This design comes from an exercise in tuning for small area and a short achievable clock period on the open sky130 flow, not from production work. RTL that was checked went through simulation tests only; none was proved equivalent to the original. Not every run is shown, and edits may drop behaviour that the tests do not exercise. For runs 2 to 7 and 10 to 12, only the layout was checked, not whether the RTL still works.

--- design/flow/config.mk ---
export PLATFORM = sky130hd
export DESIGN_NAME = plastic_neuron
export DESIGN_NICKNAME = plastic_neuron
export VERILOG_FILES = /design/flow/design.v
export SDC_FILE = /design/flow/constraint.sdc
export NUM_CORES = 4
export LEC_CHECK = 0
export CAP_MARGIN = 20
export CORE_MARGIN = 2
export CORE_UTILIZATION = 40
export SLEW_MARGIN = 20
--- design/flow/run.sh ---
#!/bin/bash
# synth_recipe.tcl (not shown) runs the flow's synth.tcl, then flattens the netlist and writes it again
# the make line also repeats each setting of config.mk as NAME=value (left out here)
make -C /OpenROAD-flow-scripts/flow DESIGN_CONFIG=/design/flow/config.mk WORK_HOME=/design/flow/orfs CLKGATE_MAP_FILE= SYNTH_SCRIPT=/design/flow/synth_recipe.tcl finish
--- design/flow/constraint.sdc ---
create_clock -name core_clock -period 7.0 [get_ports {clk}]
set_input_delay 1.4000 -clock core_clock [delete_from_list [all_inputs] [get_ports {clk}]]
set_output_delay 1.4000 -clock core_clock [all_outputs]
set_load 0.01 [all_outputs]
--- design/flow/design.v ---
module plastic_neuron (
    input wire clk,
    input wire rst,
    input wire [15:0] input_signal,       
    input wire [15:0] feedback_error,     
    input wire enable_learning,           
    output reg [31:0] output_signal       
);
    reg signed [15:0] weight;
    parameter LEARNING_RATE = 16'd10; 
    always @(posedge clk or posedge rst) begin
        if (rst) begin
            weight <= 16'd1000;  
            output_signal <= 0;
        end else begin
            output_signal <= $signed(input_signal) * $signed(weight);
            if (enable_learning) begin
                if (input_signal > 0 && feedback_error > 0) begin
                    weight <= weight + LEARNING_RATE;
                end else if (input_signal > 0 && feedback_error < 0) begin
                    weight <= weight - LEARNING_RATE;
                end
            end
        end
    end
endmodule
Fig. 1: run 1, wires at chosen ports, followed through buffers
(4 px per µm)
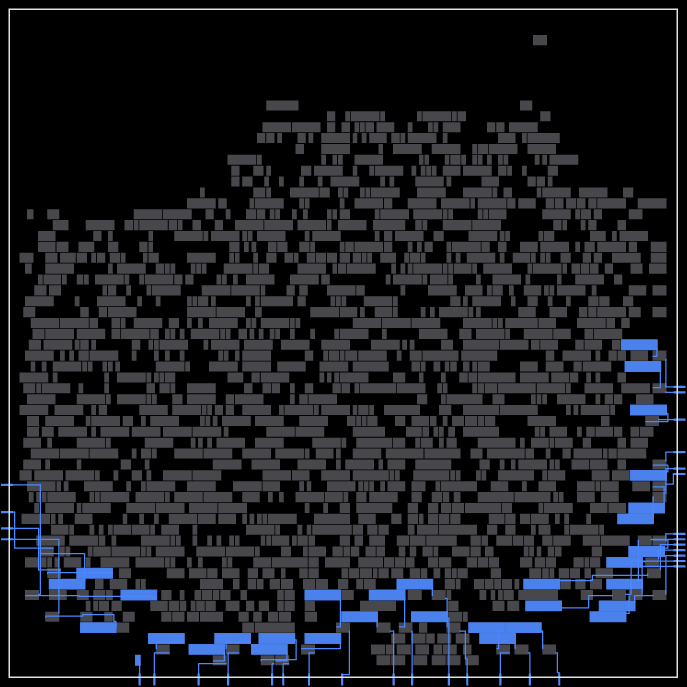
color	port	bits	direction	end cells	wire
blue	output_signal	32	output	32	630 µm

Fig. 2: run 1, floorplan with the power grid
(3 px per µm) Pins as bars on the die edge. Tap cells in gray.
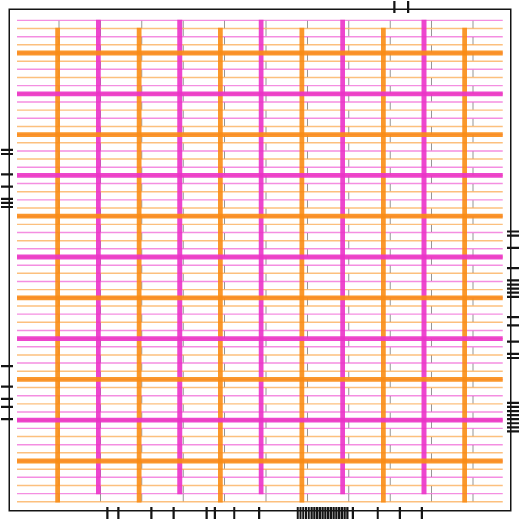
color	net
orange	VSS
magenta	VDD
met5 straps	11
signal pins	67
met1 rails	60
rows	59

Fig. 3: run 1, I/O pins on the die edge
(2 px per µm) Pins as bars across the die edge, other pins in gray.
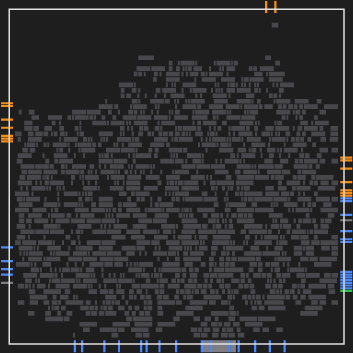
color	port	pins	direction	edge
blue	output_signal	32	output	15 bottom, 13 right, 4 left
orange	input_signal	16	input	7 right, 7 left, 2 top
green	clk	1	input	right

==> metrics.yaml, run 1 <==
logic_synthesis:
  syn_area_per_cell_um2: 9.53
  yosysTopAreaCellShare: 0.445
  syn_inst: 1111
  ys_types: 47
  synth_area_mm2: 0.0106
  synth_top_family_by_area: "adder cells"
  synth_top_area_cell: "fa_1"
  ys_ff_latch: 46
route:
  first_pass_iters: 5
  drc: 0
  drt-initial-drc-count: 333
flow_run:
  drv_cap: 0
clock_network:
  clk_latency_ns: 0.30
  cts_root_buf: "clkbuf_16"
  cts_sinks: 46
  cts_buffers: 5
die:
  start_util: 0.407
  die_y_um: 167
  design.core.area_mm2: 0.0260
outcome:
  status: "complete, no violations"
final_layout:
  final_cell_count_no_fill: 1596
  drive_above_1_share: 0.144
  most-common-layout-cells: "inv_1 (267), fa_1 (229), nand2_1 (128)"
global_route:
  grt_pass1_wl_um: 41500
  overflow: 0
  grt_pass1_vias: 8336
sta:
  fmax_mhz: 146
  fin_tns_setup_ns: 0
  finalHoldViolations: 0
  worstMarginPinSlew_ns: 0.826
  hold_slack_ns: 0.656
worst_hold_path:
  whs_path_depth: 2
setup_path:
  r2r_start: "weight[11]$_DFFE_PP0P_"
  slowest_stage: "fa_1"
  critical_path_buf_inv_count: 5
  rrSetupSlack_ns: 0.94
  cp_top_family: "adder cells"
placed_design:
  dp_cells: 1580
-- run 1: tightest hold or removal path, cell delays in order (launching register included) --
cell and delay, ns:
dfrtp_1 0.36, buf_4 0.18, xnor2_1 0.08
-- run 1: metrics by stage --
| step | cell area (µm²) | setup slack [ns] |
|---|---|---|
| finish | 12900 | 0.137 |
| global route | 12900 | -0.0430 |
| CTS | 12500 | 0.00736 |
| detailed placement | 12400 | -0.594 |
| global placement | 12400 | -0.452 |
| floorplan | 10600 | 0.203 |
-- run 1: state kept, by name (all words and copies together), names as in the netlist --
signal,cells
output_signal,31
weight,15
-- run 1: metal layers --
metal	share of wire	vias up	track usage
met5	0	-	0
met4	0.014	0	0.0334
met3	0.038	23	0.0150
met2	0.55	152	0.353
met1	0.40	4006	0.235
li1	-	3573	-
-- run 1: how the worst max path moves through the flow --
| stage | start | cells after the start | endpoint | slack [ns] |
|---|---|---|---|---|
| floorplan | input_signal[15] | 20 | output_signal[29]$_DFF_PP0_ | 0.20 |
| finish | input_signal[12] | 21 | output_signal[30]$_DFF_PP0_ | 0.14 |
| global placement | input_signal[15] | 20 | output_signal[31]$_DFF_PP0_ | -0.45 |
| CTS | input_signal[4] | 25 | output_signal[31]$_DFF_PP0_ | 0.007 |
| detailed placement | input_signal[15] | 20 | output_signal[31]$_DFF_PP0_ | -0.59 |
| global route | input_signal[3] | 21 | output_signal[30]$_DFF_PP0_ | -0.04 |
-- run 1: cells in the mapped netlist (3+ instances only) --
cell type    n
buf_1        3
ha_1        86
inv_1      270
and2_1     107
nand4_1      4
nand2b_1     8
a211oi_1     7
nand2_1    128
nor2b_1      5
a21oi_1     16
nor4_1       9
xor2_1      10
nand3_1     10
and3_1       4
dfstp_2      6
a21o_1       8
o21a_1       6
clkbuf_1    40
fa_1       235
dfrtp_1     40
nor3_1       3
o21ai_0     13
xnor2_1     34
nor2_1      32
-- run 1: timing repair --
action                     4_1_cts  5_1_grt
resized for setup               13       58
gates cloned                     0        3
pin swaps                        1       37
setup endpoints to repair       10       12
buffers inserted                 0        5
-- run 1: final cells by class --
cell class	instances	area [µm²]
fillers	2482	13100
multi-input cells	751	8510
repair buffers	186	1620
flip-flops and latches	46	1160
inverters	270	1010
well taps	335	419
clock buffers	5	125
clock inverters	3	25.0
Fig. 4: run 1, placement by cell class
(3 px per µm) Fill, decap, tap and diode cells in gray.
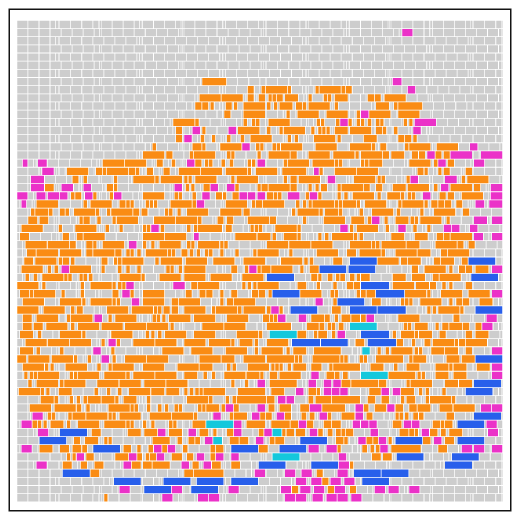

## Run 2: files that changed since run 1, shown whole
==> design/flow/design.v <==
module plastic_neuron (
    input wire clk,
    input wire rst,
    input wire [15:0] input_signal,
    input wire [15:0] feedback_error,
    input wire enable_learning,
    output wire [31:0] output_signal
);
  reg [15:0] weight;
  wire learn = enable_learning & (|input_signal) & (|feedback_error);
  always @(posedge clk or posedge rst) begin
    if (rst) weight <= 16'd1000;
    else if (learn) weight <= weight + 16'd10;
  end
  wire pp1;
  wire pp2;
  wire pp3;
  wire pp4;
  wire pp5;
  wire pp6;
  wire pp7;
  wire pp8;
  wire pp9;
  wire pp10;
  wire pp11;
  wire pp12;
  wire pp13;
  wire pp14;
  wire pp15;
  wire pp16;
  wire pp17;
  wire pp18;
  wire pp19;
  wire pp20;
  wire pp21;
  wire pp22;
  wire pp23;
  wire pp24;
  wire pp25;
  wire pp26;
  wire pp27;
  wire pp28;
  wire pp29;
  wire pp30;
  wire pp31;
  wire pp32;
  wire pp33;
  wire pp34;
  wire pp35;
  wire pp36;
  wire pp37;
  wire pp38;
  wire pp39;
  wire pp40;
  wire pp41;
  wire pp42;
  wire pp43;
  wire pp44;
  wire pp45;
  wire pp46;
  wire pp47;
  wire pp48;
  wire pp49;
  wire pp50;
  wire pp51;
  wire pp52;
  wire pp53;
  wire pp54;
  wire pp55;
  wire pp56;
  wire pp57;
  wire pp58;
  wire pp59;
  wire pp60;
  wire pp61;
  wire pp62;
  wire pp63;
  wire pp64;
  wire pp65;
  wire pp66;
  wire pp67;
  wire pp68;
  wire pp69;
  wire pp70;
  wire pp71;
  wire pp72;
  wire pp73;
  wire pp74;
  wire pp75;
  wire pp76;
  wire pp77;
  wire pp78;
  wire pp79;
  wire pp80;
  wire pp81;
  wire pp82;
  wire pp83;
  wire pp84;
  wire pp85;
  wire pp86;
  wire pp87;
  wire pp88;
  wire pp89;
  wire pp90;
  wire pp91;
  wire pp92;
  wire pp93;
  wire pp94;
  wire pp95;
  wire pp96;
  wire pp97;
  wire pp98;
  wire pp99;
  wire pp100;
  wire pp101;
  wire pp102;
  wire pp103;
  wire pp104;
  wire pp105;
  wire pp106;
  wire pp107;
  wire pp108;
  wire pp109;
  wire pp110;
  wire pp111;
  wire pp112;
  wire pp113;
  wire pp114;
  wire pp115;
  wire pp116;
  wire pp117;
  wire pp118;
  wire pp119;
  wire pp120;
  wire pp121;
  wire pp122;
  wire pp123;
  wire pp124;
  wire pp125;
  wire pp126;
  wire pp127;
  wire pp128;
  wire pp129;
  wire pp130;
  wire pp131;
  wire pp132;
  wire pp133;
  wire pp134;
  wire pp135;
  wire pp136;
  wire nb137;
  wire nb138;
  wire nb139;
  wire nb140;
  wire nb141;
  wire nb142;
  wire nb143;
  wire nb144;
  wire s145;
  wire c146;
  wire s147;
  wire c148;
  wire s149;
  wire c150;
  wire s151;
  wire c152;
  wire s153;
  wire c154;
  wire s155;
  wire c156;
  wire s157;
  wire c158;
  wire s159;
  wire c160;
  wire s161;
  wire c162;
  wire s163;
  wire c164;
  wire s165;
  wire c166;
  wire s167;
  wire c168;
  wire s169;
  wire c170;
  wire s171;
  wire c172;
  wire s173;
  wire c174;
  wire s175;
  wire c176;
  wire s177;
  wire c178;
  wire s179;
  wire c180;
  wire s181;
  wire c182;
  wire s183;
  wire c184;
  wire s185;
  wire c186;
  wire s187;
  wire c188;
  wire s189;
  wire c190;
  wire s191;
  wire c192;
  wire s193;
  wire c194;
  wire s195;
  wire c196;
  wire s197;
  wire c198;
  wire s199;
  wire c200;
  wire s201;
  wire c202;
  wire s203;
  wire c204;
  wire s205;
  wire c206;
  wire s207;
  wire c208;
  wire s209;
  wire c210;
  wire s211;
  wire c212;
  wire s213;
  wire c214;
  wire s215;
  wire c216;
  wire s217;
  wire c218;
  wire s219;
  wire c220;
  wire s221;
  wire c222;
  wire s223;
  wire c224;
  wire s225;
  wire c226;
  wire s227;
  wire c228;
  wire s229;
  wire c230;
  wire s231;
  wire c232;
  wire s233;
  wire c234;
  wire s235;
  wire c236;
  wire s237;
  wire c238;
  wire s239;
  wire c240;
  wire s241;
  wire c242;
  wire s243;
  wire c244;
  wire s245;
  wire c246;
  wire s247;
  wire c248;
  wire s249;
  wire c250;
  wire s251;
  wire c252;
  wire s253;
  wire c254;
  wire s255;
  wire c256;
  wire s257;
  wire c258;
  wire s259;
  wire c260;
  wire s261;
  wire c262;
  wire s263;
  wire c264;
  wire s265;
  wire c266;
  wire s267;
  wire c268;
  wire s269;
  wire c270;
  wire s271;
  wire c272;
  wire s273;
  wire c274;
  wire s275;
  wire c276;
  wire s277;
  wire c278;
  wire s279;
  wire c280;
  wire s281;
  wire c282;
  wire s283;
  wire c284;
  wire s285;
  wire c286;
  wire s287;
  wire c288;
  wire s289;
  wire c290;
  wire s291;
  wire c292;
  wire s293;
  wire c294;
  wire s295;
  wire c296;
  wire s297;
  wire c298;
  wire s299;
  wire c300;
  wire s301;
  wire c302;
  wire s303;
  wire c304;
  wire s305;
  wire c306;
  wire s307;
  wire c308;
  wire s309;
  wire c310;
  wire s311;
  wire c312;
  wire s313;
  wire c314;
  wire s315;
  wire c316;
  wire s317;
  wire c318;
  wire s319;
  wire c320;
  wire s321;
  wire c322;
  wire s323;
  wire c324;
  wire s325;
  wire c326;
  wire s327;
  wire c328;
  wire s329;
  wire c330;
  wire s331;
  wire c332;
  wire s333;
  wire c334;
  wire s335;
  wire c336;
  wire s337;
  wire c338;
  wire s339;
  wire c340;
  wire s341;
  wire c342;
  wire s343;
  wire c344;
  wire s345;
  wire c346;
  wire s347;
  wire c348;
  wire s349;
  wire c350;
  wire s351;
  wire c352;
  wire s353;
  wire c354;
  wire s355;
  wire c356;
  wire s357;
  wire c358;
  wire s359;
  wire c360;
  wire s361;
  wire c362;
  wire s363;
  wire c364;
  wire s365;
  wire c366;
  wire s367;
  wire c368;
  wire s369;
  wire c370;
  wire s371;
  wire c372;
  wire s373;
  wire c374;
  wire s375;
  wire c376;
  wire s377;
  wire c378;
  wire s379;
  wire c380;
  wire s381;
  wire c382;
  wire one0 = weight[0] ^ 1'b0;
  wire two0 = (weight[1] & ~weight[0] & ~1'b0) | (~weight[1] & weight[0] & 1'b0);
  wire neg0 = weight[1];
  assign pp1 = ((input_signal[0] & one0) ^ neg0);
  assign pp2 = (((input_signal[1] & one0) | (input_signal[0] & two0)) ^ neg0);
  assign pp3 = (((input_signal[2] & one0) | (input_signal[1] & two0)) ^ neg0);
  assign pp4 = (((input_signal[3] & one0) | (input_signal[2] & two0)) ^ neg0);
  assign pp5 = (((input_signal[4] & one0) | (input_signal[3] & two0)) ^ neg0);
  assign pp6 = (((input_signal[5] & one0) | (input_signal[4] & two0)) ^ neg0);
  assign pp7 = (((input_signal[6] & one0) | (input_signal[5] & two0)) ^ neg0);
  assign pp8 = (((input_signal[7] & one0) | (input_signal[6] & two0)) ^ neg0);
  assign pp9 = (((input_signal[8] & one0) | (input_signal[7] & two0)) ^ neg0);
  assign pp10 = (((input_signal[9] & one0) | (input_signal[8] & two0)) ^ neg0);
  assign pp11 = (((input_signal[10] & one0) | (input_signal[9] & two0)) ^ neg0);
  assign pp12 = (((input_signal[11] & one0) | (input_signal[10] & two0)) ^ neg0);
  assign pp13 = (((input_signal[12] & one0) | (input_signal[11] & two0)) ^ neg0);
  assign pp14 = (((input_signal[13] & one0) | (input_signal[12] & two0)) ^ neg0);
  assign pp15 = (((input_signal[14] & one0) | (input_signal[13] & two0)) ^ neg0);
  assign pp16 = (((input_signal[15] & one0) | (input_signal[14] & two0)) ^ neg0);
  assign pp17 = ~((input_signal[15] & (one0 | two0)) ^ neg0);
  wire one1 = weight[2] ^ weight[1];
  wire two1 = (weight[3] & ~weight[2] & ~weight[1]) | (~weight[3] & weight[2] & weight[1]);
  wire neg1 = weight[3];
  assign pp18 = ((input_signal[0] & one1) ^ neg1);
  assign pp19 = (((input_signal[1] & one1) | (input_signal[0] & two1)) ^ neg1);
  assign pp20 = (((input_signal[2] & one1) | (input_signal[1] & two1)) ^ neg1);
  assign pp21 = (((input_signal[3] & one1) | (input_signal[2] & two1)) ^ neg1);
  assign pp22 = (((input_signal[4] & one1) | (input_signal[3] & two1)) ^ neg1);
  assign pp23 = (((input_signal[5] & one1) | (input_signal[4] & two1)) ^ neg1);
  assign pp24 = (((input_signal[6] & one1) | (input_signal[5] & two1)) ^ neg1);
  assign pp25 = (((input_signal[7] & one1) | (input_signal[6] & two1)) ^ neg1);
  assign pp26 = (((input_signal[8] & one1) | (input_signal[7] & two1)) ^ neg1);
  assign pp27 = (((input_signal[9] & one1) | (input_signal[8] & two1)) ^ neg1);
  assign pp28 = (((input_signal[10] & one1) | (input_signal[9] & two1)) ^ neg1);
  assign pp29 = (((input_signal[11] & one1) | (input_signal[10] & two1)) ^ neg1);
  assign pp30 = (((input_signal[12] & one1) | (input_signal[11] & two1)) ^ neg1);
  assign pp31 = (((input_signal[13] & one1) | (input_signal[12] & two1)) ^ neg1);
  assign pp32 = (((input_signal[14] & one1) | (input_signal[13] & two1)) ^ neg1);
  assign pp33 = (((input_signal[15] & one1) | (input_signal[14] & two1)) ^ neg1);
  assign pp34 = ~((input_signal[15] & (one1 | two1)) ^ neg1);
  wire one2 = weight[4] ^ weight[3];
  wire two2 = (weight[5] & ~weight[4] & ~weight[3]) | (~weight[5] & weight[4] & weight[3]);
  wire neg2 = weight[5];
  assign pp35 = ((input_signal[0] & one2) ^ neg2);
  assign pp36 = (((input_signal[1] & one2) | (input_signal[0] & two2)) ^ neg2);
  assign pp37 = (((input_signal[2] & one2) | (input_signal[1] & two2)) ^ neg2);
  assign pp38 = (((input_signal[3] & one2) | (input_signal[2] & two2)) ^ neg2);
  assign pp39 = (((input_signal[4] & one2) | (input_signal[3] & two2)) ^ neg2);
  assign pp40 = (((input_signal[5] & one2) | (input_signal[4] & two2)) ^ neg2);
  assign pp41 = (((input_signal[6] & one2) | (input_signal[5] & two2)) ^ neg2);
  assign pp42 = (((input_signal[7] & one2) | (input_signal[6] & two2)) ^ neg2);
  assign pp43 = (((input_signal[8] & one2) | (input_signal[7] & two2)) ^ neg2);
  assign pp44 = (((input_signal[9] & one2) | (input_signal[8] & two2)) ^ neg2);
  assign pp45 = (((input_signal[10] & one2) | (input_signal[9] & two2)) ^ neg2);
  assign pp46 = (((input_signal[11] & one2) | (input_signal[10] & two2)) ^ neg2);
  assign pp47 = (((input_signal[12] & one2) | (input_signal[11] & two2)) ^ neg2);
  assign pp48 = (((input_signal[13] & one2) | (input_signal[12] & two2)) ^ neg2);
  assign pp49 = (((input_signal[14] & one2) | (input_signal[13] & two2)) ^ neg2);
  assign pp50 = (((input_signal[15] & one2) | (input_signal[14] & two2)) ^ neg2);
  assign pp51 = ~((input_signal[15] & (one2 | two2)) ^ neg2);
  wire one3 = weight[6] ^ weight[5];
  wire two3 = (weight[7] & ~weight[6] & ~weight[5]) | (~weight[7] & weight[6] & weight[5]);
  wire neg3 = weight[7];
  assign pp52 = ((input_signal[0] & one3) ^ neg3);
  assign pp53 = (((input_signal[1] & one3) | (input_signal[0] & two3)) ^ neg3);
  assign pp54 = (((input_signal[2] & one3) | (input_signal[1] & two3)) ^ neg3);
  assign pp55 = (((input_signal[3] & one3) | (input_signal[2] & two3)) ^ neg3);
  assign pp56 = (((input_signal[4] & one3) | (input_signal[3] & two3)) ^ neg3);
  assign pp57 = (((input_signal[5] & one3) | (input_signal[4] & two3)) ^ neg3);
  assign pp58 = (((input_signal[6] & one3) | (input_signal[5] & two3)) ^ neg3);
  assign pp59 = (((input_signal[7] & one3) | (input_signal[6] & two3)) ^ neg3);
  assign pp60 = (((input_signal[8] & one3) | (input_signal[7] & two3)) ^ neg3);
  assign pp61 = (((input_signal[9] & one3) | (input_signal[8] & two3)) ^ neg3);
  assign pp62 = (((input_signal[10] & one3) | (input_signal[9] & two3)) ^ neg3);
  assign pp63 = (((input_signal[11] & one3) | (input_signal[10] & two3)) ^ neg3);
  assign pp64 = (((input_signal[12] & one3) | (input_signal[11] & two3)) ^ neg3);
  assign pp65 = (((input_signal[13] & one3) | (input_signal[12] & two3)) ^ neg3);
  assign pp66 = (((input_signal[14] & one3) | (input_signal[13] & two3)) ^ neg3);
  assign pp67 = (((input_signal[15] & one3) | (input_signal[14] & two3)) ^ neg3);
  assign pp68 = ~((input_signal[15] & (one3 | two3)) ^ neg3);
  wire one4 = weight[8] ^ weight[7];
  wire two4 = (weight[9] & ~weight[8] & ~weight[7]) | (~weight[9] & weight[8] & weight[7]);
  wire neg4 = weight[9];
  assign pp69 = ((input_signal[0] & one4) ^ neg4);
  assign pp70 = (((input_signal[1] & one4) | (input_signal[0] & two4)) ^ neg4);
  assign pp71 = (((input_signal[2] & one4) | (input_signal[1] & two4)) ^ neg4);
  assign pp72 = (((input_signal[3] & one4) | (input_signal[2] & two4)) ^ neg4);
  assign pp73 = (((input_signal[4] & one4) | (input_signal[3] & two4)) ^ neg4);
  assign pp74 = (((input_signal[5] & one4) | (input_signal[4] & two4)) ^ neg4);
  assign pp75 = (((input_signal[6] & one4) | (input_signal[5] & two4)) ^ neg4);
  assign pp76 = (((input_signal[7] & one4) | (input_signal[6] & two4)) ^ neg4);
  assign pp77 = (((input_signal[8] & one4) | (input_signal[7] & two4)) ^ neg4);
  assign pp78 = (((input_signal[9] & one4) | (input_signal[8] & two4)) ^ neg4);
  assign pp79 = (((input_signal[10] & one4) | (input_signal[9] & two4)) ^ neg4);
  assign pp80 = (((input_signal[11] & one4) | (input_signal[10] & two4)) ^ neg4);
  assign pp81 = (((input_signal[12] & one4) | (input_signal[11] & two4)) ^ neg4);
  assign pp82 = (((input_signal[13] & one4) | (input_signal[12] & two4)) ^ neg4);
  assign pp83 = (((input_signal[14] & one4) | (input_signal[13] & two4)) ^ neg4);
  assign pp84 = (((input_signal[15] & one4) | (input_signal[14] & two4)) ^ neg4);
  assign pp85 = ~((input_signal[15] & (one4 | two4)) ^ neg4);
  wire one5 = weight[10] ^ weight[9];
  wire two5 = (weight[11] & ~weight[10] & ~weight[9]) | (~weight[11] & weight[10] & weight[9]);
  wire neg5 = weight[11];
  assign pp86 = ((input_signal[0] & one5) ^ neg5);
  assign pp87 = (((input_signal[1] & one5) | (input_signal[0] & two5)) ^ neg5);
  assign pp88 = (((input_signal[2] & one5) | (input_signal[1] & two5)) ^ neg5);
  assign pp89 = (((input_signal[3] & one5) | (input_signal[2] & two5)) ^ neg5);
  assign pp90 = (((input_signal[4] & one5) | (input_signal[3] & two5)) ^ neg5);
  assign pp91 = (((input_signal[5] & one5) | (input_signal[4] & two5)) ^ neg5);
  assign pp92 = (((input_signal[6] & one5) | (input_signal[5] & two5)) ^ neg5);
  assign pp93 = (((input_signal[7] & one5) | (input_signal[6] & two5)) ^ neg5);
  assign pp94 = (((input_signal[8] & one5) | (input_signal[7] & two5)) ^ neg5);
  assign pp95 = (((input_signal[9] & one5) | (input_signal[8] & two5)) ^ neg5);
  assign pp96 = (((input_signal[10] & one5) | (input_signal[9] & two5)) ^ neg5);
  assign pp97 = (((input_signal[11] & one5) | (input_signal[10] & two5)) ^ neg5);
  assign pp98 = (((input_signal[12] & one5) | (input_signal[11] & two5)) ^ neg5);
  assign pp99 = (((input_signal[13] & one5) | (input_signal[12] & two5)) ^ neg5);
  assign pp100 = (((input_signal[14] & one5) | (input_signal[13] & two5)) ^ neg5);
  assign pp101 = (((input_signal[15] & one5) | (input_signal[14] & two5)) ^ neg5);
  assign pp102 = ~((input_signal[15] & (one5 | two5)) ^ neg5);
  wire one6 = weight[12] ^ weight[11];
  wire two6 = (weight[13] & ~weight[12] & ~weight[11]) | (~weight[13] & weight[12] & weight[11]);
  wire neg6 = weight[13];
  assign pp103 = ((input_signal[0] & one6) ^ neg6);
  assign pp104 = (((input_signal[1] & one6) | (input_signal[0] & two6)) ^ neg6);
  assign pp105 = (((input_signal[2] & one6) | (input_signal[1] & two6)) ^ neg6);
  assign pp106 = (((input_signal[3] & one6) | (input_signal[2] & two6)) ^ neg6);
  assign pp107 = (((input_signal[4] & one6) | (input_signal[3] & two6)) ^ neg6);
  assign pp108 = (((input_signal[5] & one6) | (input_signal[4] & two6)) ^ neg6);
  assign pp109 = (((input_signal[6] & one6) | (input_signal[5] & two6)) ^ neg6);
  assign pp110 = (((input_signal[7] & one6) | (input_signal[6] & two6)) ^ neg6);
  assign pp111 = (((input_signal[8] & one6) | (input_signal[7] & two6)) ^ neg6);
  assign pp112 = (((input_signal[9] & one6) | (input_signal[8] & two6)) ^ neg6);
  assign pp113 = (((input_signal[10] & one6) | (input_signal[9] & two6)) ^ neg6);
  assign pp114 = (((input_signal[11] & one6) | (input_signal[10] & two6)) ^ neg6);
  assign pp115 = (((input_signal[12] & one6) | (input_signal[11] & two6)) ^ neg6);
  assign pp116 = (((input_signal[13] & one6) | (input_signal[12] & two6)) ^ neg6);
  assign pp117 = (((input_signal[14] & one6) | (input_signal[13] & two6)) ^ neg6);
  assign pp118 = (((input_signal[15] & one6) | (input_signal[14] & two6)) ^ neg6);
  assign pp119 = ~((input_signal[15] & (one6 | two6)) ^ neg6);
  wire one7 = weight[14] ^ weight[13];
  wire two7 = (weight[15] & ~weight[14] & ~weight[13]) | (~weight[15] & weight[14] & weight[13]);
  wire neg7 = weight[15];
  assign pp120 = ((input_signal[0] & one7) ^ neg7);
  assign pp121 = (((input_signal[1] & one7) | (input_signal[0] & two7)) ^ neg7);
  assign pp122 = (((input_signal[2] & one7) | (input_signal[1] & two7)) ^ neg7);
  assign pp123 = (((input_signal[3] & one7) | (input_signal[2] & two7)) ^ neg7);
  assign pp124 = (((input_signal[4] & one7) | (input_signal[3] & two7)) ^ neg7);
  assign pp125 = (((input_signal[5] & one7) | (input_signal[4] & two7)) ^ neg7);
  assign pp126 = (((input_signal[6] & one7) | (input_signal[5] & two7)) ^ neg7);
  assign pp127 = (((input_signal[7] & one7) | (input_signal[6] & two7)) ^ neg7);
  assign pp128 = (((input_signal[8] & one7) | (input_signal[7] & two7)) ^ neg7);
  assign pp129 = (((input_signal[9] & one7) | (input_signal[8] & two7)) ^ neg7);
  assign pp130 = (((input_signal[10] & one7) | (input_signal[9] & two7)) ^ neg7);
  assign pp131 = (((input_signal[11] & one7) | (input_signal[10] & two7)) ^ neg7);
  assign pp132 = (((input_signal[12] & one7) | (input_signal[11] & two7)) ^ neg7);
  assign pp133 = (((input_signal[13] & one7) | (input_signal[12] & two7)) ^ neg7);
  assign pp134 = (((input_signal[14] & one7) | (input_signal[13] & two7)) ^ neg7);
  assign pp135 = (((input_signal[15] & one7) | (input_signal[14] & two7)) ^ neg7);
  assign pp136 = ~((input_signal[15] & (one7 | two7)) ^ neg7);
  assign nb137 = ~pp17;
  assign nb138 = ~pp33;
  assign nb139 = ~pp50;
  assign nb140 = ~pp67;
  assign nb141 = ~pp84;
  assign nb142 = ~pp101;
  assign nb143 = ~pp118;
  assign nb144 = ~pp135;
  assign s145 = neg5 ^ pp11;
  assign c146 = neg5 & pp11;
  assign s147 = pp12 ^ pp27;
  assign c148 = pp12 & pp27;
  assign s149 = neg6 ^ pp13 ^ pp28;
  assign c150 = (neg6 & pp13) | (neg6 & pp28) | (pp13 & pp28);
  assign s151 = pp43 ^ pp58;
  assign c152 = pp43 & pp58;
  assign s153 = pp14 ^ pp29 ^ pp44;
  assign c154 = (pp14 & pp29) | (pp14 & pp44) | (pp29 & pp44);
  assign s155 = pp59 ^ pp74;
  assign c156 = pp59 & pp74;
  assign s157 = neg7 ^ pp15 ^ pp30;
  assign c158 = (neg7 & pp15) | (neg7 & pp30) | (pp15 & pp30);
  assign s159 = pp45 ^ pp60 ^ pp75;
  assign c160 = (pp45 & pp60) | (pp45 & pp75) | (pp60 & pp75);
  assign s161 = pp90 ^ pp105;
  assign c162 = pp90 & pp105;
  assign s163 = pp16 ^ pp31 ^ pp46;
  assign c164 = (pp16 & pp31) | (pp16 & pp46) | (pp31 & pp46);
  assign s165 = pp61 ^ pp76 ^ pp91;
  assign c166 = (pp61 & pp76) | (pp61 & pp91) | (pp76 & pp91);
  assign s167 = pp106 ^ pp121;
  assign c168 = pp106 & pp121;
  assign s169 = pp32 ^ pp47 ^ pp62;
  assign c170 = (pp32 & pp47) | (pp32 & pp62) | (pp47 & pp62);
  assign s171 = pp77 ^ pp92 ^ pp107;
  assign c172 = (pp77 & pp92) | (pp77 & pp107) | (pp92 & pp107);
  assign s173 = pp122 ^ nb137;
  assign c174 = pp122 & nb137;
  assign s175 = pp48 ^ pp63 ^ pp78;
  assign c176 = (pp48 & pp63) | (pp48 & pp78) | (pp63 & pp78);
  assign s177 = pp93 ^ pp108 ^ pp123;
  assign c178 = (pp93 & pp108) | (pp93 & pp123) | (pp108 & pp123);
  assign s179 = pp17 ^ nb138;
  assign c180 = pp17 & nb138;
  assign s181 = pp34 ^ pp49 ^ pp64;
  assign c182 = (pp34 & pp49) | (pp34 & pp64) | (pp49 & pp64);
  assign s183 = pp79 ^ pp94 ^ pp109;
  assign c184 = (pp79 & pp94) | (pp79 & pp109) | (pp94 & pp109);
  assign s185 = pp124 ^ pp33;
  assign c186 = pp124 & pp33;
  assign s187 = pp65 ^ pp80 ^ pp95;
  assign c188 = (pp65 & pp80) | (pp65 & pp95) | (pp80 & pp95);
  assign s189 = pp110 ^ pp125;
  assign c190 = pp110 & pp125;
  assign s191 = pp51 ^ pp66 ^ pp81;
  assign c192 = (pp51 & pp66) | (pp51 & pp81) | (pp66 & pp81);
  assign s193 = pp96 ^ pp111;
  assign c194 = pp96 & pp111;
  assign s195 = pp82 ^ pp97;
  assign c196 = pp82 & pp97;
  assign s197 = pp68 ^ pp83;
  assign c198 = pp68 & pp83;
  assign s199 = neg3 ^ pp7;
  assign c200 = neg3 & pp7;
  assign s201 = pp8 ^ pp23;
  assign c202 = pp8 & pp23;
  assign s203 = neg4 ^ pp9 ^ pp24;
  assign c204 = (neg4 & pp9) | (neg4 & pp24) | (pp9 & pp24);
  assign s205 = pp39 ^ pp54;
  assign c206 = pp39 & pp54;
  assign s207 = pp10 ^ pp25 ^ pp40;
  assign c208 = (pp10 & pp25) | (pp10 & pp40) | (pp25 & pp40);
  assign s209 = pp55 ^ pp70;
  assign c210 = pp55 & pp70;
  assign s211 = pp26 ^ pp41 ^ pp56;
  assign c212 = (pp26 & pp41) | (pp26 & pp56) | (pp41 & pp56);
  assign s213 = pp71 ^ pp86 ^ s145;
  assign c214 = (pp71 & pp86) | (pp71 & s145) | (pp86 & s145);
  assign s215 = pp42 ^ pp57 ^ pp72;
  assign c216 = (pp42 & pp57) | (pp42 & pp72) | (pp57 & pp72);
  assign s217 = pp87 ^ c146 ^ s147;
  assign c218 = (pp87 & c146) | (pp87 & s147) | (c146 & s147);
  assign s219 = pp73 ^ pp88 ^ pp103;
  assign c220 = (pp73 & pp88) | (pp73 & pp103) | (pp88 & pp103);
  assign s221 = c148 ^ s151 ^ s149;
  assign c222 = (c148 & s151) | (c148 & s149) | (s151 & s149);
  assign s223 = pp89 ^ pp104 ^ c152;
  assign c224 = (pp89 & pp104) | (pp89 & c152) | (pp104 & c152);
  assign s225 = s155 ^ c150 ^ s153;
  assign c226 = (s155 & c150) | (s155 & s153) | (c150 & s153);
  assign s227 = pp120 ^ c156 ^ s161;
  assign c228 = (pp120 & c156) | (pp120 & s161) | (c156 & s161);
  assign s229 = c154 ^ s157 ^ s159;
  assign c230 = (c154 & s157) | (c154 & s159) | (s157 & s159);
  assign s231 = c162 ^ s167 ^ c158;
  assign c232 = (c162 & s167) | (c162 & c158) | (s167 & c158);
  assign s233 = c160 ^ s163 ^ s165;
  assign c234 = (c160 & s163) | (c160 & s165) | (s163 & s165);
  assign s235 = c168 ^ c164 ^ c166;
  assign c236 = (c168 & c164) | (c168 & c166) | (c164 & c166);
  assign s237 = s173 ^ s169 ^ s171;
  assign c238 = (s173 & s169) | (s173 & s171) | (s169 & s171);
  assign s239 = c174 ^ c170 ^ c172;
  assign c240 = (c174 & c170) | (c174 & c172) | (c170 & c172);
  assign s241 = s179 ^ s175 ^ s177;
  assign c242 = (s179 & s175) | (s179 & s177) | (s175 & s177);
  assign s243 = c180 ^ s185 ^ c176;
  assign c244 = (c180 & s185) | (c180 & c176) | (s185 & c176);
  assign s245 = c178 ^ s181 ^ s183;
  assign c246 = (c178 & s181) | (c178 & s183) | (s181 & s183);
  assign s247 = nb139 ^ c186 ^ s189;
  assign c248 = (nb139 & c186) | (nb139 & s189) | (c186 & s189);
  assign s249 = c182 ^ c184 ^ s187;
  assign c250 = (c182 & c184) | (c182 & s187) | (c184 & s187);
  assign s251 = pp126 ^ pp50 ^ c190;
  assign c252 = (pp126 & pp50) | (pp126 & c190) | (pp50 & c190);
  assign s253 = s193 ^ c188 ^ s191;
  assign c254 = (s193 & c188) | (s193 & s191) | (c188 & s191);
  assign s255 = pp112 ^ pp127 ^ nb140;
  assign c256 = (pp112 & pp127) | (pp112 & nb140) | (pp127 & nb140);
  assign s257 = c194 ^ s195 ^ c192;
  assign c258 = (c194 & s195) | (c194 & c192) | (s195 & c192);
  assign s259 = pp98 ^ pp113 ^ pp128;
  assign c260 = (pp98 & pp113) | (pp98 & pp128) | (pp113 & pp128);
  assign s261 = pp67 ^ c196 ^ s197;
  assign c262 = (pp67 & c196) | (pp67 & s197) | (c196 & s197);
  assign s263 = pp99 ^ pp114 ^ pp129;
  assign c264 = (pp99 & pp114) | (pp99 & pp129) | (pp114 & pp129);
  assign s265 = nb141 ^ c198;
  assign c266 = nb141 & c198;
  assign s267 = pp85 ^ pp100 ^ pp115;
  assign c268 = (pp85 & pp100) | (pp85 & pp115) | (pp100 & pp115);
  assign s269 = pp130 ^ pp84;
  assign c270 = pp130 & pp84;
  assign s271 = pp116 ^ pp131;
  assign c272 = pp116 & pp131;
  assign s273 = pp102 ^ pp117;
  assign c274 = pp102 & pp117;
  assign s275 = neg2 ^ pp5;
  assign c276 = neg2 & pp5;
  assign s277 = pp6 ^ pp21;
  assign c278 = pp6 & pp21;
  assign s279 = pp22 ^ pp37 ^ pp52;
  assign c280 = (pp22 & pp37) | (pp22 & pp52) | (pp37 & pp52);
  assign s281 = pp38 ^ pp53 ^ c200;
  assign c282 = (pp38 & pp53) | (pp38 & c200) | (pp53 & c200);
  assign s283 = pp69 ^ c202 ^ s205;
  assign c284 = (pp69 & c202) | (pp69 & s205) | (c202 & s205);
  assign s285 = c206 ^ s209 ^ c204;
  assign c286 = (c206 & s209) | (c206 & c204) | (s209 & c204);
  assign s287 = c210 ^ c208 ^ s211;
  assign c288 = (c210 & c208) | (c210 & s211) | (c208 & s211);
  assign s289 = c212 ^ s215 ^ c214;
  assign c290 = (c212 & s215) | (c212 & c214) | (s215 & c214);
  assign s291 = c216 ^ s219 ^ c218;
  assign c292 = (c216 & s219) | (c216 & c218) | (s219 & c218);
  assign s293 = c220 ^ s223 ^ c222;
  assign c294 = (c220 & s223) | (c220 & c222) | (s223 & c222);
  assign s295 = c224 ^ s227 ^ c226;
  assign c296 = (c224 & s227) | (c224 & c226) | (s227 & c226);
  assign s297 = c228 ^ c230 ^ s231;
  assign c298 = (c228 & c230) | (c228 & s231) | (c230 & s231);
  assign s299 = c232 ^ c234 ^ s235;
  assign c300 = (c232 & c234) | (c232 & s235) | (c234 & s235);
  assign s301 = c236 ^ c238 ^ s239;
  assign c302 = (c236 & c238) | (c236 & s239) | (c238 & s239);
  assign s303 = c240 ^ c242 ^ s243;
  assign c304 = (c240 & c242) | (c240 & s243) | (c242 & s243);
  assign s305 = c244 ^ s247 ^ c246;
  assign c306 = (c244 & s247) | (c244 & c246) | (s247 & c246);
  assign s307 = s251 ^ c248 ^ c250;
  assign c308 = (s251 & c248) | (s251 & c250) | (c248 & c250);
  assign s309 = s255 ^ c252 ^ c254;
  assign c310 = (s255 & c252) | (s255 & c254) | (c252 & c254);
  assign s311 = c256 ^ s259 ^ c258;
  assign c312 = (c256 & s259) | (c256 & c258) | (s259 & c258);
  assign s313 = c260 ^ s263 ^ s265;
  assign c314 = (c260 & s263) | (c260 & s265) | (s263 & s265);
  assign s315 = s269 ^ c264 ^ s267;
  assign c316 = (s269 & c264) | (s269 & s267) | (c264 & s267);
  assign s317 = nb142 ^ c270 ^ s271;
  assign c318 = (nb142 & c270) | (nb142 & s271) | (c270 & s271);
  assign s319 = pp132 ^ pp101 ^ c272;
  assign c320 = (pp132 & pp101) | (pp132 & c272) | (pp101 & c272);
  assign s321 = pp133 ^ nb143;
  assign c322 = pp133 & nb143;
  assign s323 = pp119 ^ pp134;
  assign c324 = pp119 & pp134;
  assign s325 = neg1 ^ pp3;
  assign c326 = neg1 & pp3;
  assign s327 = pp4 ^ pp19;
  assign c328 = pp4 & pp19;
  assign s329 = pp20 ^ pp35 ^ s275;
  assign c330 = (pp20 & pp35) | (pp20 & s275) | (pp35 & s275);
  assign s331 = pp36 ^ c276 ^ s277;
  assign c332 = (pp36 & c276) | (pp36 & s277) | (c276 & s277);
  assign s333 = c278 ^ s199 ^ s279;
  assign c334 = (c278 & s199) | (c278 & s279) | (s199 & s279);
  assign s335 = s201 ^ c280 ^ s281;
  assign c336 = (s201 & c280) | (s201 & s281) | (c280 & s281);
  assign s337 = s203 ^ c282 ^ s283;
  assign c338 = (s203 & c282) | (s203 & s283) | (c282 & s283);
  assign s339 = s207 ^ c284 ^ s285;
  assign c340 = (s207 & c284) | (s207 & s285) | (c284 & s285);
  assign s341 = c286 ^ s213 ^ s287;
  assign c342 = (c286 & s213) | (c286 & s287) | (s213 & s287);
  assign s343 = s217 ^ c288 ^ s289;
  assign c344 = (s217 & c288) | (s217 & s289) | (c288 & s289);
  assign s345 = s221 ^ c290 ^ s291;
  assign c346 = (s221 & c290) | (s221 & s291) | (c290 & s291);
  assign s347 = s225 ^ c292 ^ s293;
  assign c348 = (s225 & c292) | (s225 & s293) | (c292 & s293);
  assign s349 = s229 ^ c294 ^ s295;
  assign c350 = (s229 & c294) | (s229 & s295) | (c294 & s295);
  assign s351 = s233 ^ c296 ^ s297;
  assign c352 = (s233 & c296) | (s233 & s297) | (c296 & s297);
  assign s353 = s237 ^ c298 ^ s299;
  assign c354 = (s237 & c298) | (s237 & s299) | (c298 & s299);
  assign s355 = s241 ^ c300 ^ s301;
  assign c356 = (s241 & c300) | (s241 & s301) | (c300 & s301);
  assign s357 = s245 ^ c302 ^ s303;
  assign c358 = (s245 & c302) | (s245 & s303) | (c302 & s303);
  assign s359 = s249 ^ c304 ^ s305;
  assign c360 = (s249 & c304) | (s249 & s305) | (c304 & s305);
  assign s361 = s253 ^ c306 ^ s307;
  assign c362 = (s253 & c306) | (s253 & s307) | (c306 & s307);
  assign s363 = s257 ^ c308 ^ s309;
  assign c364 = (s257 & c308) | (s257 & s309) | (c308 & s309);
  assign s365 = s261 ^ s311 ^ c310;
  assign c366 = (s261 & s311) | (s261 & c310) | (s311 & c310);
  assign s367 = c262 ^ s313 ^ c312;
  assign c368 = (c262 & s313) | (c262 & c312) | (s313 & c312);
  assign s369 = c266 ^ s315 ^ c314;
  assign c370 = (c266 & s315) | (c266 & c314) | (s315 & c314);
  assign s371 = c268 ^ s317 ^ c316;
  assign c372 = (c268 & s317) | (c268 & c316) | (s317 & c316);
  assign s373 = s273 ^ s319 ^ c318;
  assign c374 = (s273 & s319) | (s273 & c318) | (s319 & c318);
  assign s375 = c274 ^ s321 ^ c320;
  assign c376 = (c274 & s321) | (c274 & c320) | (s321 & c320);
  assign s377 = pp118 ^ c322 ^ s323;
  assign c378 = (pp118 & c322) | (pp118 & s323) | (c322 & s323);
  assign s379 = nb144 ^ c324;
  assign c380 = nb144 & c324;
  assign s381 = pp136 ^ pp135;
  assign c382 = pp136 & pp135;
  wire [31:0] pa = {c382, c380, c378, c376, c374, c372, c370, c368, c366, c364, c362, c360, c358, c356, c354, c352, c350, c348, c346, c344, c342, c340, c338, c336, c334, c332, c330, c328, c326, s325, pp2, neg0};
  wire [31:0] pb = {1'b1, s381, s379, s377, s375, s373, s371, s369, s367, s365, s363, s361, s359, s357, s355, s353, s351, s349, s347, s345, s343, s341, s339, s337, s335, s333, s331, s329, s327, pp18, 1'b0, pp1};
  wire [31:0] prod = pa + pb;
  reg [31:0] prod_q;
  always @(posedge clk or posedge rst) begin
    if (rst) prod_q <= 32'd0;
    else prod_q <= prod;
  end
  assign output_signal = prod_q;
endmodule
Fig. 5: run 2, placement by cell class
(4 px per µm) Fill, decap, tap and diode cells in gray.
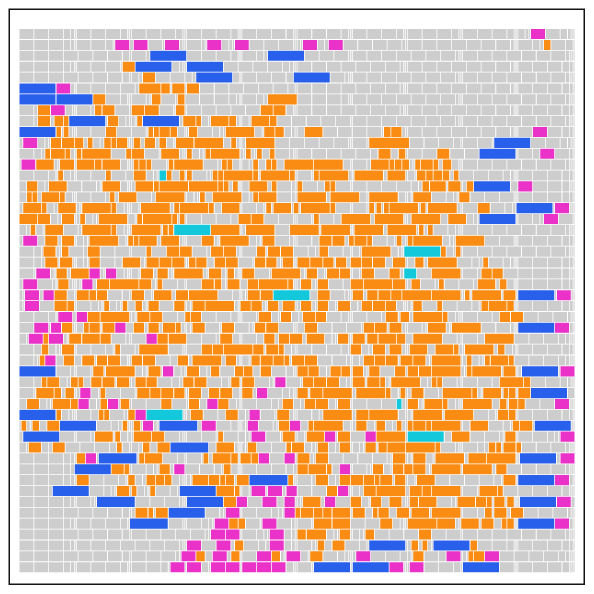
color	class	cells
magenta	remaining buffers and delay cells	99
blue	registers	46
cyan	clock drivers and dummy loads	8
orange	remaining logic cells	718

==> metrics.yaml, run 2 <==
outcome:
  status: "complete, no violations"
clock_network:
  cts_setup_buffers: 0
  cts_sinks: 46
  cts_root_buf: "clkbuf_16"
  cts_buffers: 5
logic_synthesis:
  ys_ff_latch: 46
  yosys-top-cells-count: "xnor2_1 (107), inv_1 (102), a22oi_1 (99), fa_1 (89), ha_1 (67)"
  syn_area_per_cell_um2: 9.34
  synth_top_family_by_area: "adder cells"
  ys_types: 53
  synth_top_area_cell: "fa_1"
sta:
  worstMarginPinSlew_ns: 1.02
  fmax_mhz: 159
  finalHoldViolations: 0
global_route:
  overflow: 0
  grt_pass1_wl_um: 32200
route:
  first_pass_iters: 5
  drc: 0
  drt-initial-drc-count: 401
placed_design:
  dp_cells: 1123
final_layout:
  fillers: 1839
  largest_registers: "prod_q (31), weight (15)"
  largest_reg_flops: 31
  regMostFlops: "prod_q"
  final_cell_count_no_fill: 1131
flow_run:
  drv_cap: 0
die:
  design.core.area_mm2: 0.0189
  start_util: 0.411
Fig. 6: run 2, wires at chosen ports, followed through buffers
(4 px per µm)
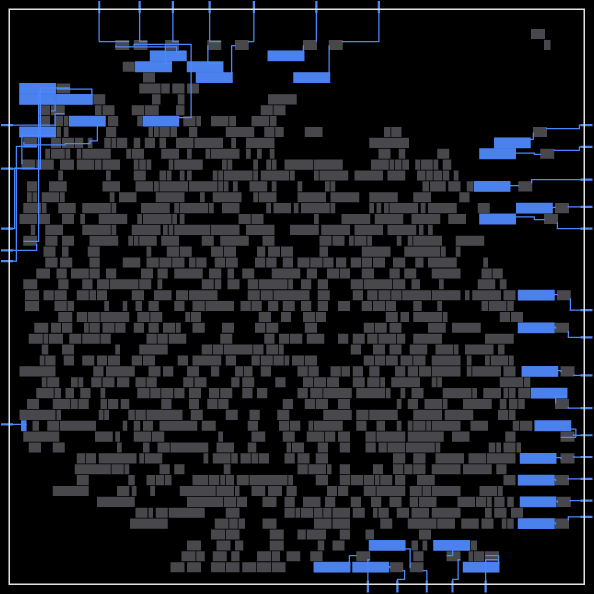
color	port	bits	direction	end cells	wire
blue	output_signal	32	output	32	552 µm

[run 2: final cells by class]
class	count	area [µm²]	area share
repair buffers	99	906	0.102
flip-flops and latches	46	1160	0.130
multi-input cells	614	5960	0.671
inverters	104	392	0.0441
well taps	260	325	0.0366
clock buffers	6	129	0.0145
clock inverters	2	13.8	0.00155
[run 2: per-stage QoR]
step	hold slack (ns)	setup slack, ns	cell area, µm²	util
floorplan	0.493	1.09	7770	-
global placement	0.526	0.480	8740	0.463
detailed placement	0.525	0.387	8740	0.463
CTS	0.539	0.733	8880	0.470
global route	0.562	0.412	8880	0.470
finish	0.535	0.691	8880	0.470
[run 2: path summary, 6_finish.rpt]
path	startpoint	end	slack (ns)	cells past startpoint
setup / recovery	input_signal[8]	prod_q[26]$_DFF_PP0_	0.69	16
hold / removal	weight[14]$_DFFE_PP0P_	weight[14]$_DFFE_PP0P_	0.53	1
setup reg to reg	weight[9]$_DFFE_PP1P_	prod_q[26]$_DFF_PP0_	0.77	18
hold reg to reg	weight[14]$_DFFE_PP0P_	weight[14]$_DFFE_PP0P_	0.53	1
max in group asynchronous	rst	weight[15]$_DFFE_PP0P_	4.92	2
min in group asynchronous	rst	prod_q[21]$_DFF_PP0_	1.56	2
[run 2: routing by layer]
layer | part of all wire | track usage | up-vias
li1 | - | - | 2866
met1 | 0.45 | 0.277 | 2944
met2 | 0.47 | 0.329 | 222
met3 | 0.055 | 0.0273 | 34
met4 | 0.029 | 0.0733 | 0
met5 | 0 | 0 | -
[run 2: kinds of logic (layout without fill, tap and decap cells)]
logic type,Yosys count,after routing
simple gates,116,116
xor+xnor,156,156
buf+inv,172,211
fa+ha+maj,156,156
mux,2,2
flops,46,46
other cells,1,1
compound gates,183,183
[run 2: worst max-delay path, stage by stage]
cell and delay, ns:
clkdlybuf4s50_1 0.78, a22oi_1 0.20, xnor2_1 0.22, fa_1 0.54
inv_1 0.05, fa_1 0.38, fa_1 0.53, fa_1 0.41
ha_1 0.39, nand2_1 0.07, o21ai_0 0.42, o31a_1 0.25
o41ai_4 0.14, o21ai_2 0.29, a31oi_1 0.18, o311ai_1 0.27
Fig. 7: run 2, I/O pins on the die edge
(2 px per µm) Pins as bars across the die edge, other pins in gray.
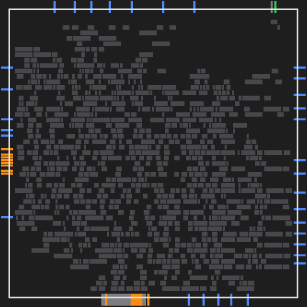

==> inputs of run 3 (changes only) <==
--- a/design/flow/design.v
+++ b/design/flow/design.v
@@ -804,9 +804,16 @@
   wire [31:0] pb = {1'b1, s381, s379, s377, s375, s373, s371, s369, s367, s365, s363, s361, s359, s357, s355, s353, s351, s349, s347, s345, s343, s341, s339, s337, s335, s333, s331, s329, s327, pp18, 1'b0, pp1};
-  wire [31:0] prod = pa + pb;
-  reg [31:0] prod_q;
+  wire [6:0] lo_d = pa[5:0] + pb[5:0];
+  reg [6:0] lo_q;
+  reg [25:0] ha_q, hb_q;
   always @(posedge clk or posedge rst) begin
-    if (rst) prod_q <= 32'd0;
-    else prod_q <= prod;
+    if (rst) begin
+      ha_q <= 26'd0; hb_q <= 26'd0;
+      lo_q <= 7'd0;
+    end else begin
+      ha_q <= pa[31:6];
+      hb_q <= pb[31:6];
+      lo_q <= lo_d;
+    end
   end
-  assign output_signal = prod_q;
+  assign output_signal = {ha_q + hb_q + {25'd0, lo_q[6]}, lo_q[5:0]};
 endmodule
Fig. 8: run 3, I/O pins on the die edge
(2 px per µm) Pins as bars across the die edge, other pins in gray.
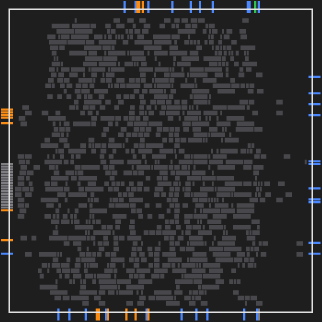
color	port	pins	direction	edge
blue	output_signal	32	output	11 right, 10 bottom, 10 top, 1 left
green	clk	1	input	top
orange	input_signal	16	input	7 left, 6 bottom, 3 top
all pins by edge	25 left, 17 bottom, 14 top, 11 right

==> metrics.yaml, run 3 <==
setup_path:
  reg2reg_depth: 11
  r2r_start: "weight[13]$_DFFE_PP0P_"
  r2r_end: "hb_q[12]$_DFF_PP0_"
  critical_path.max_stage_delay_ns: 0.55
  slowest_stage: "clkdlybuf4s50_1"
  critical_path_buf_inv_count: 3
clock_network:
  cts_buffers: 9
  cts_sinks: 73
  ctsResizeCount: 0
  clk_latency_ns: 0.35
route:
  drt-initial-drc-count: 401
  met2_length_um: 9350
  drc: 0
  wl_met1_um: 9280
die:
  design.core.area_mm2: 0.0211
  start_util: 0.409
  die_y_um: 151
placed_design:
  post-place-ws_ns: 2.09
logic_synthesis:
  yosysTopAreaCellShare: 0.211
  yosys-top-cells-count: "inv_1 (116), xnor2_1 (116), a22oi_1 (100), fa_1 (91), dfrtp_1 (67)"
  syn_inst: 896
  syn_area_per_cell_um2: 9.62
  synth_area_mm2: 0.00862
  ys_types: 51
worst_hold_path:
  hold_path_end: "weight[6]$_DFFE_PP1P_"
global_route:
  grt_pass1_vias: 6429
  met3_usage: 0.0274
  grt_pass1_wl_um: 33500
  grt_busiest_layer: "met2"
flow_run:
  drv_cap: 0
sta:
  postLayoutSetupSlackWorst_ns: 1.93
  fmax_mhz: 197
  fin_tns_setup_ns: 0
final_layout:
  fillers: 2064
  most-common-layout-cells: "xnor2_1 (116), inv_1 (115), a22oi_1 (100)"
  drive_above_1_share: 0.0473
outcome:
  status: "complete, no violations"
Fig. 9: run 3, floorplan with the power grid
(3 px per µm) Pins as bars on the die edge. Tap cells in gray.
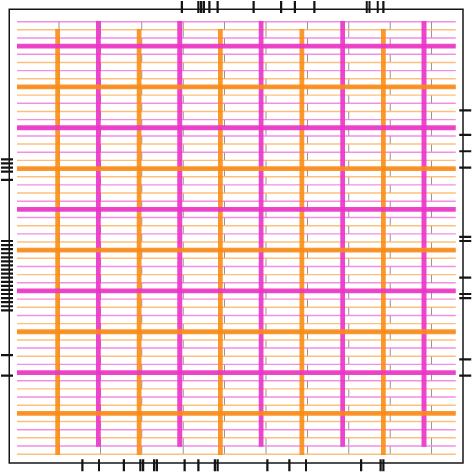
color	net
magenta	VDD
orange	VSS
met4 straps	10
rows	53
tap cells	275
met1 rails	54
met5 straps	10

==> run 3: cell types whose count changed in the layout (fill, tap and decap cells not counted), moves of 4 or more <==
| cell | previous run | this run |
|---|---|---|
| dfrtp_1 | 40 | 67 |
| xor2_1 | 49 | 44 |
| o21bai_1 | 0 | 4 |
| clkbuf_16 | 5 | 9 |
| o211ai_1 | 6 | 2 |
| nand2_1 | 28 | 33 |
| a21oi_1 | 18 | 26 |
| xnor2_1 | 107 | 116 |
| nor3_1 | 8 | 4 |
| buf_4 | 34 | 10 |
| inv_1 | 101 | 115 |
==> run 3: worst max path at each step <==
stage	from	endpoint	slack (ns)	depth (start not counted)
2_1_floorplan	input_signal[14]	hb_q[11]$_DFF_PP0_	2.76	10
3_3_place_gp	input_signal[10]	hb_q[9]$_DFF_PP0_	2.10	9
3_5_place_dp	input_signal[10]	hb_q[9]$_DFF_PP0_	2.09	9
4_1_cts	lo_q[6]$_DFF_PP0_	output_signal[30]	1.87	12
5_1_grt	lo_q[6]$_DFF_PP0_	output_signal[30]	1.68	12
6_report	lo_q[6]$_DFF_PP0_	output_signal[30]	1.93	12
==> run 3: cell type report <==
cell class,instances,area [µm²],area share
clock buffer,12,236,0.0246
clock inverter,4,20.0,0.00208
inverter,119,447,0.0464
multi-input combinational,626,6010,0.625
sequential,73,1830,0.191
tap,275,344,0.0358
timing repair buffer,75,726,0.0754
==> run 3: cell families (layout without fill, tap and decap cells) <==
group | Yosys count | count (layout) | share of synthesized area
xor gates and xnor gates | 160 | 160 | 0.163
other | 2 | 2 | 0.000872
AOI/OAI and AO/OA | 183 | 183 | 0.151
adders and majority gates | 157 | 157 | 0.307
and+or+nand+nor | 123 | 123 | 0.0743
buffers and inverters | 197 | 210 | 0.0894
muxes | 1 | 1 | 0.00131
DFF | 73 | 73 | 0.213
==> run 3: stage by stage <==
step | util | cell area [µm²] | std cells
4_1_cts | 0.456 | 9620 | 1184
3_3_place_gp | 0.444 | 9360 | 1168
3_5_place_dp | 0.444 | 9360 | 1168
6_report | 0.456 | 9620 | 1184
5_1_grt | 0.456 | 9620 | 1184
2_1_floorplan | - | 8620 | 896
Fig. 10: run 3, the clock tree on the layout
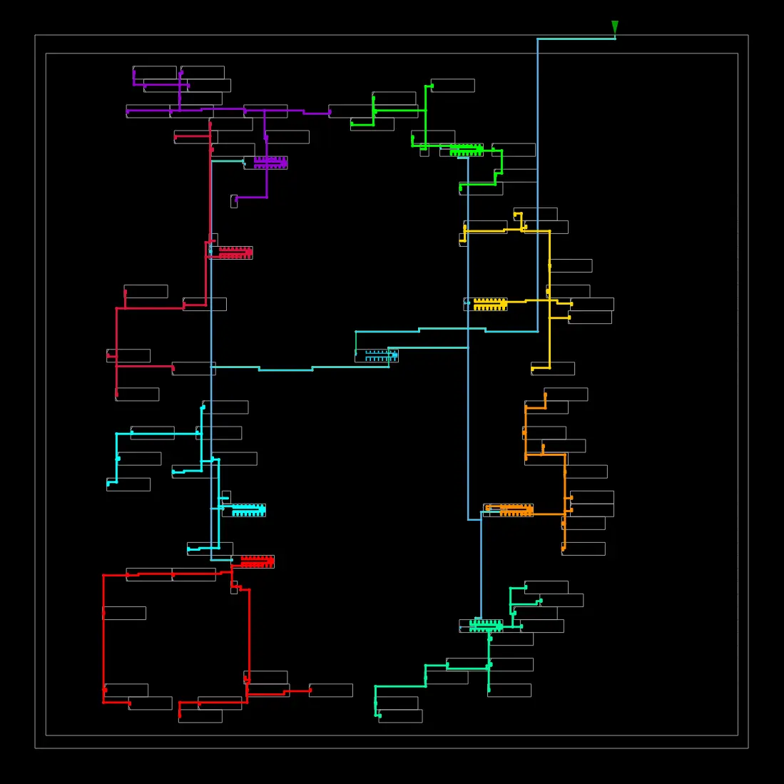

==> inputs of run 4 (changes only) <==
--- a/design/flow/config.mk
+++ b/design/flow/config.mk
@@ -10,2 +10,3 @@
 export CORE_UTILIZATION = 40
+export SETUP_SLACK_MARGIN = 2.5
 export SLEW_MARGIN = 20
Fig. 11: run 4, the clock tree on the layout
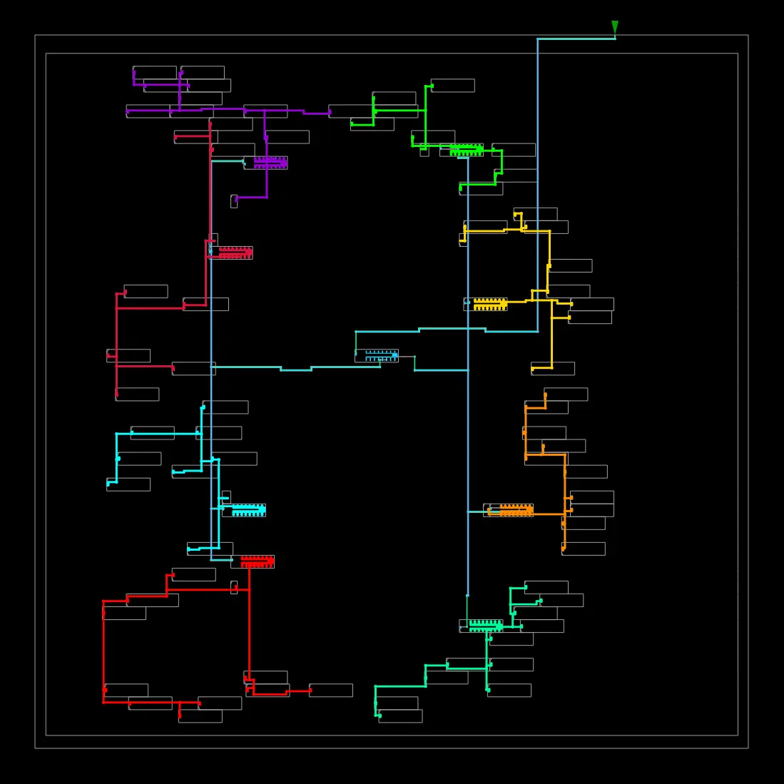
clk sink count: 73
CTS Buf Count: 9
layout sequential cell count: 73

Fig. 12: run 4, wires at chosen ports, followed through buffers
(4 px per µm)
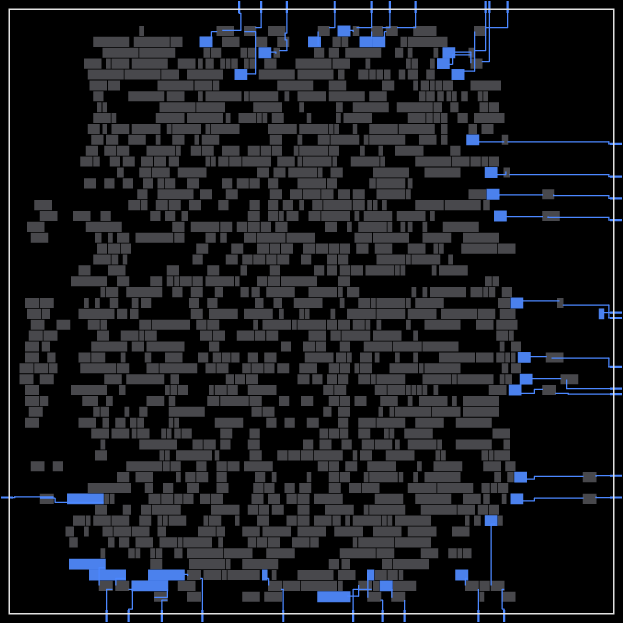
color	port	bits	direction	end cells	wire
blue	output_signal	32	output	32	534 µm

==> metrics.yaml, run 4 <==
sta:
  fin_tns_setup_ns: 0
  finalHoldViolations: 0
  worstMarginPinSlew_ns: 0.922
global_route:
  grt_pass1_vias: 6471
  overflow: 0
clock_network:
  cts_root_buf: "clkbuf_16"
final_layout:
  most-common-layout-cells: "xnor2_1 (116), inv_1 (113), a22oi_1 (100)"
  fin_area_mm2: 0.00975
route:
  drt-initial-drc-count: 354
  drc: 0
  first_pass_iters: 5
flow_run:
  drv_cap: 0
logic_synthesis:
  synth_top_area_cell: "fa_1"
  yosys-top-cells-count: "inv_1 (116), xnor2_1 (116), a22oi_1 (100), fa_1 (91), dfrtp_1 (67)"
  ys_types: 51
  yosysTopAreaCellShare: 0.211
  synth_area_mm2: 0.00862
  syn_area_per_cell_um2: 9.62
  syn_inst: 896
die:
  die_y_um: 151
  start_util: 0.409
  design.core.area_mm2: 0.0211
setup_path:
  critical_path.max_stage_delay_ns: 0.45
  path_cells: "ha_1 > nor2b_1 > o31a_1 > or2_1 > a221o_2 > buf_4 > a31oi_4 > o211ai_1 > xor2_1 > dlygate4sd2_1"
  cp_top_family: "compound AO/OA/AOI/OAI gates"
placed_design:
  placed_area_mm2: 0.00936
outcome:
  status: "complete, no violations"
## run 4: area by class of cell
cell class	instances	area, µm²
fillers	2060	11300
multi-input cells	626	6060
flip-flops and latches	73	1840
repair buffers	84	796
inverters	119	450
well taps	275	344
clock buffers	12	236
clock inverters	4	20.0
## run 4: metal layers
layer  wire [µm]  part of all wire  track usage
met1        9500              0.46        0.268
met2        9530              0.46        0.305
met3        1050             0.051       0.0274
met4         511             0.025       0.0701
met5           0                 0            0
## run 4: worst paths after layout
kind | slack, ns | startpoint | cells after the start | endpoint
max | 2.60 | hb_q[1]$_DFF_PP0_ | 10 | output_signal[25]
min | 0.51 | weight[6]$_DFFE_PP1P_ | 1 | weight[6]$_DFFE_PP1P_
max reg2reg | 2.74 | weight[3]$_DFFE_PP1P_ | 11 | hb_q[9]$_DFF_PP0_
min reg2reg | 0.51 | weight[6]$_DFFE_PP1P_ | 1 | weight[6]$_DFFE_PP1P_
max in group asynchronous | 4.70 | rst | 3 | weight[13]$_DFFE_PP0P_
min in group asynchronous | 1.67 | rst | 3 | hb_q[0]$_DFF_PP0_
## run 4: cell families after synthesis
kind of cell,share of synthesized area
AOI/OAI and AO/OA,0.151
muxes,0.00131
adders and majority gates,0.307
DFF,0.213
buffers and inverters,0.0894
and+or+nand+nor,0.0743
xor gates and xnor gates,0.163
other,0.000872
## run 4: repair_timing
| item | CTS | global route |
|---|---|---|
| buffers inserted | 6 | 3 |
| endpoints found under the setup margin | 20 | 25 |
| pin swaps | 6 | 7 |
| gates resized for setup | 26 | 34 |
## run 4: through the flow
stage | hold WS (ns) | worst slack (ns) | utilization | std cells
after floorplan | 0.489 | 2.76 | - | 896
after global placement | 0.503 | 2.10 | 0.444 | 1168
final | 0.514 | 2.60 | 0.462 | 1193
after global routing | 0.536 | 2.42 | 0.462 | 1193
after detailed placement | 0.507 | 2.09 | 0.444 | 1168
after CTS | 0.517 | 2.36 | 0.460 | 1190
==> inputs of run 5 (changes only) <==
--- a/design/flow/config.mk
+++ b/design/flow/config.mk
@@ -7,2 +7,3 @@
 export LEC_CHECK = 0
+export ABC_CLOCK_PERIOD_IN_PS = 2500
 export CAP_MARGIN = 20
Fig. 13: run 5, placement by cell class
(4 px per µm) Fill, decap, tap and diode cells in gray.
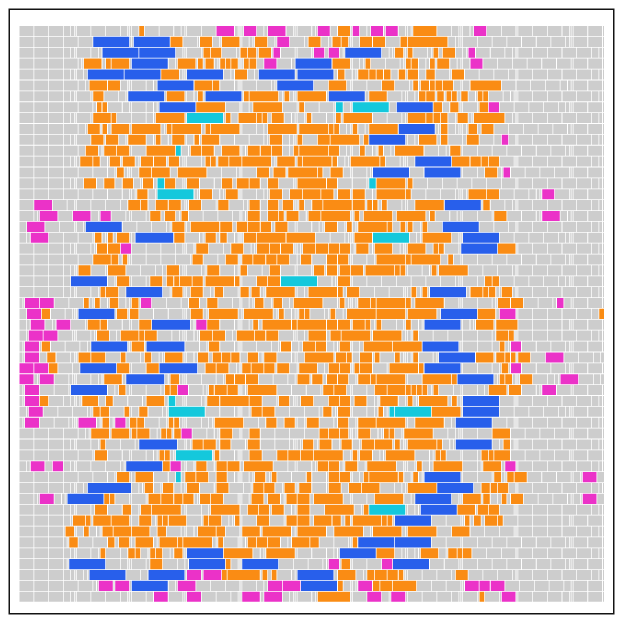
color	class	cells
magenta	remaining buffers and delay cells	84
orange	remaining logic cells	745
blue	registers	73
cyan	clock drivers and dummy loads	16

Fig. 14: run 5, I/O pins on the die edge
(2 px per µm) Pins as bars across the die edge, other pins in gray.
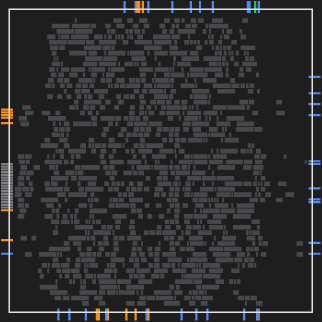
color	port	pins	direction	edge
green	clk	1	input	top
blue	output_signal	32	output	11 right, 10 bottom, 10 top, 1 left
orange	input_signal	16	input	7 left, 6 bottom, 3 top
all pins by edge	25 left, 17 bottom, 14 top, 11 right

==> metrics.yaml, run 5 <==
route:
  top_layer: "met4"
  drc: 0
  drt-initial-drc-count: 354
  first_pass_iters: 5
placed_design:
  placed_area_mm2: 0.00936
  dp_cells: 1168
setup_path:
  reg2reg_depth: 11
  cp_top_family: "compound AO/OA/AOI/OAI gates"
  rrSetupSlack_ns: 2.74
sta:
  worstMarginPinSlew_ns: 0.922
  hold_slack_ns: 0.514
clock_network:
  cts_root_buf: "clkbuf_16"
  cts_buffers: 9
  cts_sinks: 73
die:
  design.core.area_mm2: 0.0211
  start_util: 0.409
logic_synthesis:
  synth_top_area_cell: "fa_1"
  syn_area_per_cell_um2: 9.62
  yosysTopAreaCellShare: 0.211
  syn_inst: 896
  synth_area_mm2: 0.00862
  ys_ff_latch: 73
  yosys-top-cells-count: "inv_1 (116), xnor2_1 (116), a22oi_1 (100), fa_1 (91), dfrtp_1 (67)"
final_layout:
  most-common-layout-cells: "xnor2_1 (116), inv_1 (113), a22oi_1 (100)"
  final_cell_count_no_fill: 1193
worst_hold_path:
  hp-start: "weight[6]$_DFFE_PP1P_"
global_route:
  grt_pass1_vias: 6471
  overflow: 0
outcome:
  status: "complete, no violations"
## run 5: cell counts after synthesis
Identical to the previous run, type by type.
## run 5: area by class of cell
class,instances,area (µm²),share of cell area
Clock buffer,12,236,0.0243
Clock inverter,4,20.0,0.00205
Inverter,119,450,0.0462
Multi-Input combinational cell,626,6060,0.622
Sequential cell,73,1840,0.189
Tap cell,275,344,0.0353
Timing Repair Buffer,84,796,0.0816
## run 5: worst max path at each step
stage                     cells past startpoint               from  slack, ns                 end
after floorplan                              10   input_signal[14]       2.76  hb_q[11]$_DFF_PP0_
after global placement                        9   input_signal[10]       2.10   hb_q[9]$_DFF_PP0_
after detailed placement                      9   input_signal[10]       2.09   hb_q[9]$_DFF_PP0_
after CTS                                     9  ha_q[1]$_DFF_PP0_       2.36   output_signal[31]
after global routing                         10  hb_q[1]$_DFF_PP0_       2.42   output_signal[25]
final                                        10  hb_q[1]$_DFF_PP0_       2.60   output_signal[25]
## run 5: cells by family after synthesis
kind of cell	synth area share
buffers and inverters	0.0894
AOI/OAI and AO/OA	0.151
xor gates and xnor gates	0.163
adders and majority gates	0.307
and+or+nand+nor	0.0743
DFF	0.213
other	0.000872
muxes	0.00131
## run 5: metrics by stage
| step | utilization | setup slack [ns] |
|---|---|---|
| after floorplan | - | 2.76 |
| after global placement | 0.444 | 2.10 |
| after detailed placement | 0.444 | 2.09 |
| after CTS | 0.460 | 2.36 |
| after global routing | 0.462 | 2.42 |
| final | 0.462 | 2.60 |
## run 5: layer usage
metal | up-vias | global-route usage
met4 | 0 | 0.0701
met1 | 3117 | 0.268
met3 | 40 | 0.0274
met5 | - | 0
met2 | 191 | 0.305
li1 | 2983 | -
## run 5: what timing repair did
item                       CTS  global route
setup endpoints to repair   20            25
hold buffers                 0             0
gates cloned                 0             0
pin swaps                    6             7
gates resized for setup     26            34
buffers inserted             6             3
==> inputs of run 6 (changes only) <==
--- a/design/flow/config.mk
+++ b/design/flow/config.mk
@@ -7,3 +7,2 @@
 export LEC_CHECK = 0
-export ABC_CLOCK_PERIOD_IN_PS = 2500
 export CAP_MARGIN = 20
@@ -11,3 +10,3 @@
 export CORE_UTILIZATION = 40
-export SETUP_SLACK_MARGIN = 2.5
+export SETUP_SLACK_MARGIN = 3.0
 export SLEW_MARGIN = 20
Fig. 15: run 6, the clock tree on the layout
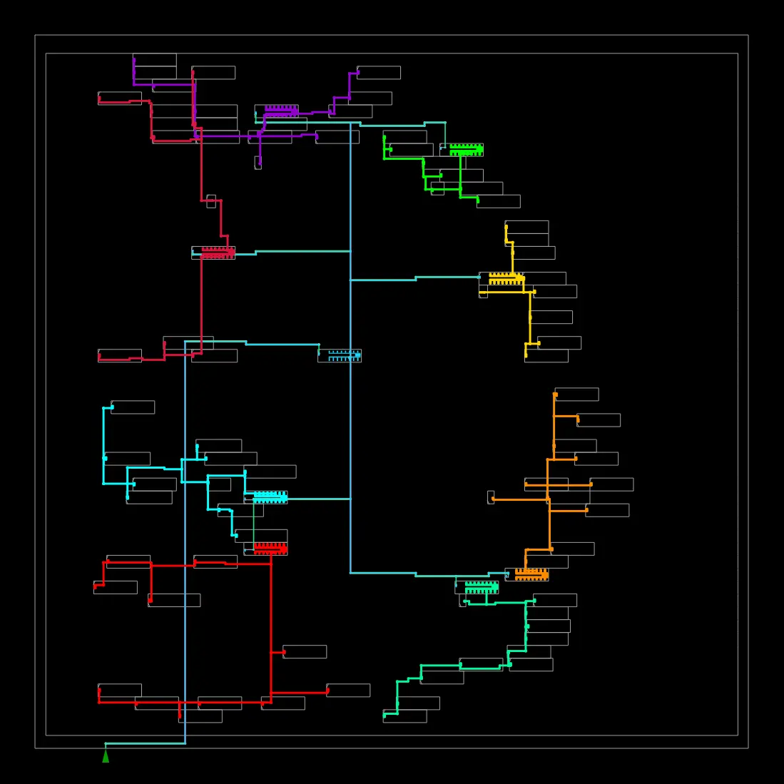
Root Buffer: clkbuf_16
H-Tree Depth: 3

Fig. 16: run 6, placement by cell class
(4 px per µm) Fill, decap, tap and diode cells in gray.
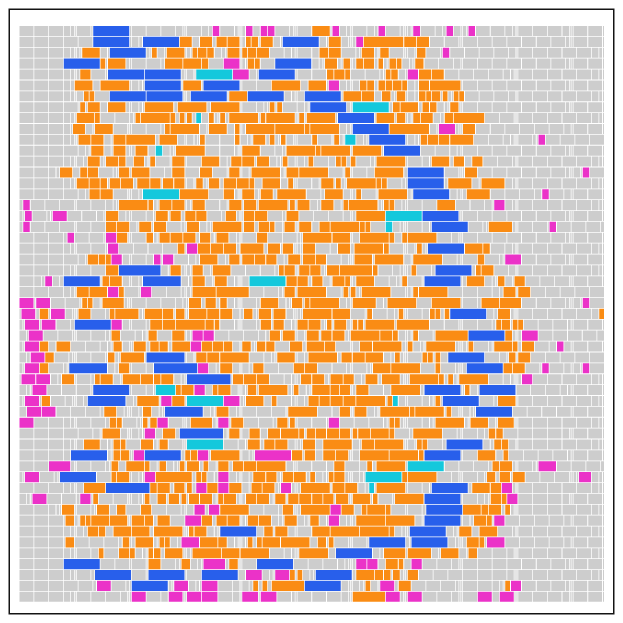
color	class	cells
magenta	remaining buffers and delay cells	116
cyan	clock drivers and dummy loads	16
blue	registers	73
orange	remaining logic cells	746

==> metrics.yaml, run 6 <==
sta:
  hold_slack_ns: 0.526
  worstMarginPinSlew_ns: 0.926
  fin_tns_setup_ns: 0
  finalHoldViolations: 0
final_layout:
  final_cell_count_no_fill: 1226
  fillers: 2034
  largest_registers: "ha_q (26), hb_q (26), weight (15)"
  most-common-layout-cells: "xnor2_1 (111), inv_1 (111), a22oi_1 (90)"
  drive_above_1_share: 0.179
setup_path:
  cp.depth: 10
  cp_top_family: "compound AO/OA/AOI/OAI gates"
  reg2reg_depth: 11
  critical_path.max_stage_delay_ns: 0.46
  critical_path_buf_inv_count: 2
route:
  first_pass_iters: 5
  wl_met3_um: 1590
  drt-initial-drc-count: 607
logic_synthesis:
  yosysTopAreaCellShare: 0.211
  syn_inst: 896
  ys_types: 51
  ys_ff_latch: 73
worst_hold_path:
  whs_path_depth: 1
die:
  die_y_um: 151
  design.core.area_mm2: 0.0211
outcome:
  status: "complete, no violations"
global_route:
  grt_pass1_wl_um: 34900
  grt_pass1_vias: 6496
clock_network:
  cts_sinks: 73
  cts_hold_buf: 0
placed_design:
  post-place-ws_ns: 2.14
flow_run:
  drv_cap: 0
==> run 6: final timing paths <==
kind                       slack, ns                endpoint                  start
setup reg to reg                3.17      hb_q[11]$_DFF_PP0_  weight[3]$_DFFE_PP1P_
setup / recovery                2.70       output_signal[31]      ha_q[1]$_DFF_PP0_
hold / removal                  0.53   weight[6]$_DFFE_PP1P_  weight[6]$_DFFE_PP1P_
hold reg to reg                 0.53   weight[6]$_DFFE_PP1P_  weight[6]$_DFFE_PP1P_
min in group asynchronous       1.66       hb_q[0]$_DFF_PP0_                    rst
max in group asynchronous       4.65  weight[13]$_DFFE_PP0P_                    rst
==> run 6: worst reg2reg max path: cells and delay by family, from the launching register on <==
kind / cells / cell delay, ns
adders and majority gates: 5 / 2.08
xor gates and xnor gates: 1 / 0.19
AOI/OAI and AO/OA: 1 / 0.28
buffers and inverters: 4 / 0.51
DFF: 1 / 0.64
==> run 6: cell families (layout without fill, tap and decap cells) <==
logic type,count (synthesis),count (layout),synth area share
other cells,2,2,0.000872
mux,1,1,0.00131
flops,73,73,0.213
simple gates,123,123,0.0743
fa+ha+maj,157,157,0.307
compound gates,183,183,0.151
xor+xnor,160,160,0.163
buf+inv,197,252,0.0894
==> run 6: layer usage <==
| metal | vias up | track usage |
|---|---|---|
| li1 | 3048 | - |
| met1 | 3155 | 0.278 |
| met2 | 228 | 0.305 |
| met3 | 23 | 0.0425 |
| met4 | 0 | 0.0589 |
| met5 | - | 0 |
==> run 6: repair_timing <==
action,CTS,global route
cloned,0,2
resized for setup,143,57
buffers inserted,16,23
pin swaps,24,15
setup endpoints to repair,50,31
==> run 6: cell type report <==
class / instances / area (µm²) / area share
clock inverter: 3 / 17.5 / 0.00172
multi-input combinational: 626 / 6270 / 0.616
tap: 275 / 344 / 0.0338
timing repair inverter: 1 / 7.51 / 0.000737
sequential: 73 / 1860 / 0.182
timing repair buffer: 116 / 980 / 0.0962
inverter: 119 / 450 / 0.0442
clock buffer: 13 / 250 / 0.0246
Fig. 17: run 6, wires at chosen ports, followed through buffers
(4 px per µm)
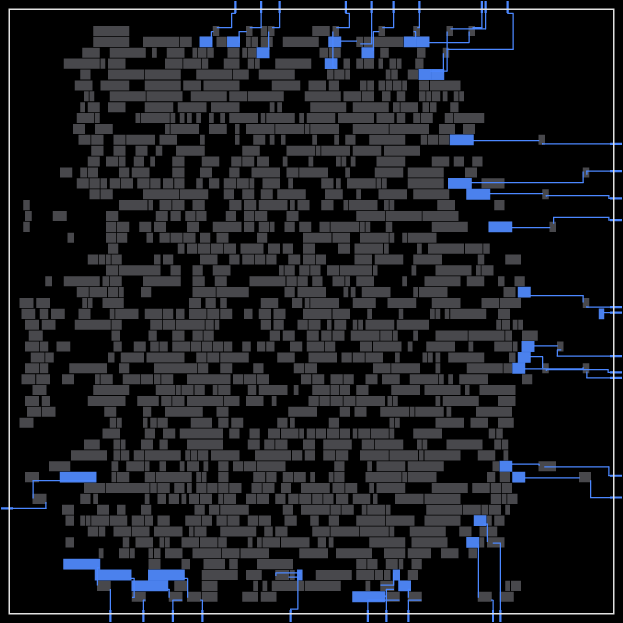

==> inputs of run 7 (changes only) <==
--- a/design/flow/config.mk
+++ b/design/flow/config.mk
@@ -10,3 +10,3 @@
 export CORE_UTILIZATION = 40
-export SETUP_SLACK_MARGIN = 3.0
+export SETUP_SLACK_MARGIN = 3.5
 export SLEW_MARGIN = 20
Fig. 18: run 7, wires at chosen ports, followed through buffers
(4 px per µm)
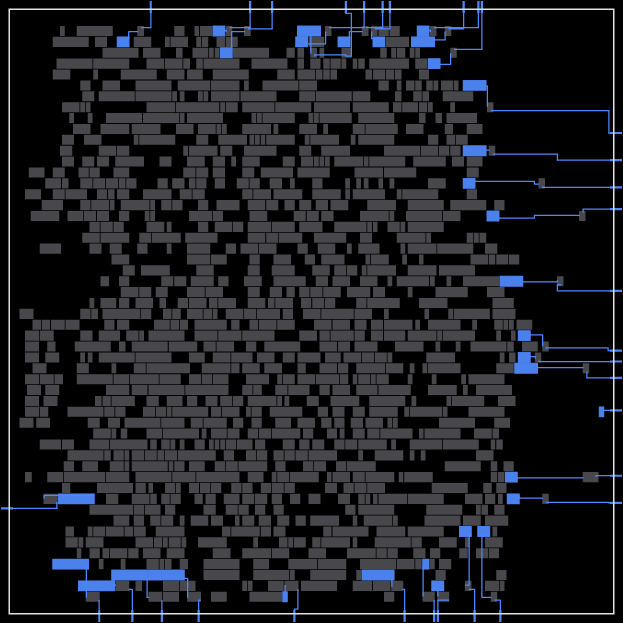
color	port	bits	direction	end cells	wire
blue	output_signal	32	output	32	580 µm

==> metrics.yaml, run 7 <==
outcome:
  status: "complete, no violations"
setup_path:
  critical_path.max_stage_delay_ns: 0.42
  end_kind: "output pin"
  path_cells: "inv_2 > fa_2 > inv_2 > fa_2 > a21oi_2 > nor3b_2 > o211ai_1 > buf_4 > o21ai_4 > a41oi_2 > buf_4 > o21ai_2 > xor2_1 > buf_2"
  cp.depth: 14
  critical_path_buf_inv_count: 5
  slowest_stage: "fa_2"
  cp_top_family: "compound AO/OA/AOI/OAI gates"
die:
  die_y_um: 151
  rows: 53
  start_util: 0.409
  design.core.area_mm2: 0.0211
logic_synthesis:
  syn_inst: 896
  synth_area_mm2: 0.00862
  yosysTopAreaCellShare: 0.211
  ys_types: 51
  yosys-top-cells-count: "inv_1 (116), xnor2_1 (116), a22oi_1 (100), fa_1 (91), dfrtp_1 (67)"
  synth_edf_count: 0
  synth_top_area_cell: "fa_1"
  ys_ff_latch: 73
  syn_area_per_cell_um2: 9.62
flow_run:
  drv_cap: 0
clock_network:
  clk_latency_ns: 0.35
  htree_levels: 3
  cts_buffers: 9
  cts_sinks: 73
  cts_root_buf: "clkbuf_16"
route:
  first_pass_iters: 5
  drt-initial-drc-count: 530
  drt_wl_total_um: 22500
global_route:
  overflow: 0
  grt_pass1_vias: 6846
  grt_pass1_wl_um: 36400
sta:
  fin_tns_setup_ns: 0
  hold_slack_ns: 0.526
  worstMarginPinSlew_ns: 0.921
  fmax_mhz: 226
  rsz0062_at_grt: "yes"
worst_hold_path:
  whs_path_depth: 1
final_layout:
  most-common-layout-cells: "inv_1 (97), xnor2_1 (96), dfrtp_1 (65)"
  drive_above_1_share: 0.321
  largest_registers: "ha_q (26), hb_q (26), weight (15)"
Fig. 19: run 7, placement by cell class
(4 px per µm) Fill, decap, tap and diode cells in gray.
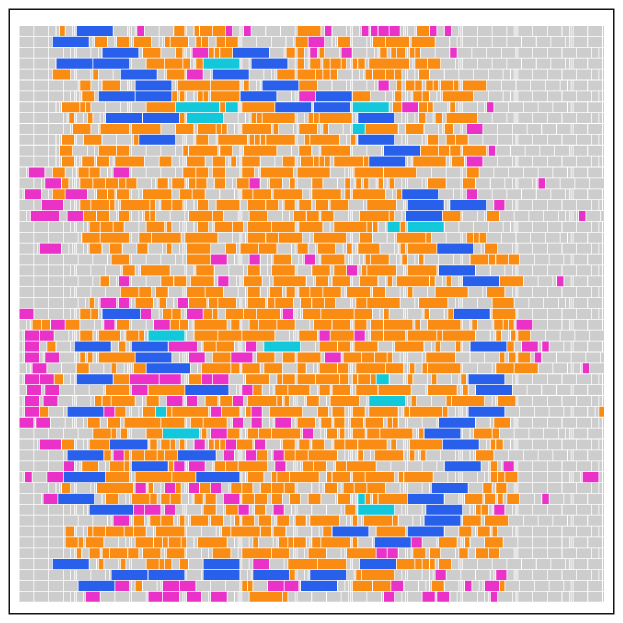
color	class	cells
cyan	clock drivers and dummy loads	16
blue	registers	73
magenta	remaining buffers and delay cells	151
orange	remaining logic cells	745

[run 7: cell counts after synthesis]
No cell type changed its count.
[run 7: layout make-up]
cell class	instances	area [µm²]
Inverter	119	468
Timing Repair Buffer	151	1360
Clock buffer	9	225
Tap cell	275	344
Multi-Input combinational cell	626	6780
Sequential cell	73	1850
Fill cell	1908	9980
Clock inverter	7	77.6
[run 7: metal layers]
metal / vias to the layer above / GRT usage / routed length [µm]
li1: 3110 / - / -
met1: 3362 / 0.288 / 9930
met3: 41 / 0.0383 / 1410
met4: 0 / 0.0757 / 552
met5: - / 0 / 0
met2: 259 / 0.327 / 10600
[run 7: path summary, 6_finish.rpt]
path	start	endpoint	slack (ns)
min in group asynchronous	rst	ha_q[4]$_DFF_PP0_	1.65
max in group asynchronous	rst	weight[1]$_DFFE_PP0P_	4.68
worst max register to register	weight[3]$_DFFE_PP1P_	hb_q[10]$_DFF_PP0_	3.39
worst max-delay path	ha_q[0]$_DFF_PP0_	output_signal[30]	2.58
worst min register to register	weight[14]$_DFFE_PP0P_	weight[14]$_DFFE_PP0P_	0.53
worst min-delay path	weight[14]$_DFFE_PP0P_	weight[14]$_DFFE_PP0P_	0.53
[run 7: logic make-up after synthesis]
logic type	share of synthesized area
buffers and inverters	0.0894
other	0.000872
and+or+nand+nor	0.0743
xor gates and xnor gates	0.163
DFF	0.213
AOI/OAI and AO/OA	0.151
muxes	0.00131
adders and majority gates	0.307
[run 7: what timing repair did]
action                                  4_1_cts  5_1_grt
hold buffers                                  0        0
gates cloned                                  2        0
endpoints found under the setup margin       74       43
gates resized for setup                     281       68
setup buffers                                55       20
pin swaps                                    67       62
[run 7: metrics by stage]
step	cell area [µm²]	utilization	setup WS (ns)	instances
global route	11100	0.527	2.45	1260
finish	11100	0.527	2.58	1260
CTS	10700	0.507	2.54	1240
floorplan	9210	-	3.04	896
global placement	9640	0.457	2.14	1167
detailed placement	9640	0.457	2.11	1167
Fig. 20: run 7, floorplan with the power grid
(3 px per µm) Pins as bars on the die edge. Tap cells in gray.
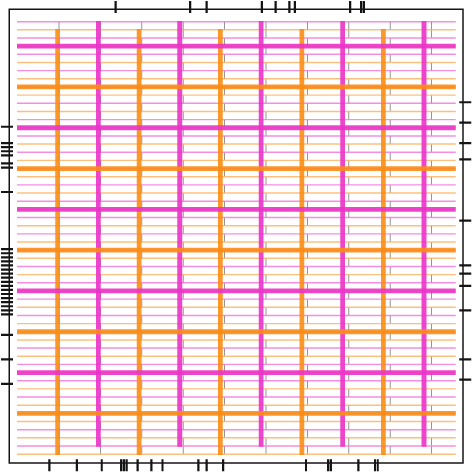

--- run 8: outline of the changes from run 7 ---
design/flow/design.v: 819 -> 708 lines; modules unchanged: 0
  plastic_neuron: edited, 819 -> 700 lines
  pn_fa: new, 4 lines
  pn_ha: new, 4 lines
==> module pn_fa as of run 8 <==
module pn_fa (input wire a, input wire b, input wire c, output wire s, output wire co);
  assign s = a ^ b ^ c;
  assign co = (a & b) | (a & c) | (b & c);
endmodule
==> module pn_ha as of run 8 <==
module pn_ha (input wire a, input wire b, output wire s, output wire co);
  assign s = a ^ b;
  assign co = a & b;
endmodule
--- a/design/flow/config.mk
+++ b/design/flow/config.mk
@@ -9,4 +9,5 @@
 export CORE_MARGIN = 2
 export CORE_UTILIZATION = 40
-export SETUP_SLACK_MARGIN = 3.5
+export SETUP_SLACK_MARGIN = 2.5
 export SLEW_MARGIN = 20
+export SYNTH_HIERARCHICAL = 1
Fig. 21: run 8, floorplan with the power grid
(3 px per µm) Pins as bars on the die edge. Tap cells in gray.
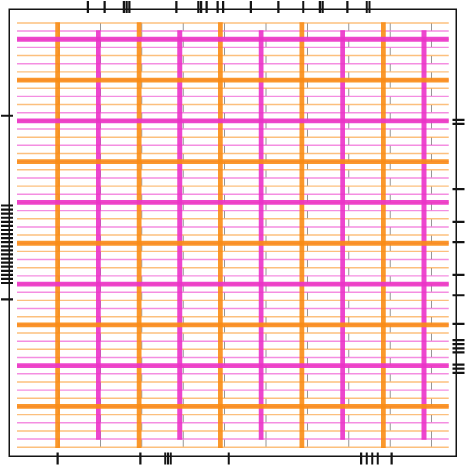
color	net
orange	VSS
magenta	VDD
rows	52
signal pins	67
met5 straps	10

Fig. 22: run 8, wires at chosen ports, followed through buffers
(4 px per µm)
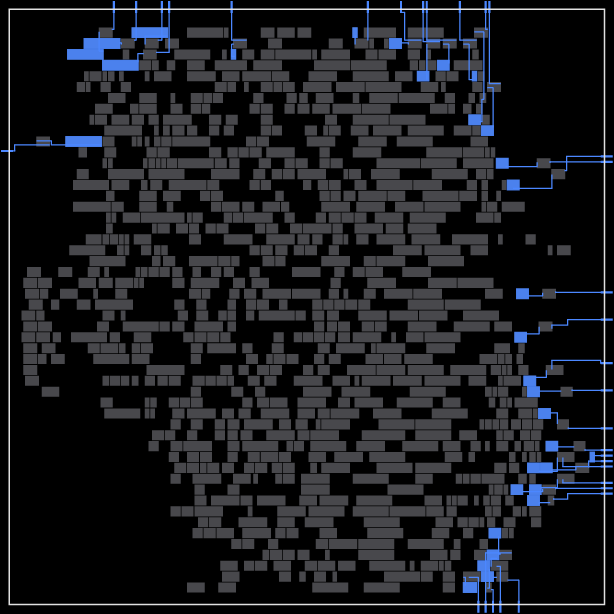
color	port	bits	direction	end cells	wire
blue	output_signal	32	output	32	538 µm

==> metrics.yaml, run 8 <==
outcome:
  status: "complete, no violations"
sta:
  finalHoldViolations: 0
  fmax_mhz: 228
  fin_tns_setup_ns: 0
  worstMarginPinSlew_ns: 0.904
  postLayoutSetupSlackWorst_ns: 2.61
  rsz0062_at_grt: "yes"
logic_synthesis:
  yosys-top-cells-count: "xnor2_1 (133), a22oi_1 (98), fa_1 (92), dfrtp_1 (67), ha_1 (65)"
  yosysTopAreaCellShare: 0.221
  synth_most_common_cell: "xnor2_1"
  syn_inst: 812
  ys_types: 55
  synth_edf_count: 0
  synth_area_mm2: 0.00835
  ys_ff_latch: 73
clock_network:
  clk_latency_ns: 0.34
  cts_buffers: 9
  cts_sinks: 73
  cts_root_buf: "clkbuf_16"
  cts_hold_buf: 0
placed_design:
  io_buffers: 65
  post-place-ws_ns: 2.17
  dp_cells: 1077
setup_path:
  path_cells: "inv_1 > fa_2 > fa_2 > nor2b_2 > o2111ai_1 > nand2_2 > a31oi_4 > o21ai_4 > buf_4 > buf_4 > a41oi_1 > xnor2_1 > clkbuf_2"
  cp_top_family: "adder cells"
  slowest_stage: "fa_2"
  critical_path.max_stage_delay_ns: 0.42
  critical_path_buf_inv_count: 4
  rrSetupSlack_ns: 2.72
die:
  rows: 52
  design.core.area_mm2: 0.0204
  die_y_um: 148
  start_util: 0.410
route:
  drc: 0
  first_pass_iters: 5
  drt-initial-drc-count: 524
final_layout:
  fillers: 1923
  final_cell_count_no_fill: 1099
  largest_registers: "ha_q (26), hb_q (26), weight (15)"
  most-common-layout-cells: "xnor2_1 (133), a22oi_1 (98), fa_1 (90)"
global_route:
  grt_pass1_vias: 6301
-- run 8: changes by cell type after synthesis, moves of 5 or more --
cell	previous run	this run
clkbuf_2	0	14
nor2_1	19	25
nand3_1	11	5
xor2_1	44	26
o21a_1	3	8
inv_1	116	23
xnor2_1	116	133
clkbuf_1	59	43
-- run 8: metrics by stage --
step | hold WS [ns] | area, µm²
global route | 0.572 | 9500
global placement | 0.528 | 9060
finish | 0.531 | 9500
floorplan | 0.493 | 8350
CTS | 0.544 | 9430
detailed placement | 0.536 | 9060
-- run 8: layer usage --
metal  GRT usage  share of wire  up-vias
met2       0.299           0.46      213
met4      0.0514         0.0099        0
met1       0.272           0.47     2976
li1            -              -     2811
met5           0              0        -
met3      0.0380          0.065       13
-- run 8: path summary, 6_finish.rpt --
check                                             from                      to  cells after the start
worst min-delay path            weight[14]$_DFFE_PP0P_  weight[14]$_DFFE_PP0P_                      1
worst max-delay path                 lo_q[6]$_DFF_PP0_       output_signal[30]                     13
min in group asynchronous                          rst       hb_q[8]$_DFF_PP0_                      3
worst max register to register   weight[3]$_DFFE_PP1P_      hb_q[15]$_DFF_PP0_                      9
worst min register to register  weight[14]$_DFFE_PP0P_  weight[14]$_DFFE_PP0P_                      1
max in group asynchronous                          rst  weight[15]$_DFFE_PP0P_                      3
-- run 8: area by class of cell --
cell class,count,area [µm²],area share
well taps,270,338,0.0356
diodes,1,2.50,0.000263
inverters,25,95.1,0.0100
flip-flops and latches,73,1840,0.194
clock inverters,7,92.6,0.00975
repair buffers,80,785,0.0826
multi-input cells,634,6120,0.645
clock buffers,9,225,0.0237
-- run 8: kinds of logic after synthesis --
kind of cell	after synthesis	synth area share
other cells	2	0.000900
fa+ha+maj	157	0.318
mux	2	0.00255
flops	73	0.220
xor+xnor	159	0.167
buf+inv	105	0.0537
compound gates	194	0.165
simple gates	120	0.0733
-- run 8: what timing repair did --
item / CTS / global route
gates resized for setup: 16 / 24
cloned: 0 / 0
setup endpoints to repair: 30 / 21
pin swaps: 3 / 7
setup buffers: 3 / 2
endpoints found under the hold margin: 0 / 0
Fig. 23: run 8, I/O pins on the die edge
(2 px per µm) Pins as bars across the die edge, other pins in gray.
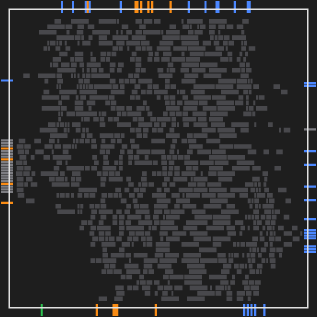

==> inputs of run 9 (changes only) <==
--- a/design/flow/config.mk
+++ b/design/flow/config.mk
@@ -10,3 +10,3 @@
 export CORE_UTILIZATION = 40
-export SETUP_SLACK_MARGIN = 2.5
+export SETUP_SLACK_MARGIN = 3.0
 export SLEW_MARGIN = 20
Fig. 24: run 9, I/O pins on the die edge
(2 px per µm) Pins as bars across the die edge, other pins in gray.
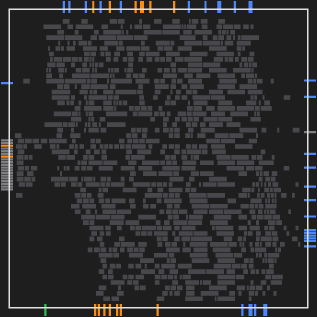
color	port	pins	direction	edge
orange	input_signal	16	input	7 top, 7 bottom, 2 left
green	clk	1	input	bottom
blue	output_signal	32	output	13 right, 12 top, 6 bottom, 1 left
all pins by edge	20 left, 19 top, 14 bottom, 14 right

==> metrics.yaml, run 9 <==
flow_run:
  drv_cap: 0
final_layout:
  most-common-layout-cells: "xnor2_1 (131), a22oi_1 (98), fa_1 (90)"
  utilization: 0.474
  drive_above_1_share: 0.149
  largest_registers: "ha_q (26), hb_q (26), weight (15)"
sta:
  fmax_mhz: 237
  rsz0062_at_grt: "yes"
outcome:
  status: "complete, no violations"
clock_network:
  cts_root_buf: "clkbuf_16"
  cts_sinks: 73
  cts_hold_buf: 0
  cts_buffers: 9
setup_path:
  rrSetupSlack_ns: 3.19
  r2r_start: "weight[3]$_DFFE_PP1P_"
  end_kind: "output pin"
route:
  drc: 0
  first_pass_iters: 5
logic_synthesis:
  yosys.area_share.simple: 0.0733
  synth_edf_count: 0
  syn_area_per_cell_um2: 10.3
  synth-xor-area-share: 0.167
  syn_inst: 812
  ys_types: 55
  synth.area.mux_share: 0.00255
global_route:
  grt_pass1_vias: 6221
worst_hold_path:
  hp-start: "weight[14]$_DFFE_PP0P_"
Fig. 25: run 9, wires at chosen ports, followed through buffers
(4 px per µm)
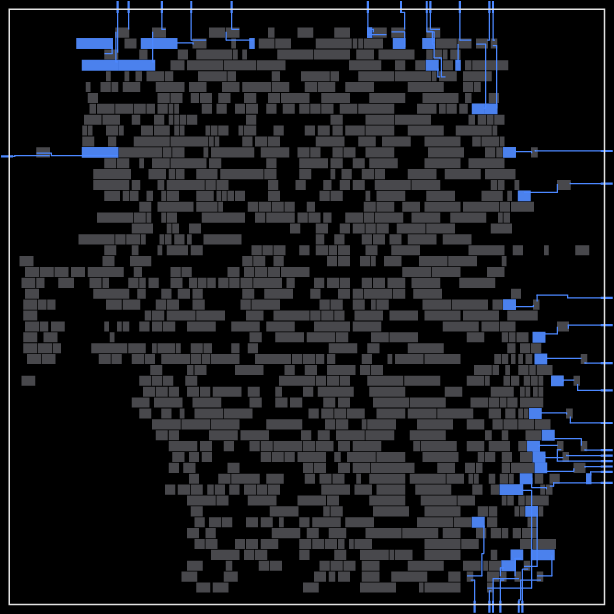
color	port	bits	direction	end cells	wire
blue	output_signal	32	output	32	567 µm

run 9: worst max path at each step:
stage / from / endpoint / slack, ns
floorplan: input_signal[13] / hb_q[12]$_DFF_PP0_ / 2.99
global placement: input_signal[10] / hb_q[11]$_DFF_PP0_ / 2.16
detailed placement: input_signal[12] / hb_q[9]$_DFF_PP0_ / 2.17
CTS: hb_q[0]$_DFF_PP0_ / output_signal[26] / 2.64
global route: lo_q[6]$_DFF_PP0_ / output_signal[26] / 2.67
finish: lo_q[6]$_DFF_PP0_ / output_signal[26] / 2.78
run 9: layout make-up:
cell class	instances	area [µm²]
clock buffers	11	243
clock inverters	5	56.3
fillers	1861	10700
inverters	25	97.6
multi-input cells	634	6290
flip-flops and latches	73	1850
well taps	270	338
repair buffers	89	772
run 9: timing repair:
action / CTS / global route
gates cloned: 0 / 0
resized for setup: 132 / 39
buffers inserted: 8 / 4
pin swaps: 22 / 19
setup endpoints to repair: 53 / 37
run 9: layer usage:
metal,vias up,global-route usage,share of wire,wire length [µm]
met1,3043,0.278,0.46,9660
met4,0,0.0567,0.014,294
met2,228,0.310,0.46,9800
met5,-,0,0,0
li1,2825,-,-,-
met3,26,0.0380,0.063,1330
run 9: stage by stage:
stage               cells  worst slack, ns
floorplan             812             2.99
global placement     1079             2.16
detailed placement   1079             2.17
CTS                  1103             2.64
global route         1107             2.67
finish               1107             2.78
run 9: logic make-up after synthesis:
logic type / count (synthesis)
AOI/OAI and AO/OA: 194
xor gates and xnor gates: 159
adders and majority gates: 157
buffers and inverters: 105
DFF: 73
muxes: 2
other: 2
and+or+nand+nor: 120
run 9: per-module statistics from Yosys (local to each module, per instance):
module          times used  flip-flops and latches
plastic_neuron           1                      73
pn_ha                   29                       0
pn_fa                   90                       0
run 9: worst max-delay path, stage by stage (launching register included):
cell	delay [ns]
dfrtp_1	0.34
inv_2	0.04
fa_2	0.41
fa_2	0.39
nor2b_4	0.15
o2111ai_2	0.13
nand2_2	0.12
a31oi_4	0.14
o21ai_4	0.19
buf_6	0.13
a41oi_2	0.11
xnor2_2	0.17
buf_2	0.15
Fig. 26: run 9, the clock tree on the layout
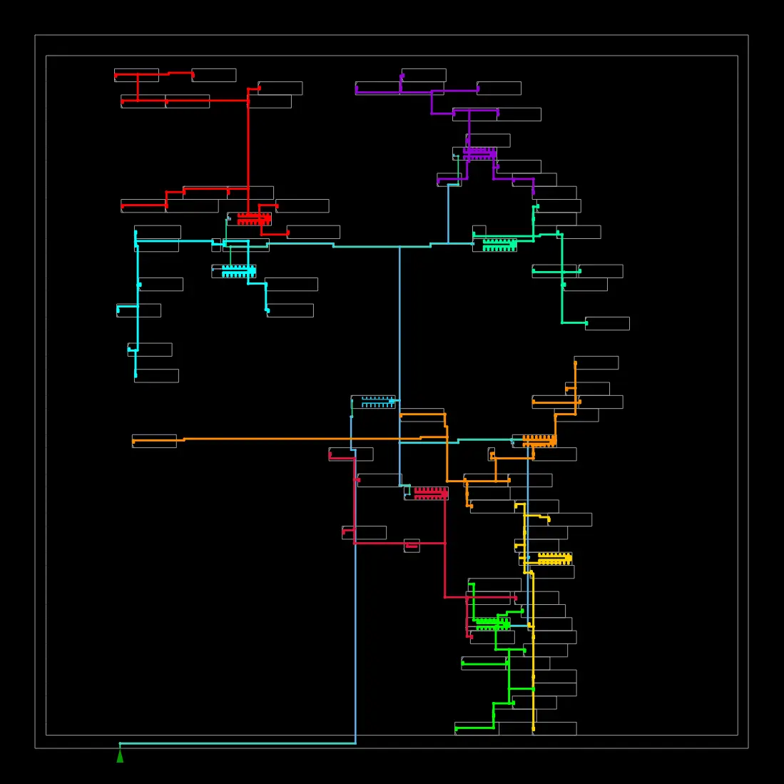

==> inputs of run 10 (changes only) <==
--- a/design/flow/design.v
+++ b/design/flow/design.v
@@ -698,3 +698,4 @@
   end
-  assign output_signal = {ha_q + hb_q + {25'd0, lo_q[6]}, lo_q[5:0]};
+  wire [26:0] hi_sum = {ha_q, lo_q[6]} + {hb_q, lo_q[6]};
+  assign output_signal = {hi_sum[26:1], lo_q[5:0]};
 endmodule
Fig. 27: run 10, the clock tree on the layout
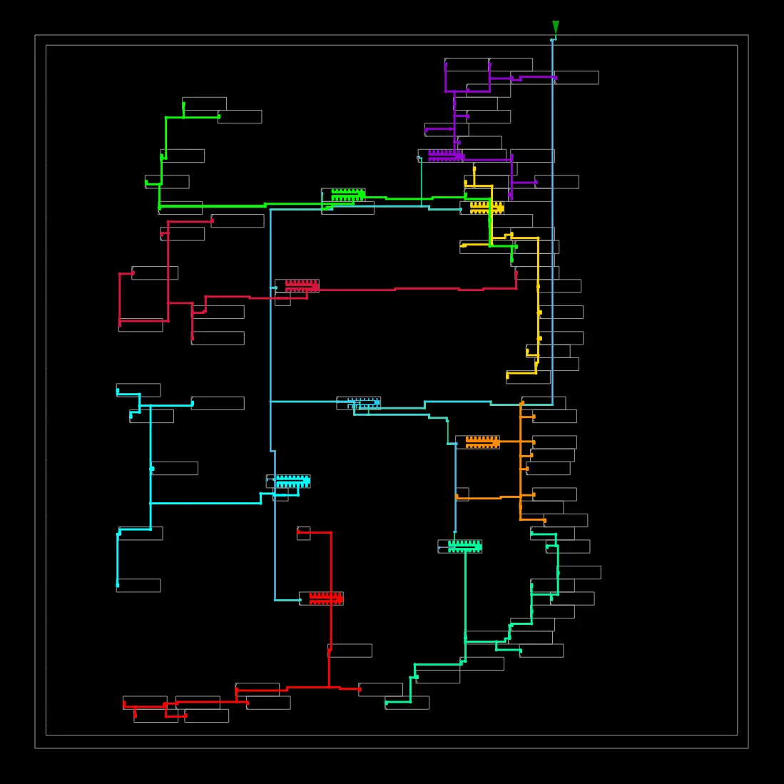

Fig. 28: run 10, I/O pins on the die edge
(2 px per µm) Pins as bars across the die edge, other pins in gray.
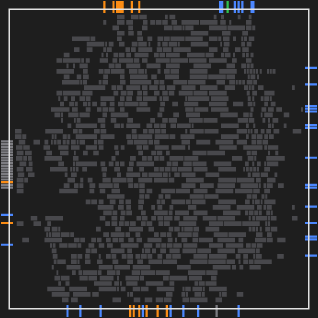
color	port	pins	direction	edge
green	clk	1	input	top
blue	output_signal	32	output	15 right, 8 bottom, 7 top, 2 left
orange	input_signal	16	input	8 top, 6 bottom, 2 left

==> metrics.yaml, run 10 <==
outcome:
  status: "complete, no violations"
logic_synthesis:
  yosysTopAreaCellShare: 0.217
  synth_top_area_cell: "fa_1"
  synth_fp_nets: 1023
  ys_types: 55
  yosys-top-cells-count: "xnor2_1 (131), a22oi_1 (98), fa_1 (91), dfrtp_1 (67), ha_1 (66)"
  synth_most_common_cell: "xnor2_1"
  syn_inst: 831
  synth_area_mm2: 0.00841
  syn_area_per_cell_um2: 10.1
  synth_edf_count: 0
  ys_ff_latch: 73
clock_network:
  cts_buffers: 9
  clk_latency_ns: 0.35
  cts_sinks: 73
  htree_levels: 3
  cts_hold_buf: 0
  cts_root_buf: "clkbuf_16"
final_layout:
  final_cell_count_no_fill: 1141
  largest_registers: "ha_q (26), hb_q (26), weight (15)"
  utilization: 0.477
  fin_area_mm2: 0.00993
  fillers: 1942
  most-common-layout-cells: "xnor2_1 (130), a22oi_1 (97), fa_1 (89)"
  nets: 1054
  antenna_cells: 0
  drive_above_1_share: 0.165
placed_design:
  place_congestion: 0.875
  io_buffers: 65
  post-place-ws_ns: 2.16
  dp_cells: 1105
  placed_area_mm2: 0.00916
setup_path:
  cp-start-kind: "register"
  reg2reg_depth: 9
  end_kind: "output pin"
sta:
  worstMarginPinSlew_ns: 0.894
  fmax_mhz: 245
  rsz0062_at_grt: "yes"
  finalHoldViolations: 0
  hold_slack_ns: 0.517
  postLayoutSetupSlackWorst_ns: 2.92
global_route:
  grtUsageTotal: 0.200
  grt_pass1_wl_um: 34900
  grt_pass1_vias: 6500
  overflow: 0
die:
  rows: 53
  die_x_um: 149
  io_pins: 67
  start_util: 0.404
route:
  drc: 0
  drt-initial-drc-count: 344
  first_pass_iters: 5
  drt_wl_total_um: 21500
worst_hold_path:
  whs_path_depth: 1
-- run 10: routing by layer --
metal | wire, µm | global-route usage
met4 | 545 | 0.0695
met5 | 0 | 0
met1 | 9390 | 0.272
met2 | 10100 | 0.327
met3 | 1460 | 0.0309
-- run 10: final timing paths --
kind	to	start	slack (ns)
min	weight[8]$_DFFE_PP1P_	weight[8]$_DFFE_PP1P_	0.52
max in group asynchronous	ha_q[20]$_DFF_PP0_	rst	4.78
min reg2reg	weight[8]$_DFFE_PP1P_	weight[8]$_DFFE_PP1P_	0.52
min in group asynchronous	ha_q[4]$_DFF_PP0_	rst	1.65
max reg2reg	hb_q[15]$_DFF_PP0_	weight[3]$_DFFE_PP1P_	3.13
max	output_signal[29]	ha_q[3]$_DFF_PP0_	2.92
-- run 10: layout make-up --
class	instances	area, µm²	share of cell area
multi-input combinational	656	6470	0.651
sequential	73	1850	0.186
timing repair buffer	98	856	0.0862
tap	275	344	0.0346
clock buffer	9	225	0.0227
inverter	24	98.8	0.00995
clock inverter	6	92.6	0.00932
-- run 10: worst max-delay path, stage by stage (launching register included) --
cell and delay, ns:
dfrtp_1 0.40, ha_4 0.27, a21oi_4 0.15, nand2b_1 0.10, o21a_1 0.21, a21o_1 0.20
buf_4 0.16, a2111oi_4 0.39, o21ai_1 0.15, xor2_1 0.15, clkbuf_2 0.15
-- run 10: timing repair --
action,in CTS,in global routing
setup buffers,14,7
setup endpoints to repair,49,30
resized for setup,138,38
pin swaps,27,19
-- run 10: per-module statistics from Yosys (local to each module, per instance) --
module	copies in the design	cell area (µm²)	flip-flops and latches
pn_ha	29	12.5	0
plastic_neuron	1	6250	73
pn_fa	90	20.0	0
-- run 10: cell families (layout without fill, tap and decap cells) --
logic type,count (synthesis),in the layout,synth area share
xor+xnor,156,156,0.162
mux,1,1,0.00119
buf+inv,102,137,0.0513
flops,73,73,0.218
simple gates,142,142,0.0849
fa+ha+maj,157,157,0.315
other cells,2,2,0.000893
compound gates,198,198,0.166
Fig. 29: run 10, wires at chosen ports, followed through buffers
(4 px per µm)
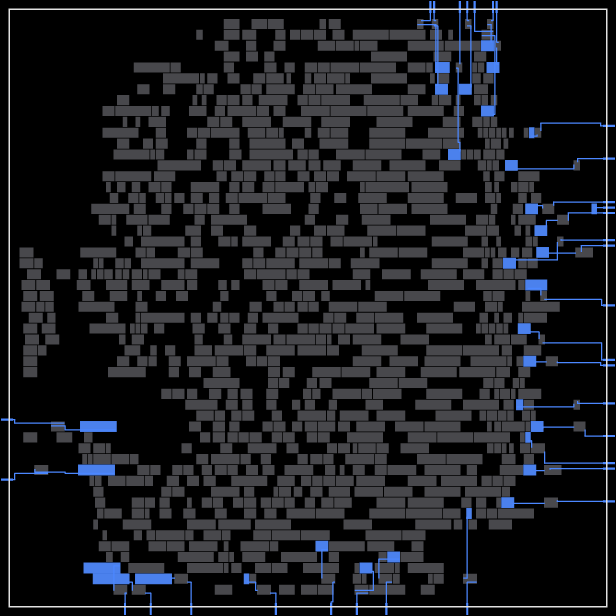

==> inputs of run 11 (changes only) <==
--- a/design/flow/config.mk
+++ b/design/flow/config.mk
@@ -10,2 +10,3 @@
 export CORE_UTILIZATION = 40
+export CTS_BUF_LIST = sky130_fd_sc_hd__clkbuf_4 sky130_fd_sc_hd__clkbuf_8
 export SETUP_SLACK_MARGIN = 3.0
Fig. 30: run 11, wires at chosen ports, followed through buffers
(4 px per µm)
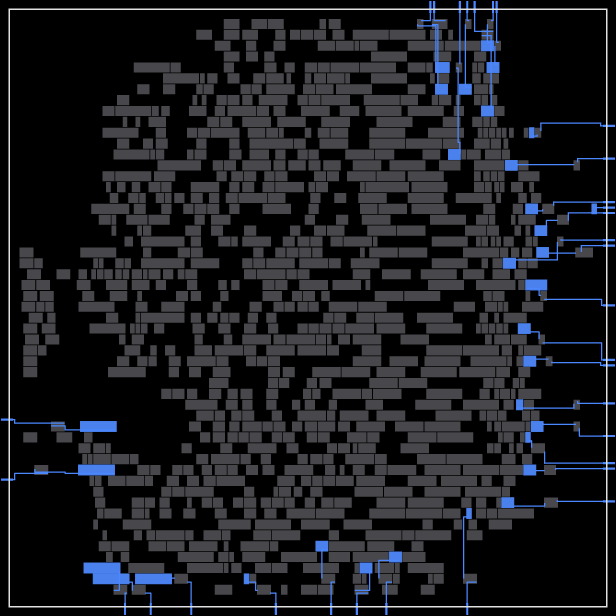
color	port	bits	direction	end cells	wire
blue	output_signal	32	output	32	588 µm

==> metrics.yaml, run 11 <==
outcome:
  status: "complete, no violations"
final_layout:
  utilization: 0.475
  final_cell_count_no_fill: 1144
  largest_registers: "ha_q (26), hb_q (26), weight (15)"
  nets: 1057
  drive_above_1_share: 0.175
die:
  design.core.area_mm2: 0.0208
  io_pins: 67
sta:
  finalHoldViolations: 0
  postLayoutSetupSlackWorst_ns: 2.87
  fmax_mhz: 242
  hold_slack_ns: 0.521
  rsz0062_at_grt: "yes"
clock_network:
  clk_latency_ns: 0.37
setup_path:
  end_kind: "output pin"
  rrSetupSlack_ns: 3.16
  cp-start-kind: "register"
  r2r_end: "hb_q[9]$_DFF_PP0_"
  slowest_stage: "fa_2"
  cpMostUsedCell: "buf_6"
placed_design:
  place_congestion: 0.875
global_route:
  grtUsageTotal: 0.202
  grt_pass1_wl_um: 35200
logic_synthesis:
  synth_area_mm2: 0.00841
  ys_types: 55
  yosys-top-cells-count: "xnor2_1 (131), a22oi_1 (98), fa_1 (91), dfrtp_1 (67), ha_1 (66)"
  syn_area_per_cell_um2: 10.1
  synth_fp_nets: 1023
route:
  drt-initial-drc-count: 361
  drt_wl_total_um: 21600
Fig. 31: run 11, placement by cell class
(4 px per µm) Fill, decap, tap and diode cells in gray.
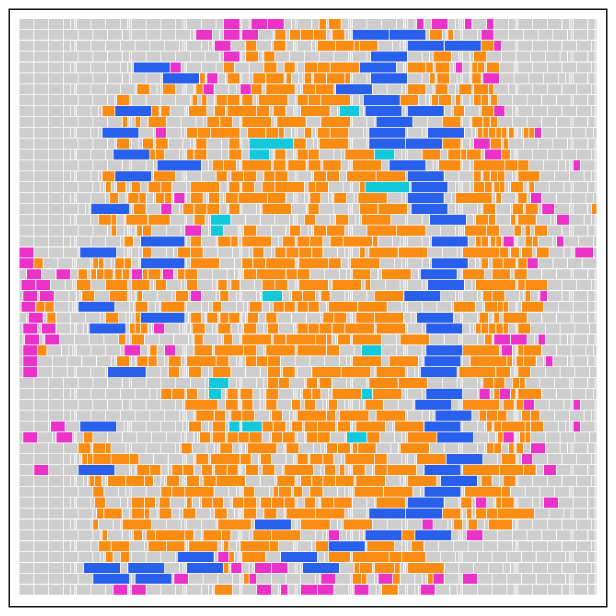
color	class	cells
cyan	clock drivers and dummy loads	15
blue	registers	73
magenta	remaining buffers and delay cells	101
orange	remaining logic cells	680

-- run 11: cell counts after synthesis --
Identical to the previous run, type by type.
-- run 11: worst max-delay path by stage --
stage | start | endpoint | slack, ns | cells past startpoint
floorplan | input_signal[4] | hb_q[12]$_DFF_PP0_ | 3.00 | 8
global placement | input_signal[11] | hb_q[12]$_DFF_PP0_ | 2.17 | 7
detailed placement | input_signal[12] | hb_q[9]$_DFF_PP0_ | 2.16 | 7
CTS | ha_q[3]$_DFF_PP0_ | output_signal[29] | 2.86 | 10
global route | hb_q[12]$_DFF_PP0_ | output_signal[24] | 2.72 | 10
finish | ha_q[0]$_DFF_PP0_ | output_signal[25] | 2.87 | 13
-- run 11: logic make-up after synthesis --
| kind of cell | count (synthesis) | synth area share |
|---|---|---|
| AO/OA/AOI/OAI | 198 | 0.166 |
| adder cells (fa/ha/maj) | 157 | 0.315 |
| XOR/XNOR | 156 | 0.162 |
| AND/OR/NAND/NOR | 142 | 0.0849 |
| buffers and inverters | 102 | 0.0513 |
| flip-flops | 73 | 0.218 |
| other | 2 | 0.000893 |
| multiplexers | 1 | 0.00119 |
-- run 11: critical path, delay by kind of cell (launching register included) --
family	cells	cell delay [ns]
and+or+nand+nor	4	0.55
buffers and inverters	5	0.53
adders and majority gates	1	0.42
DFF	1	0.36
AOI/OAI and AO/OA	2	0.33
xor gates and xnor gates	1	0.18
-- run 11: area by class of cell --
| cell class | count | area (µm²) |
|---|---|---|
| clock buffer | 9 | 124 |
| fill | 1958 | 10900 |
| tap | 275 | 344 |
| sequential | 73 | 1850 |
| inverter | 24 | 98.8 |
| clock inverter | 6 | 92.6 |
| multi-input combinational | 656 | 6500 |
| timing repair buffer | 101 | 891 |
-- run 11: metal layers --
layer | wire length (µm) | GRT usage
met5 | 0 | 0
met3 | 1400 | 0.0297
met4 | 514 | 0.0643
met2 | 10100 | 0.331
met1 | 9550 | 0.276
-- run 11: what timing repair did --
item,CTS,global route
resized for setup,152,35
pin swaps,34,19
setup buffers,17,7
cloned,0,0
setup endpoints to repair,50,29
Fig. 32: run 11, floorplan with the power grid
(3 px per µm) Pins as bars on the die edge. Tap cells in gray.
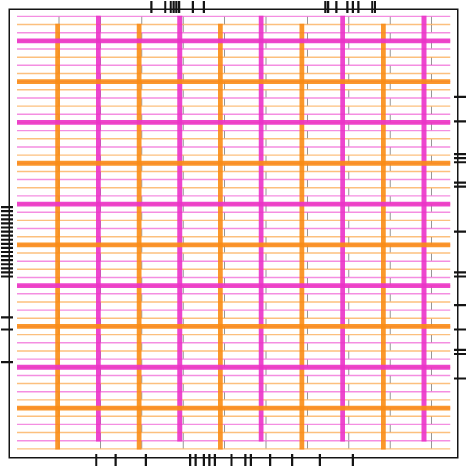

==> inputs of run 12 (changes only) <==
--- a/design/flow/config.mk
+++ b/design/flow/config.mk
@@ -9,4 +9,3 @@
 export CORE_MARGIN = 2
-export CORE_UTILIZATION = 40
-export CTS_BUF_LIST = sky130_fd_sc_hd__clkbuf_4 sky130_fd_sc_hd__clkbuf_8
+export CORE_UTILIZATION = 65
 export SETUP_SLACK_MARGIN = 3.0
Fig. 33: run 12, floorplan with the power grid
(4 px per µm) Pins as bars on the die edge. Tap cells in gray.
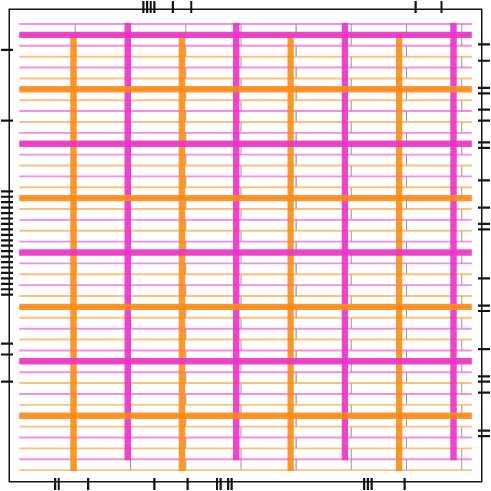
color	net
magenta	VDD
orange	VSS
signal pins	67
met5 straps	8

Fig. 34: run 12, the clock tree on the layout
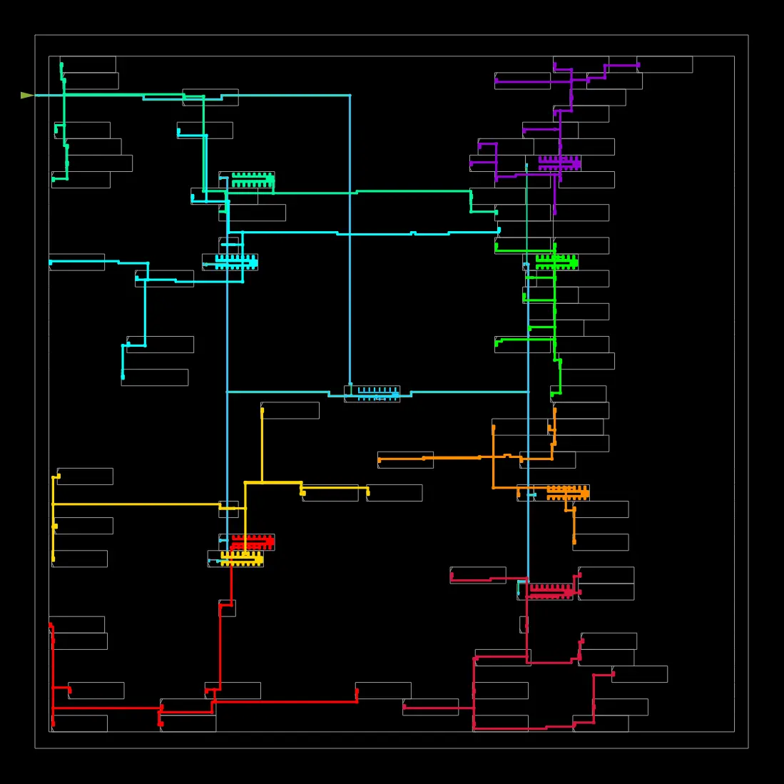

==> metrics.yaml, run 12 <==
clock_network:
  cts_sinks: 73
  htree_levels: 3
  clk_transition_reported_paths_ns: 0.06
  cts_buffers: 9
  clk_latency_ns: 0.34
die:
  die_x_um: 118
  die_y_um: 118
  io_pins: 67
  start_util: 0.666
  design.core.area_mm2: 0.0126
logic_synthesis:
  synth_edf_count: 0
  synth_fp_nets: 1023
  syn_inst: 831
  synth_top_area_cell: "fa_1"
  synth_most_common_cell: "xnor2_1"
  syn_area_per_cell_um2: 10.1
  ys_ff_latch: 73
  ys.warnings.count: 7
  synth_area_mm2: 0.00841
  yosysTopAreaCellShare: 0.217
  yosys-top-cells-count: "xnor2_1 (131), a22oi_1 (98), fa_1 (91), dfrtp_1 (67), ha_1 (66)"
flow_run:
  drv_cap: 0
placed_design:
  io_buffers: 65
  place_congestion: 0.930
sta:
  fin_tns_setup_ns: 0
  relSlewSlack: 0.378
  finalHoldViolations: 0
  rsz0062_at_grt: "yes"
  worstMarginPinSlew_ns: 0.933
  setup_viol: 0
outcome:
  status: "complete, no violations"
route:
  drt-initial-drc-count: 706
  first_pass_iters: 5
  drt_wl_total_um: 24500
  drc: 0
final_layout:
  largest_registers: "ha_q (26), hb_q (26), weight (15)"
  utilization: 0.785
  syn_to_final_growth_pct: 17.8
  most-common-layout-cells: "xnor2_1 (129), a22oi_1 (96), fa_1 (90)"
  antenna_cells: 0
global_route:
  grtUsageTotal: 0.346
  grt_pass1_wl_um: 37700
worst_hold_path:
  whs_path_depth: 1
setup_path:
  reg2reg_depth: 7
[run 12: what timing repair did]
action	in CTS	in global routing
pin swaps	29	19
hold endpoints to repair	0	0
setup buffers	19	7
hold buffers	0	0
setup endpoints to repair	49	36
resized for setup	135	57
[run 12: metrics by stage]
stage                     hold slack, ns  cells  cell area, µm²  worst slack (ns)
final                              0.521   1042            9910              2.79
after global routing               0.536   1042            9910              2.74
after CTS                          0.523   1035            9780              2.94
after detailed placement           0.512   1000            9020              2.13
after global placement             0.501   1000            9010              2.13
after floorplan                    0.489    831            8460              3.00
[run 12: path summary, 6_finish.rpt]
check                                 startpoint                     to  slack (ns)
setup / recovery               ha_q[7]$_DFF_PP0_      output_signal[25]        2.79
hold / removal             weight[8]$_DFFE_PP1P_  weight[8]$_DFFE_PP1P_        0.52
setup reg to reg           weight[5]$_DFFE_PP1P_     hb_q[15]$_DFF_PP0_        3.11
hold reg to reg            weight[8]$_DFFE_PP1P_  weight[8]$_DFFE_PP1P_        0.52
max in group asynchronous                    rst     ha_q[11]$_DFF_PP0_        4.66
min in group asynchronous                    rst      ha_q[6]$_DFF_PP0_        1.69
[run 12: logic make-up (layout without fill, tap and decap cells)]
| group | after synthesis | after routing | synth area share |
|---|---|---|---|
| AOI/OAI and AO/OA | 198 | 198 | 0.166 |
| xor gates and xnor gates | 156 | 156 | 0.162 |
| adders and majority gates | 157 | 157 | 0.315 |
| buffers and inverters | 102 | 141 | 0.0513 |
| DFF | 73 | 73 | 0.218 |
| muxes | 1 | 1 | 0.00119 |
| other | 2 | 2 | 0.000893 |
| and+or+nand+nor | 142 | 142 | 0.0849 |
[run 12: final cells by class]
cell class / count / area, µm²
sequential: 73 / 1850
fill: 848 / 2710
timing repair buffer: 101 / 878
clock inverter: 6 / 67.6
tap: 172 / 215
clock buffer: 10 / 229
inverter: 24 / 93.8
multi-input combinational: 656 / 6580
[run 12: metal layers]
metal,global-route usage,share of wire
met5,0,0
met4,0.135,0.033
met3,0.0567,0.074
met2,0.561,0.48
met1,0.470,0.41
[run 12: critical path, cell delays in order (launching register included)]
cell and delay (ns):
dfrtp_1 0.41, ha_4 0.34, nand4_1 0.20, nor3_2 0.29
o211ai_1 0.20, nand2_1 0.17, buf_4 0.14, nor4_2 0.04
nor3_1 0.21, xor2_1 0.20, clkdlybuf4s15_2 0.24

==> layout pictures side by side <==
The clock tree on the layout.
shot_01.png
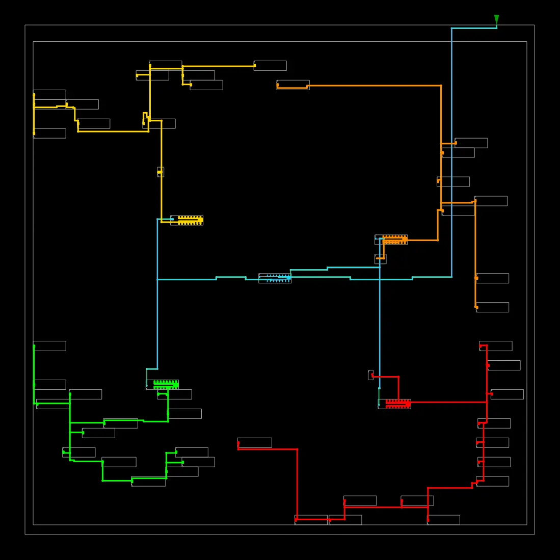
shot_02.png
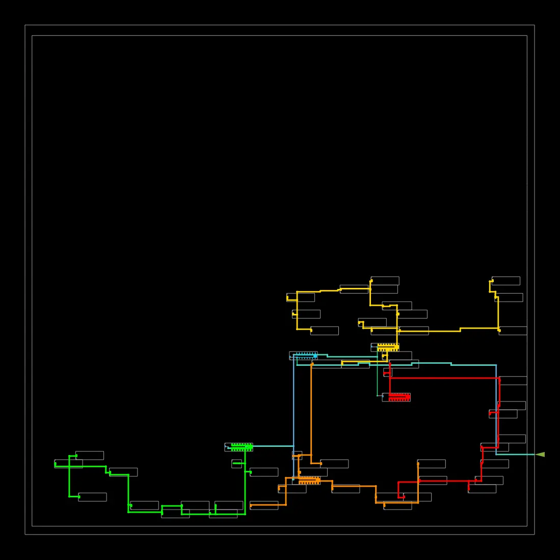
shot_03.png
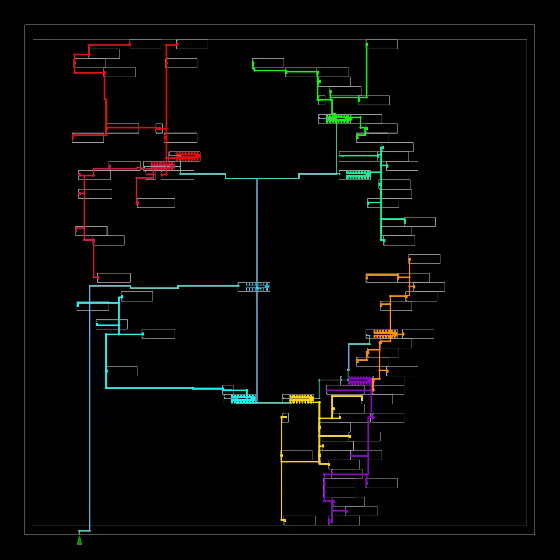
shot_04.png
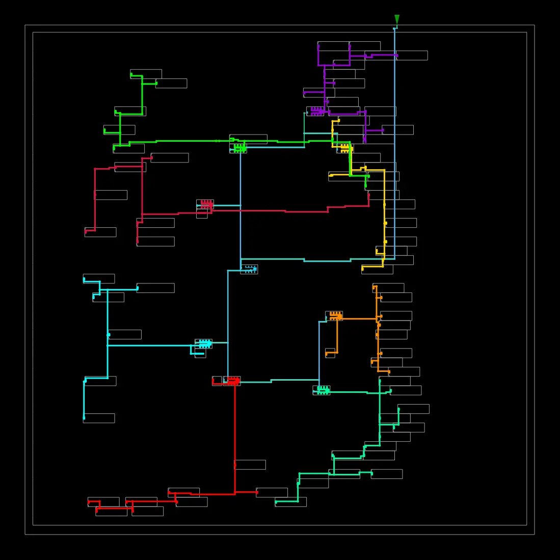
shot_05.png
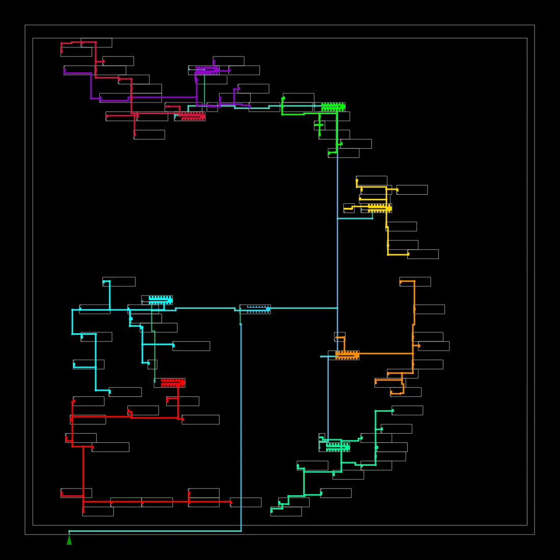
shot_01.png -> run 2
shot_03.png -> run 8
shot_05.png -> run 7
shot_02.png -> run 1
shot_04.png -> run 11


==> layout pictures side by side <==
I/O pins on the die edge.
(a)
(2 px per µm) Pins as bars across the die edge, other pins in gray.
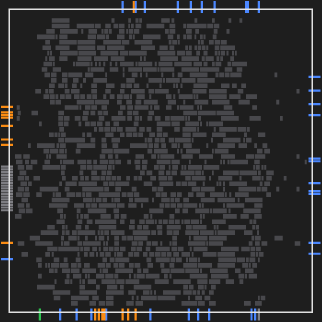
(b)
(2 px per µm) Pins as bars across the die edge, other pins in gray.
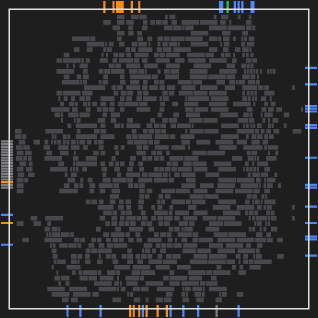
(c)
(3 px per µm) Pins as bars across the die edge, other pins in gray.
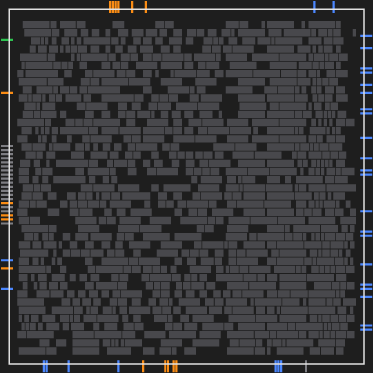
- run 12 = (c)
- run 11 = (b)
- run 6 = (a)

Key to (a):
color	port	pins	direction	edge
orange	input_signal	16	input	8 left, 7 bottom, 1 top
green	clk	1	input	bottom
blue	output_signal	32	output	11 right, 10 bottom, 10 top, 1 left

==> afterwards: timing with drivers on the ports <==
Ports are ideal in the flow. The routed layouts listed here were re-timed in OpenROAD.
Step 1, drivers: a clkbuf_16 drives clk and a buf_2 each remaining input, both assumed.
Step 2 adds t to the input delays and takes it off the output delays; t is the mean of the earliest and latest rising clock arrival at the registers after step 1. Input paths then give back, and output paths get back, about the clock's delay inside the block.
a / b / c = ideal ports / drivers / drivers and shift; a / b = the first two.
| run | t, ns | setup slack, ns | worst data-port slew with drivers (ns) |
|---|---|---|---|
| run 1 | 0.338 | 0.137 / 0.152 / -0.185 | 0.05 |
| run 2 | 0.352 | 0.691 / 0.693 / 0.341 | 0.05 |
| run 3 | 0.388 | 1.930 / 1.887 / 2.059 | 0.03 |
| run 4 | 0.388 | 2.599 / 2.556 / 2.259 | 0.03 |
| run 5 | 0.388 | 2.599 / 2.556 / 2.259 | 0.03 |
| run 6 | 0.389 | 2.695 / 2.648 / 2.720 | 0.04 |
| run 7 | 0.387 | 2.579 / 2.538 / 2.925 | 0.06 |
| run 8 | 0.375 | 2.609 / 2.569 / 2.267 | 0.05 |
| run 9 | 0.382 | 2.782 / 2.743 / 2.716 | 0.04 |
| run 10 | 0.385 | 2.917 / 2.875 / 2.701 | 0.04 |
| run 11 | 0.400 | 2.865 / 2.829 / 2.698 | 0.04 |
| run 12 | 0.381 | 2.794 / 2.752 / 2.688 | 0.04 |
Met with ideal ports but missed after step 2: setup timing in run 1. For run 2, which loses most, drivers alone change the setup slack by +0.002 ns; drivers and shift together by -0.350 ns.
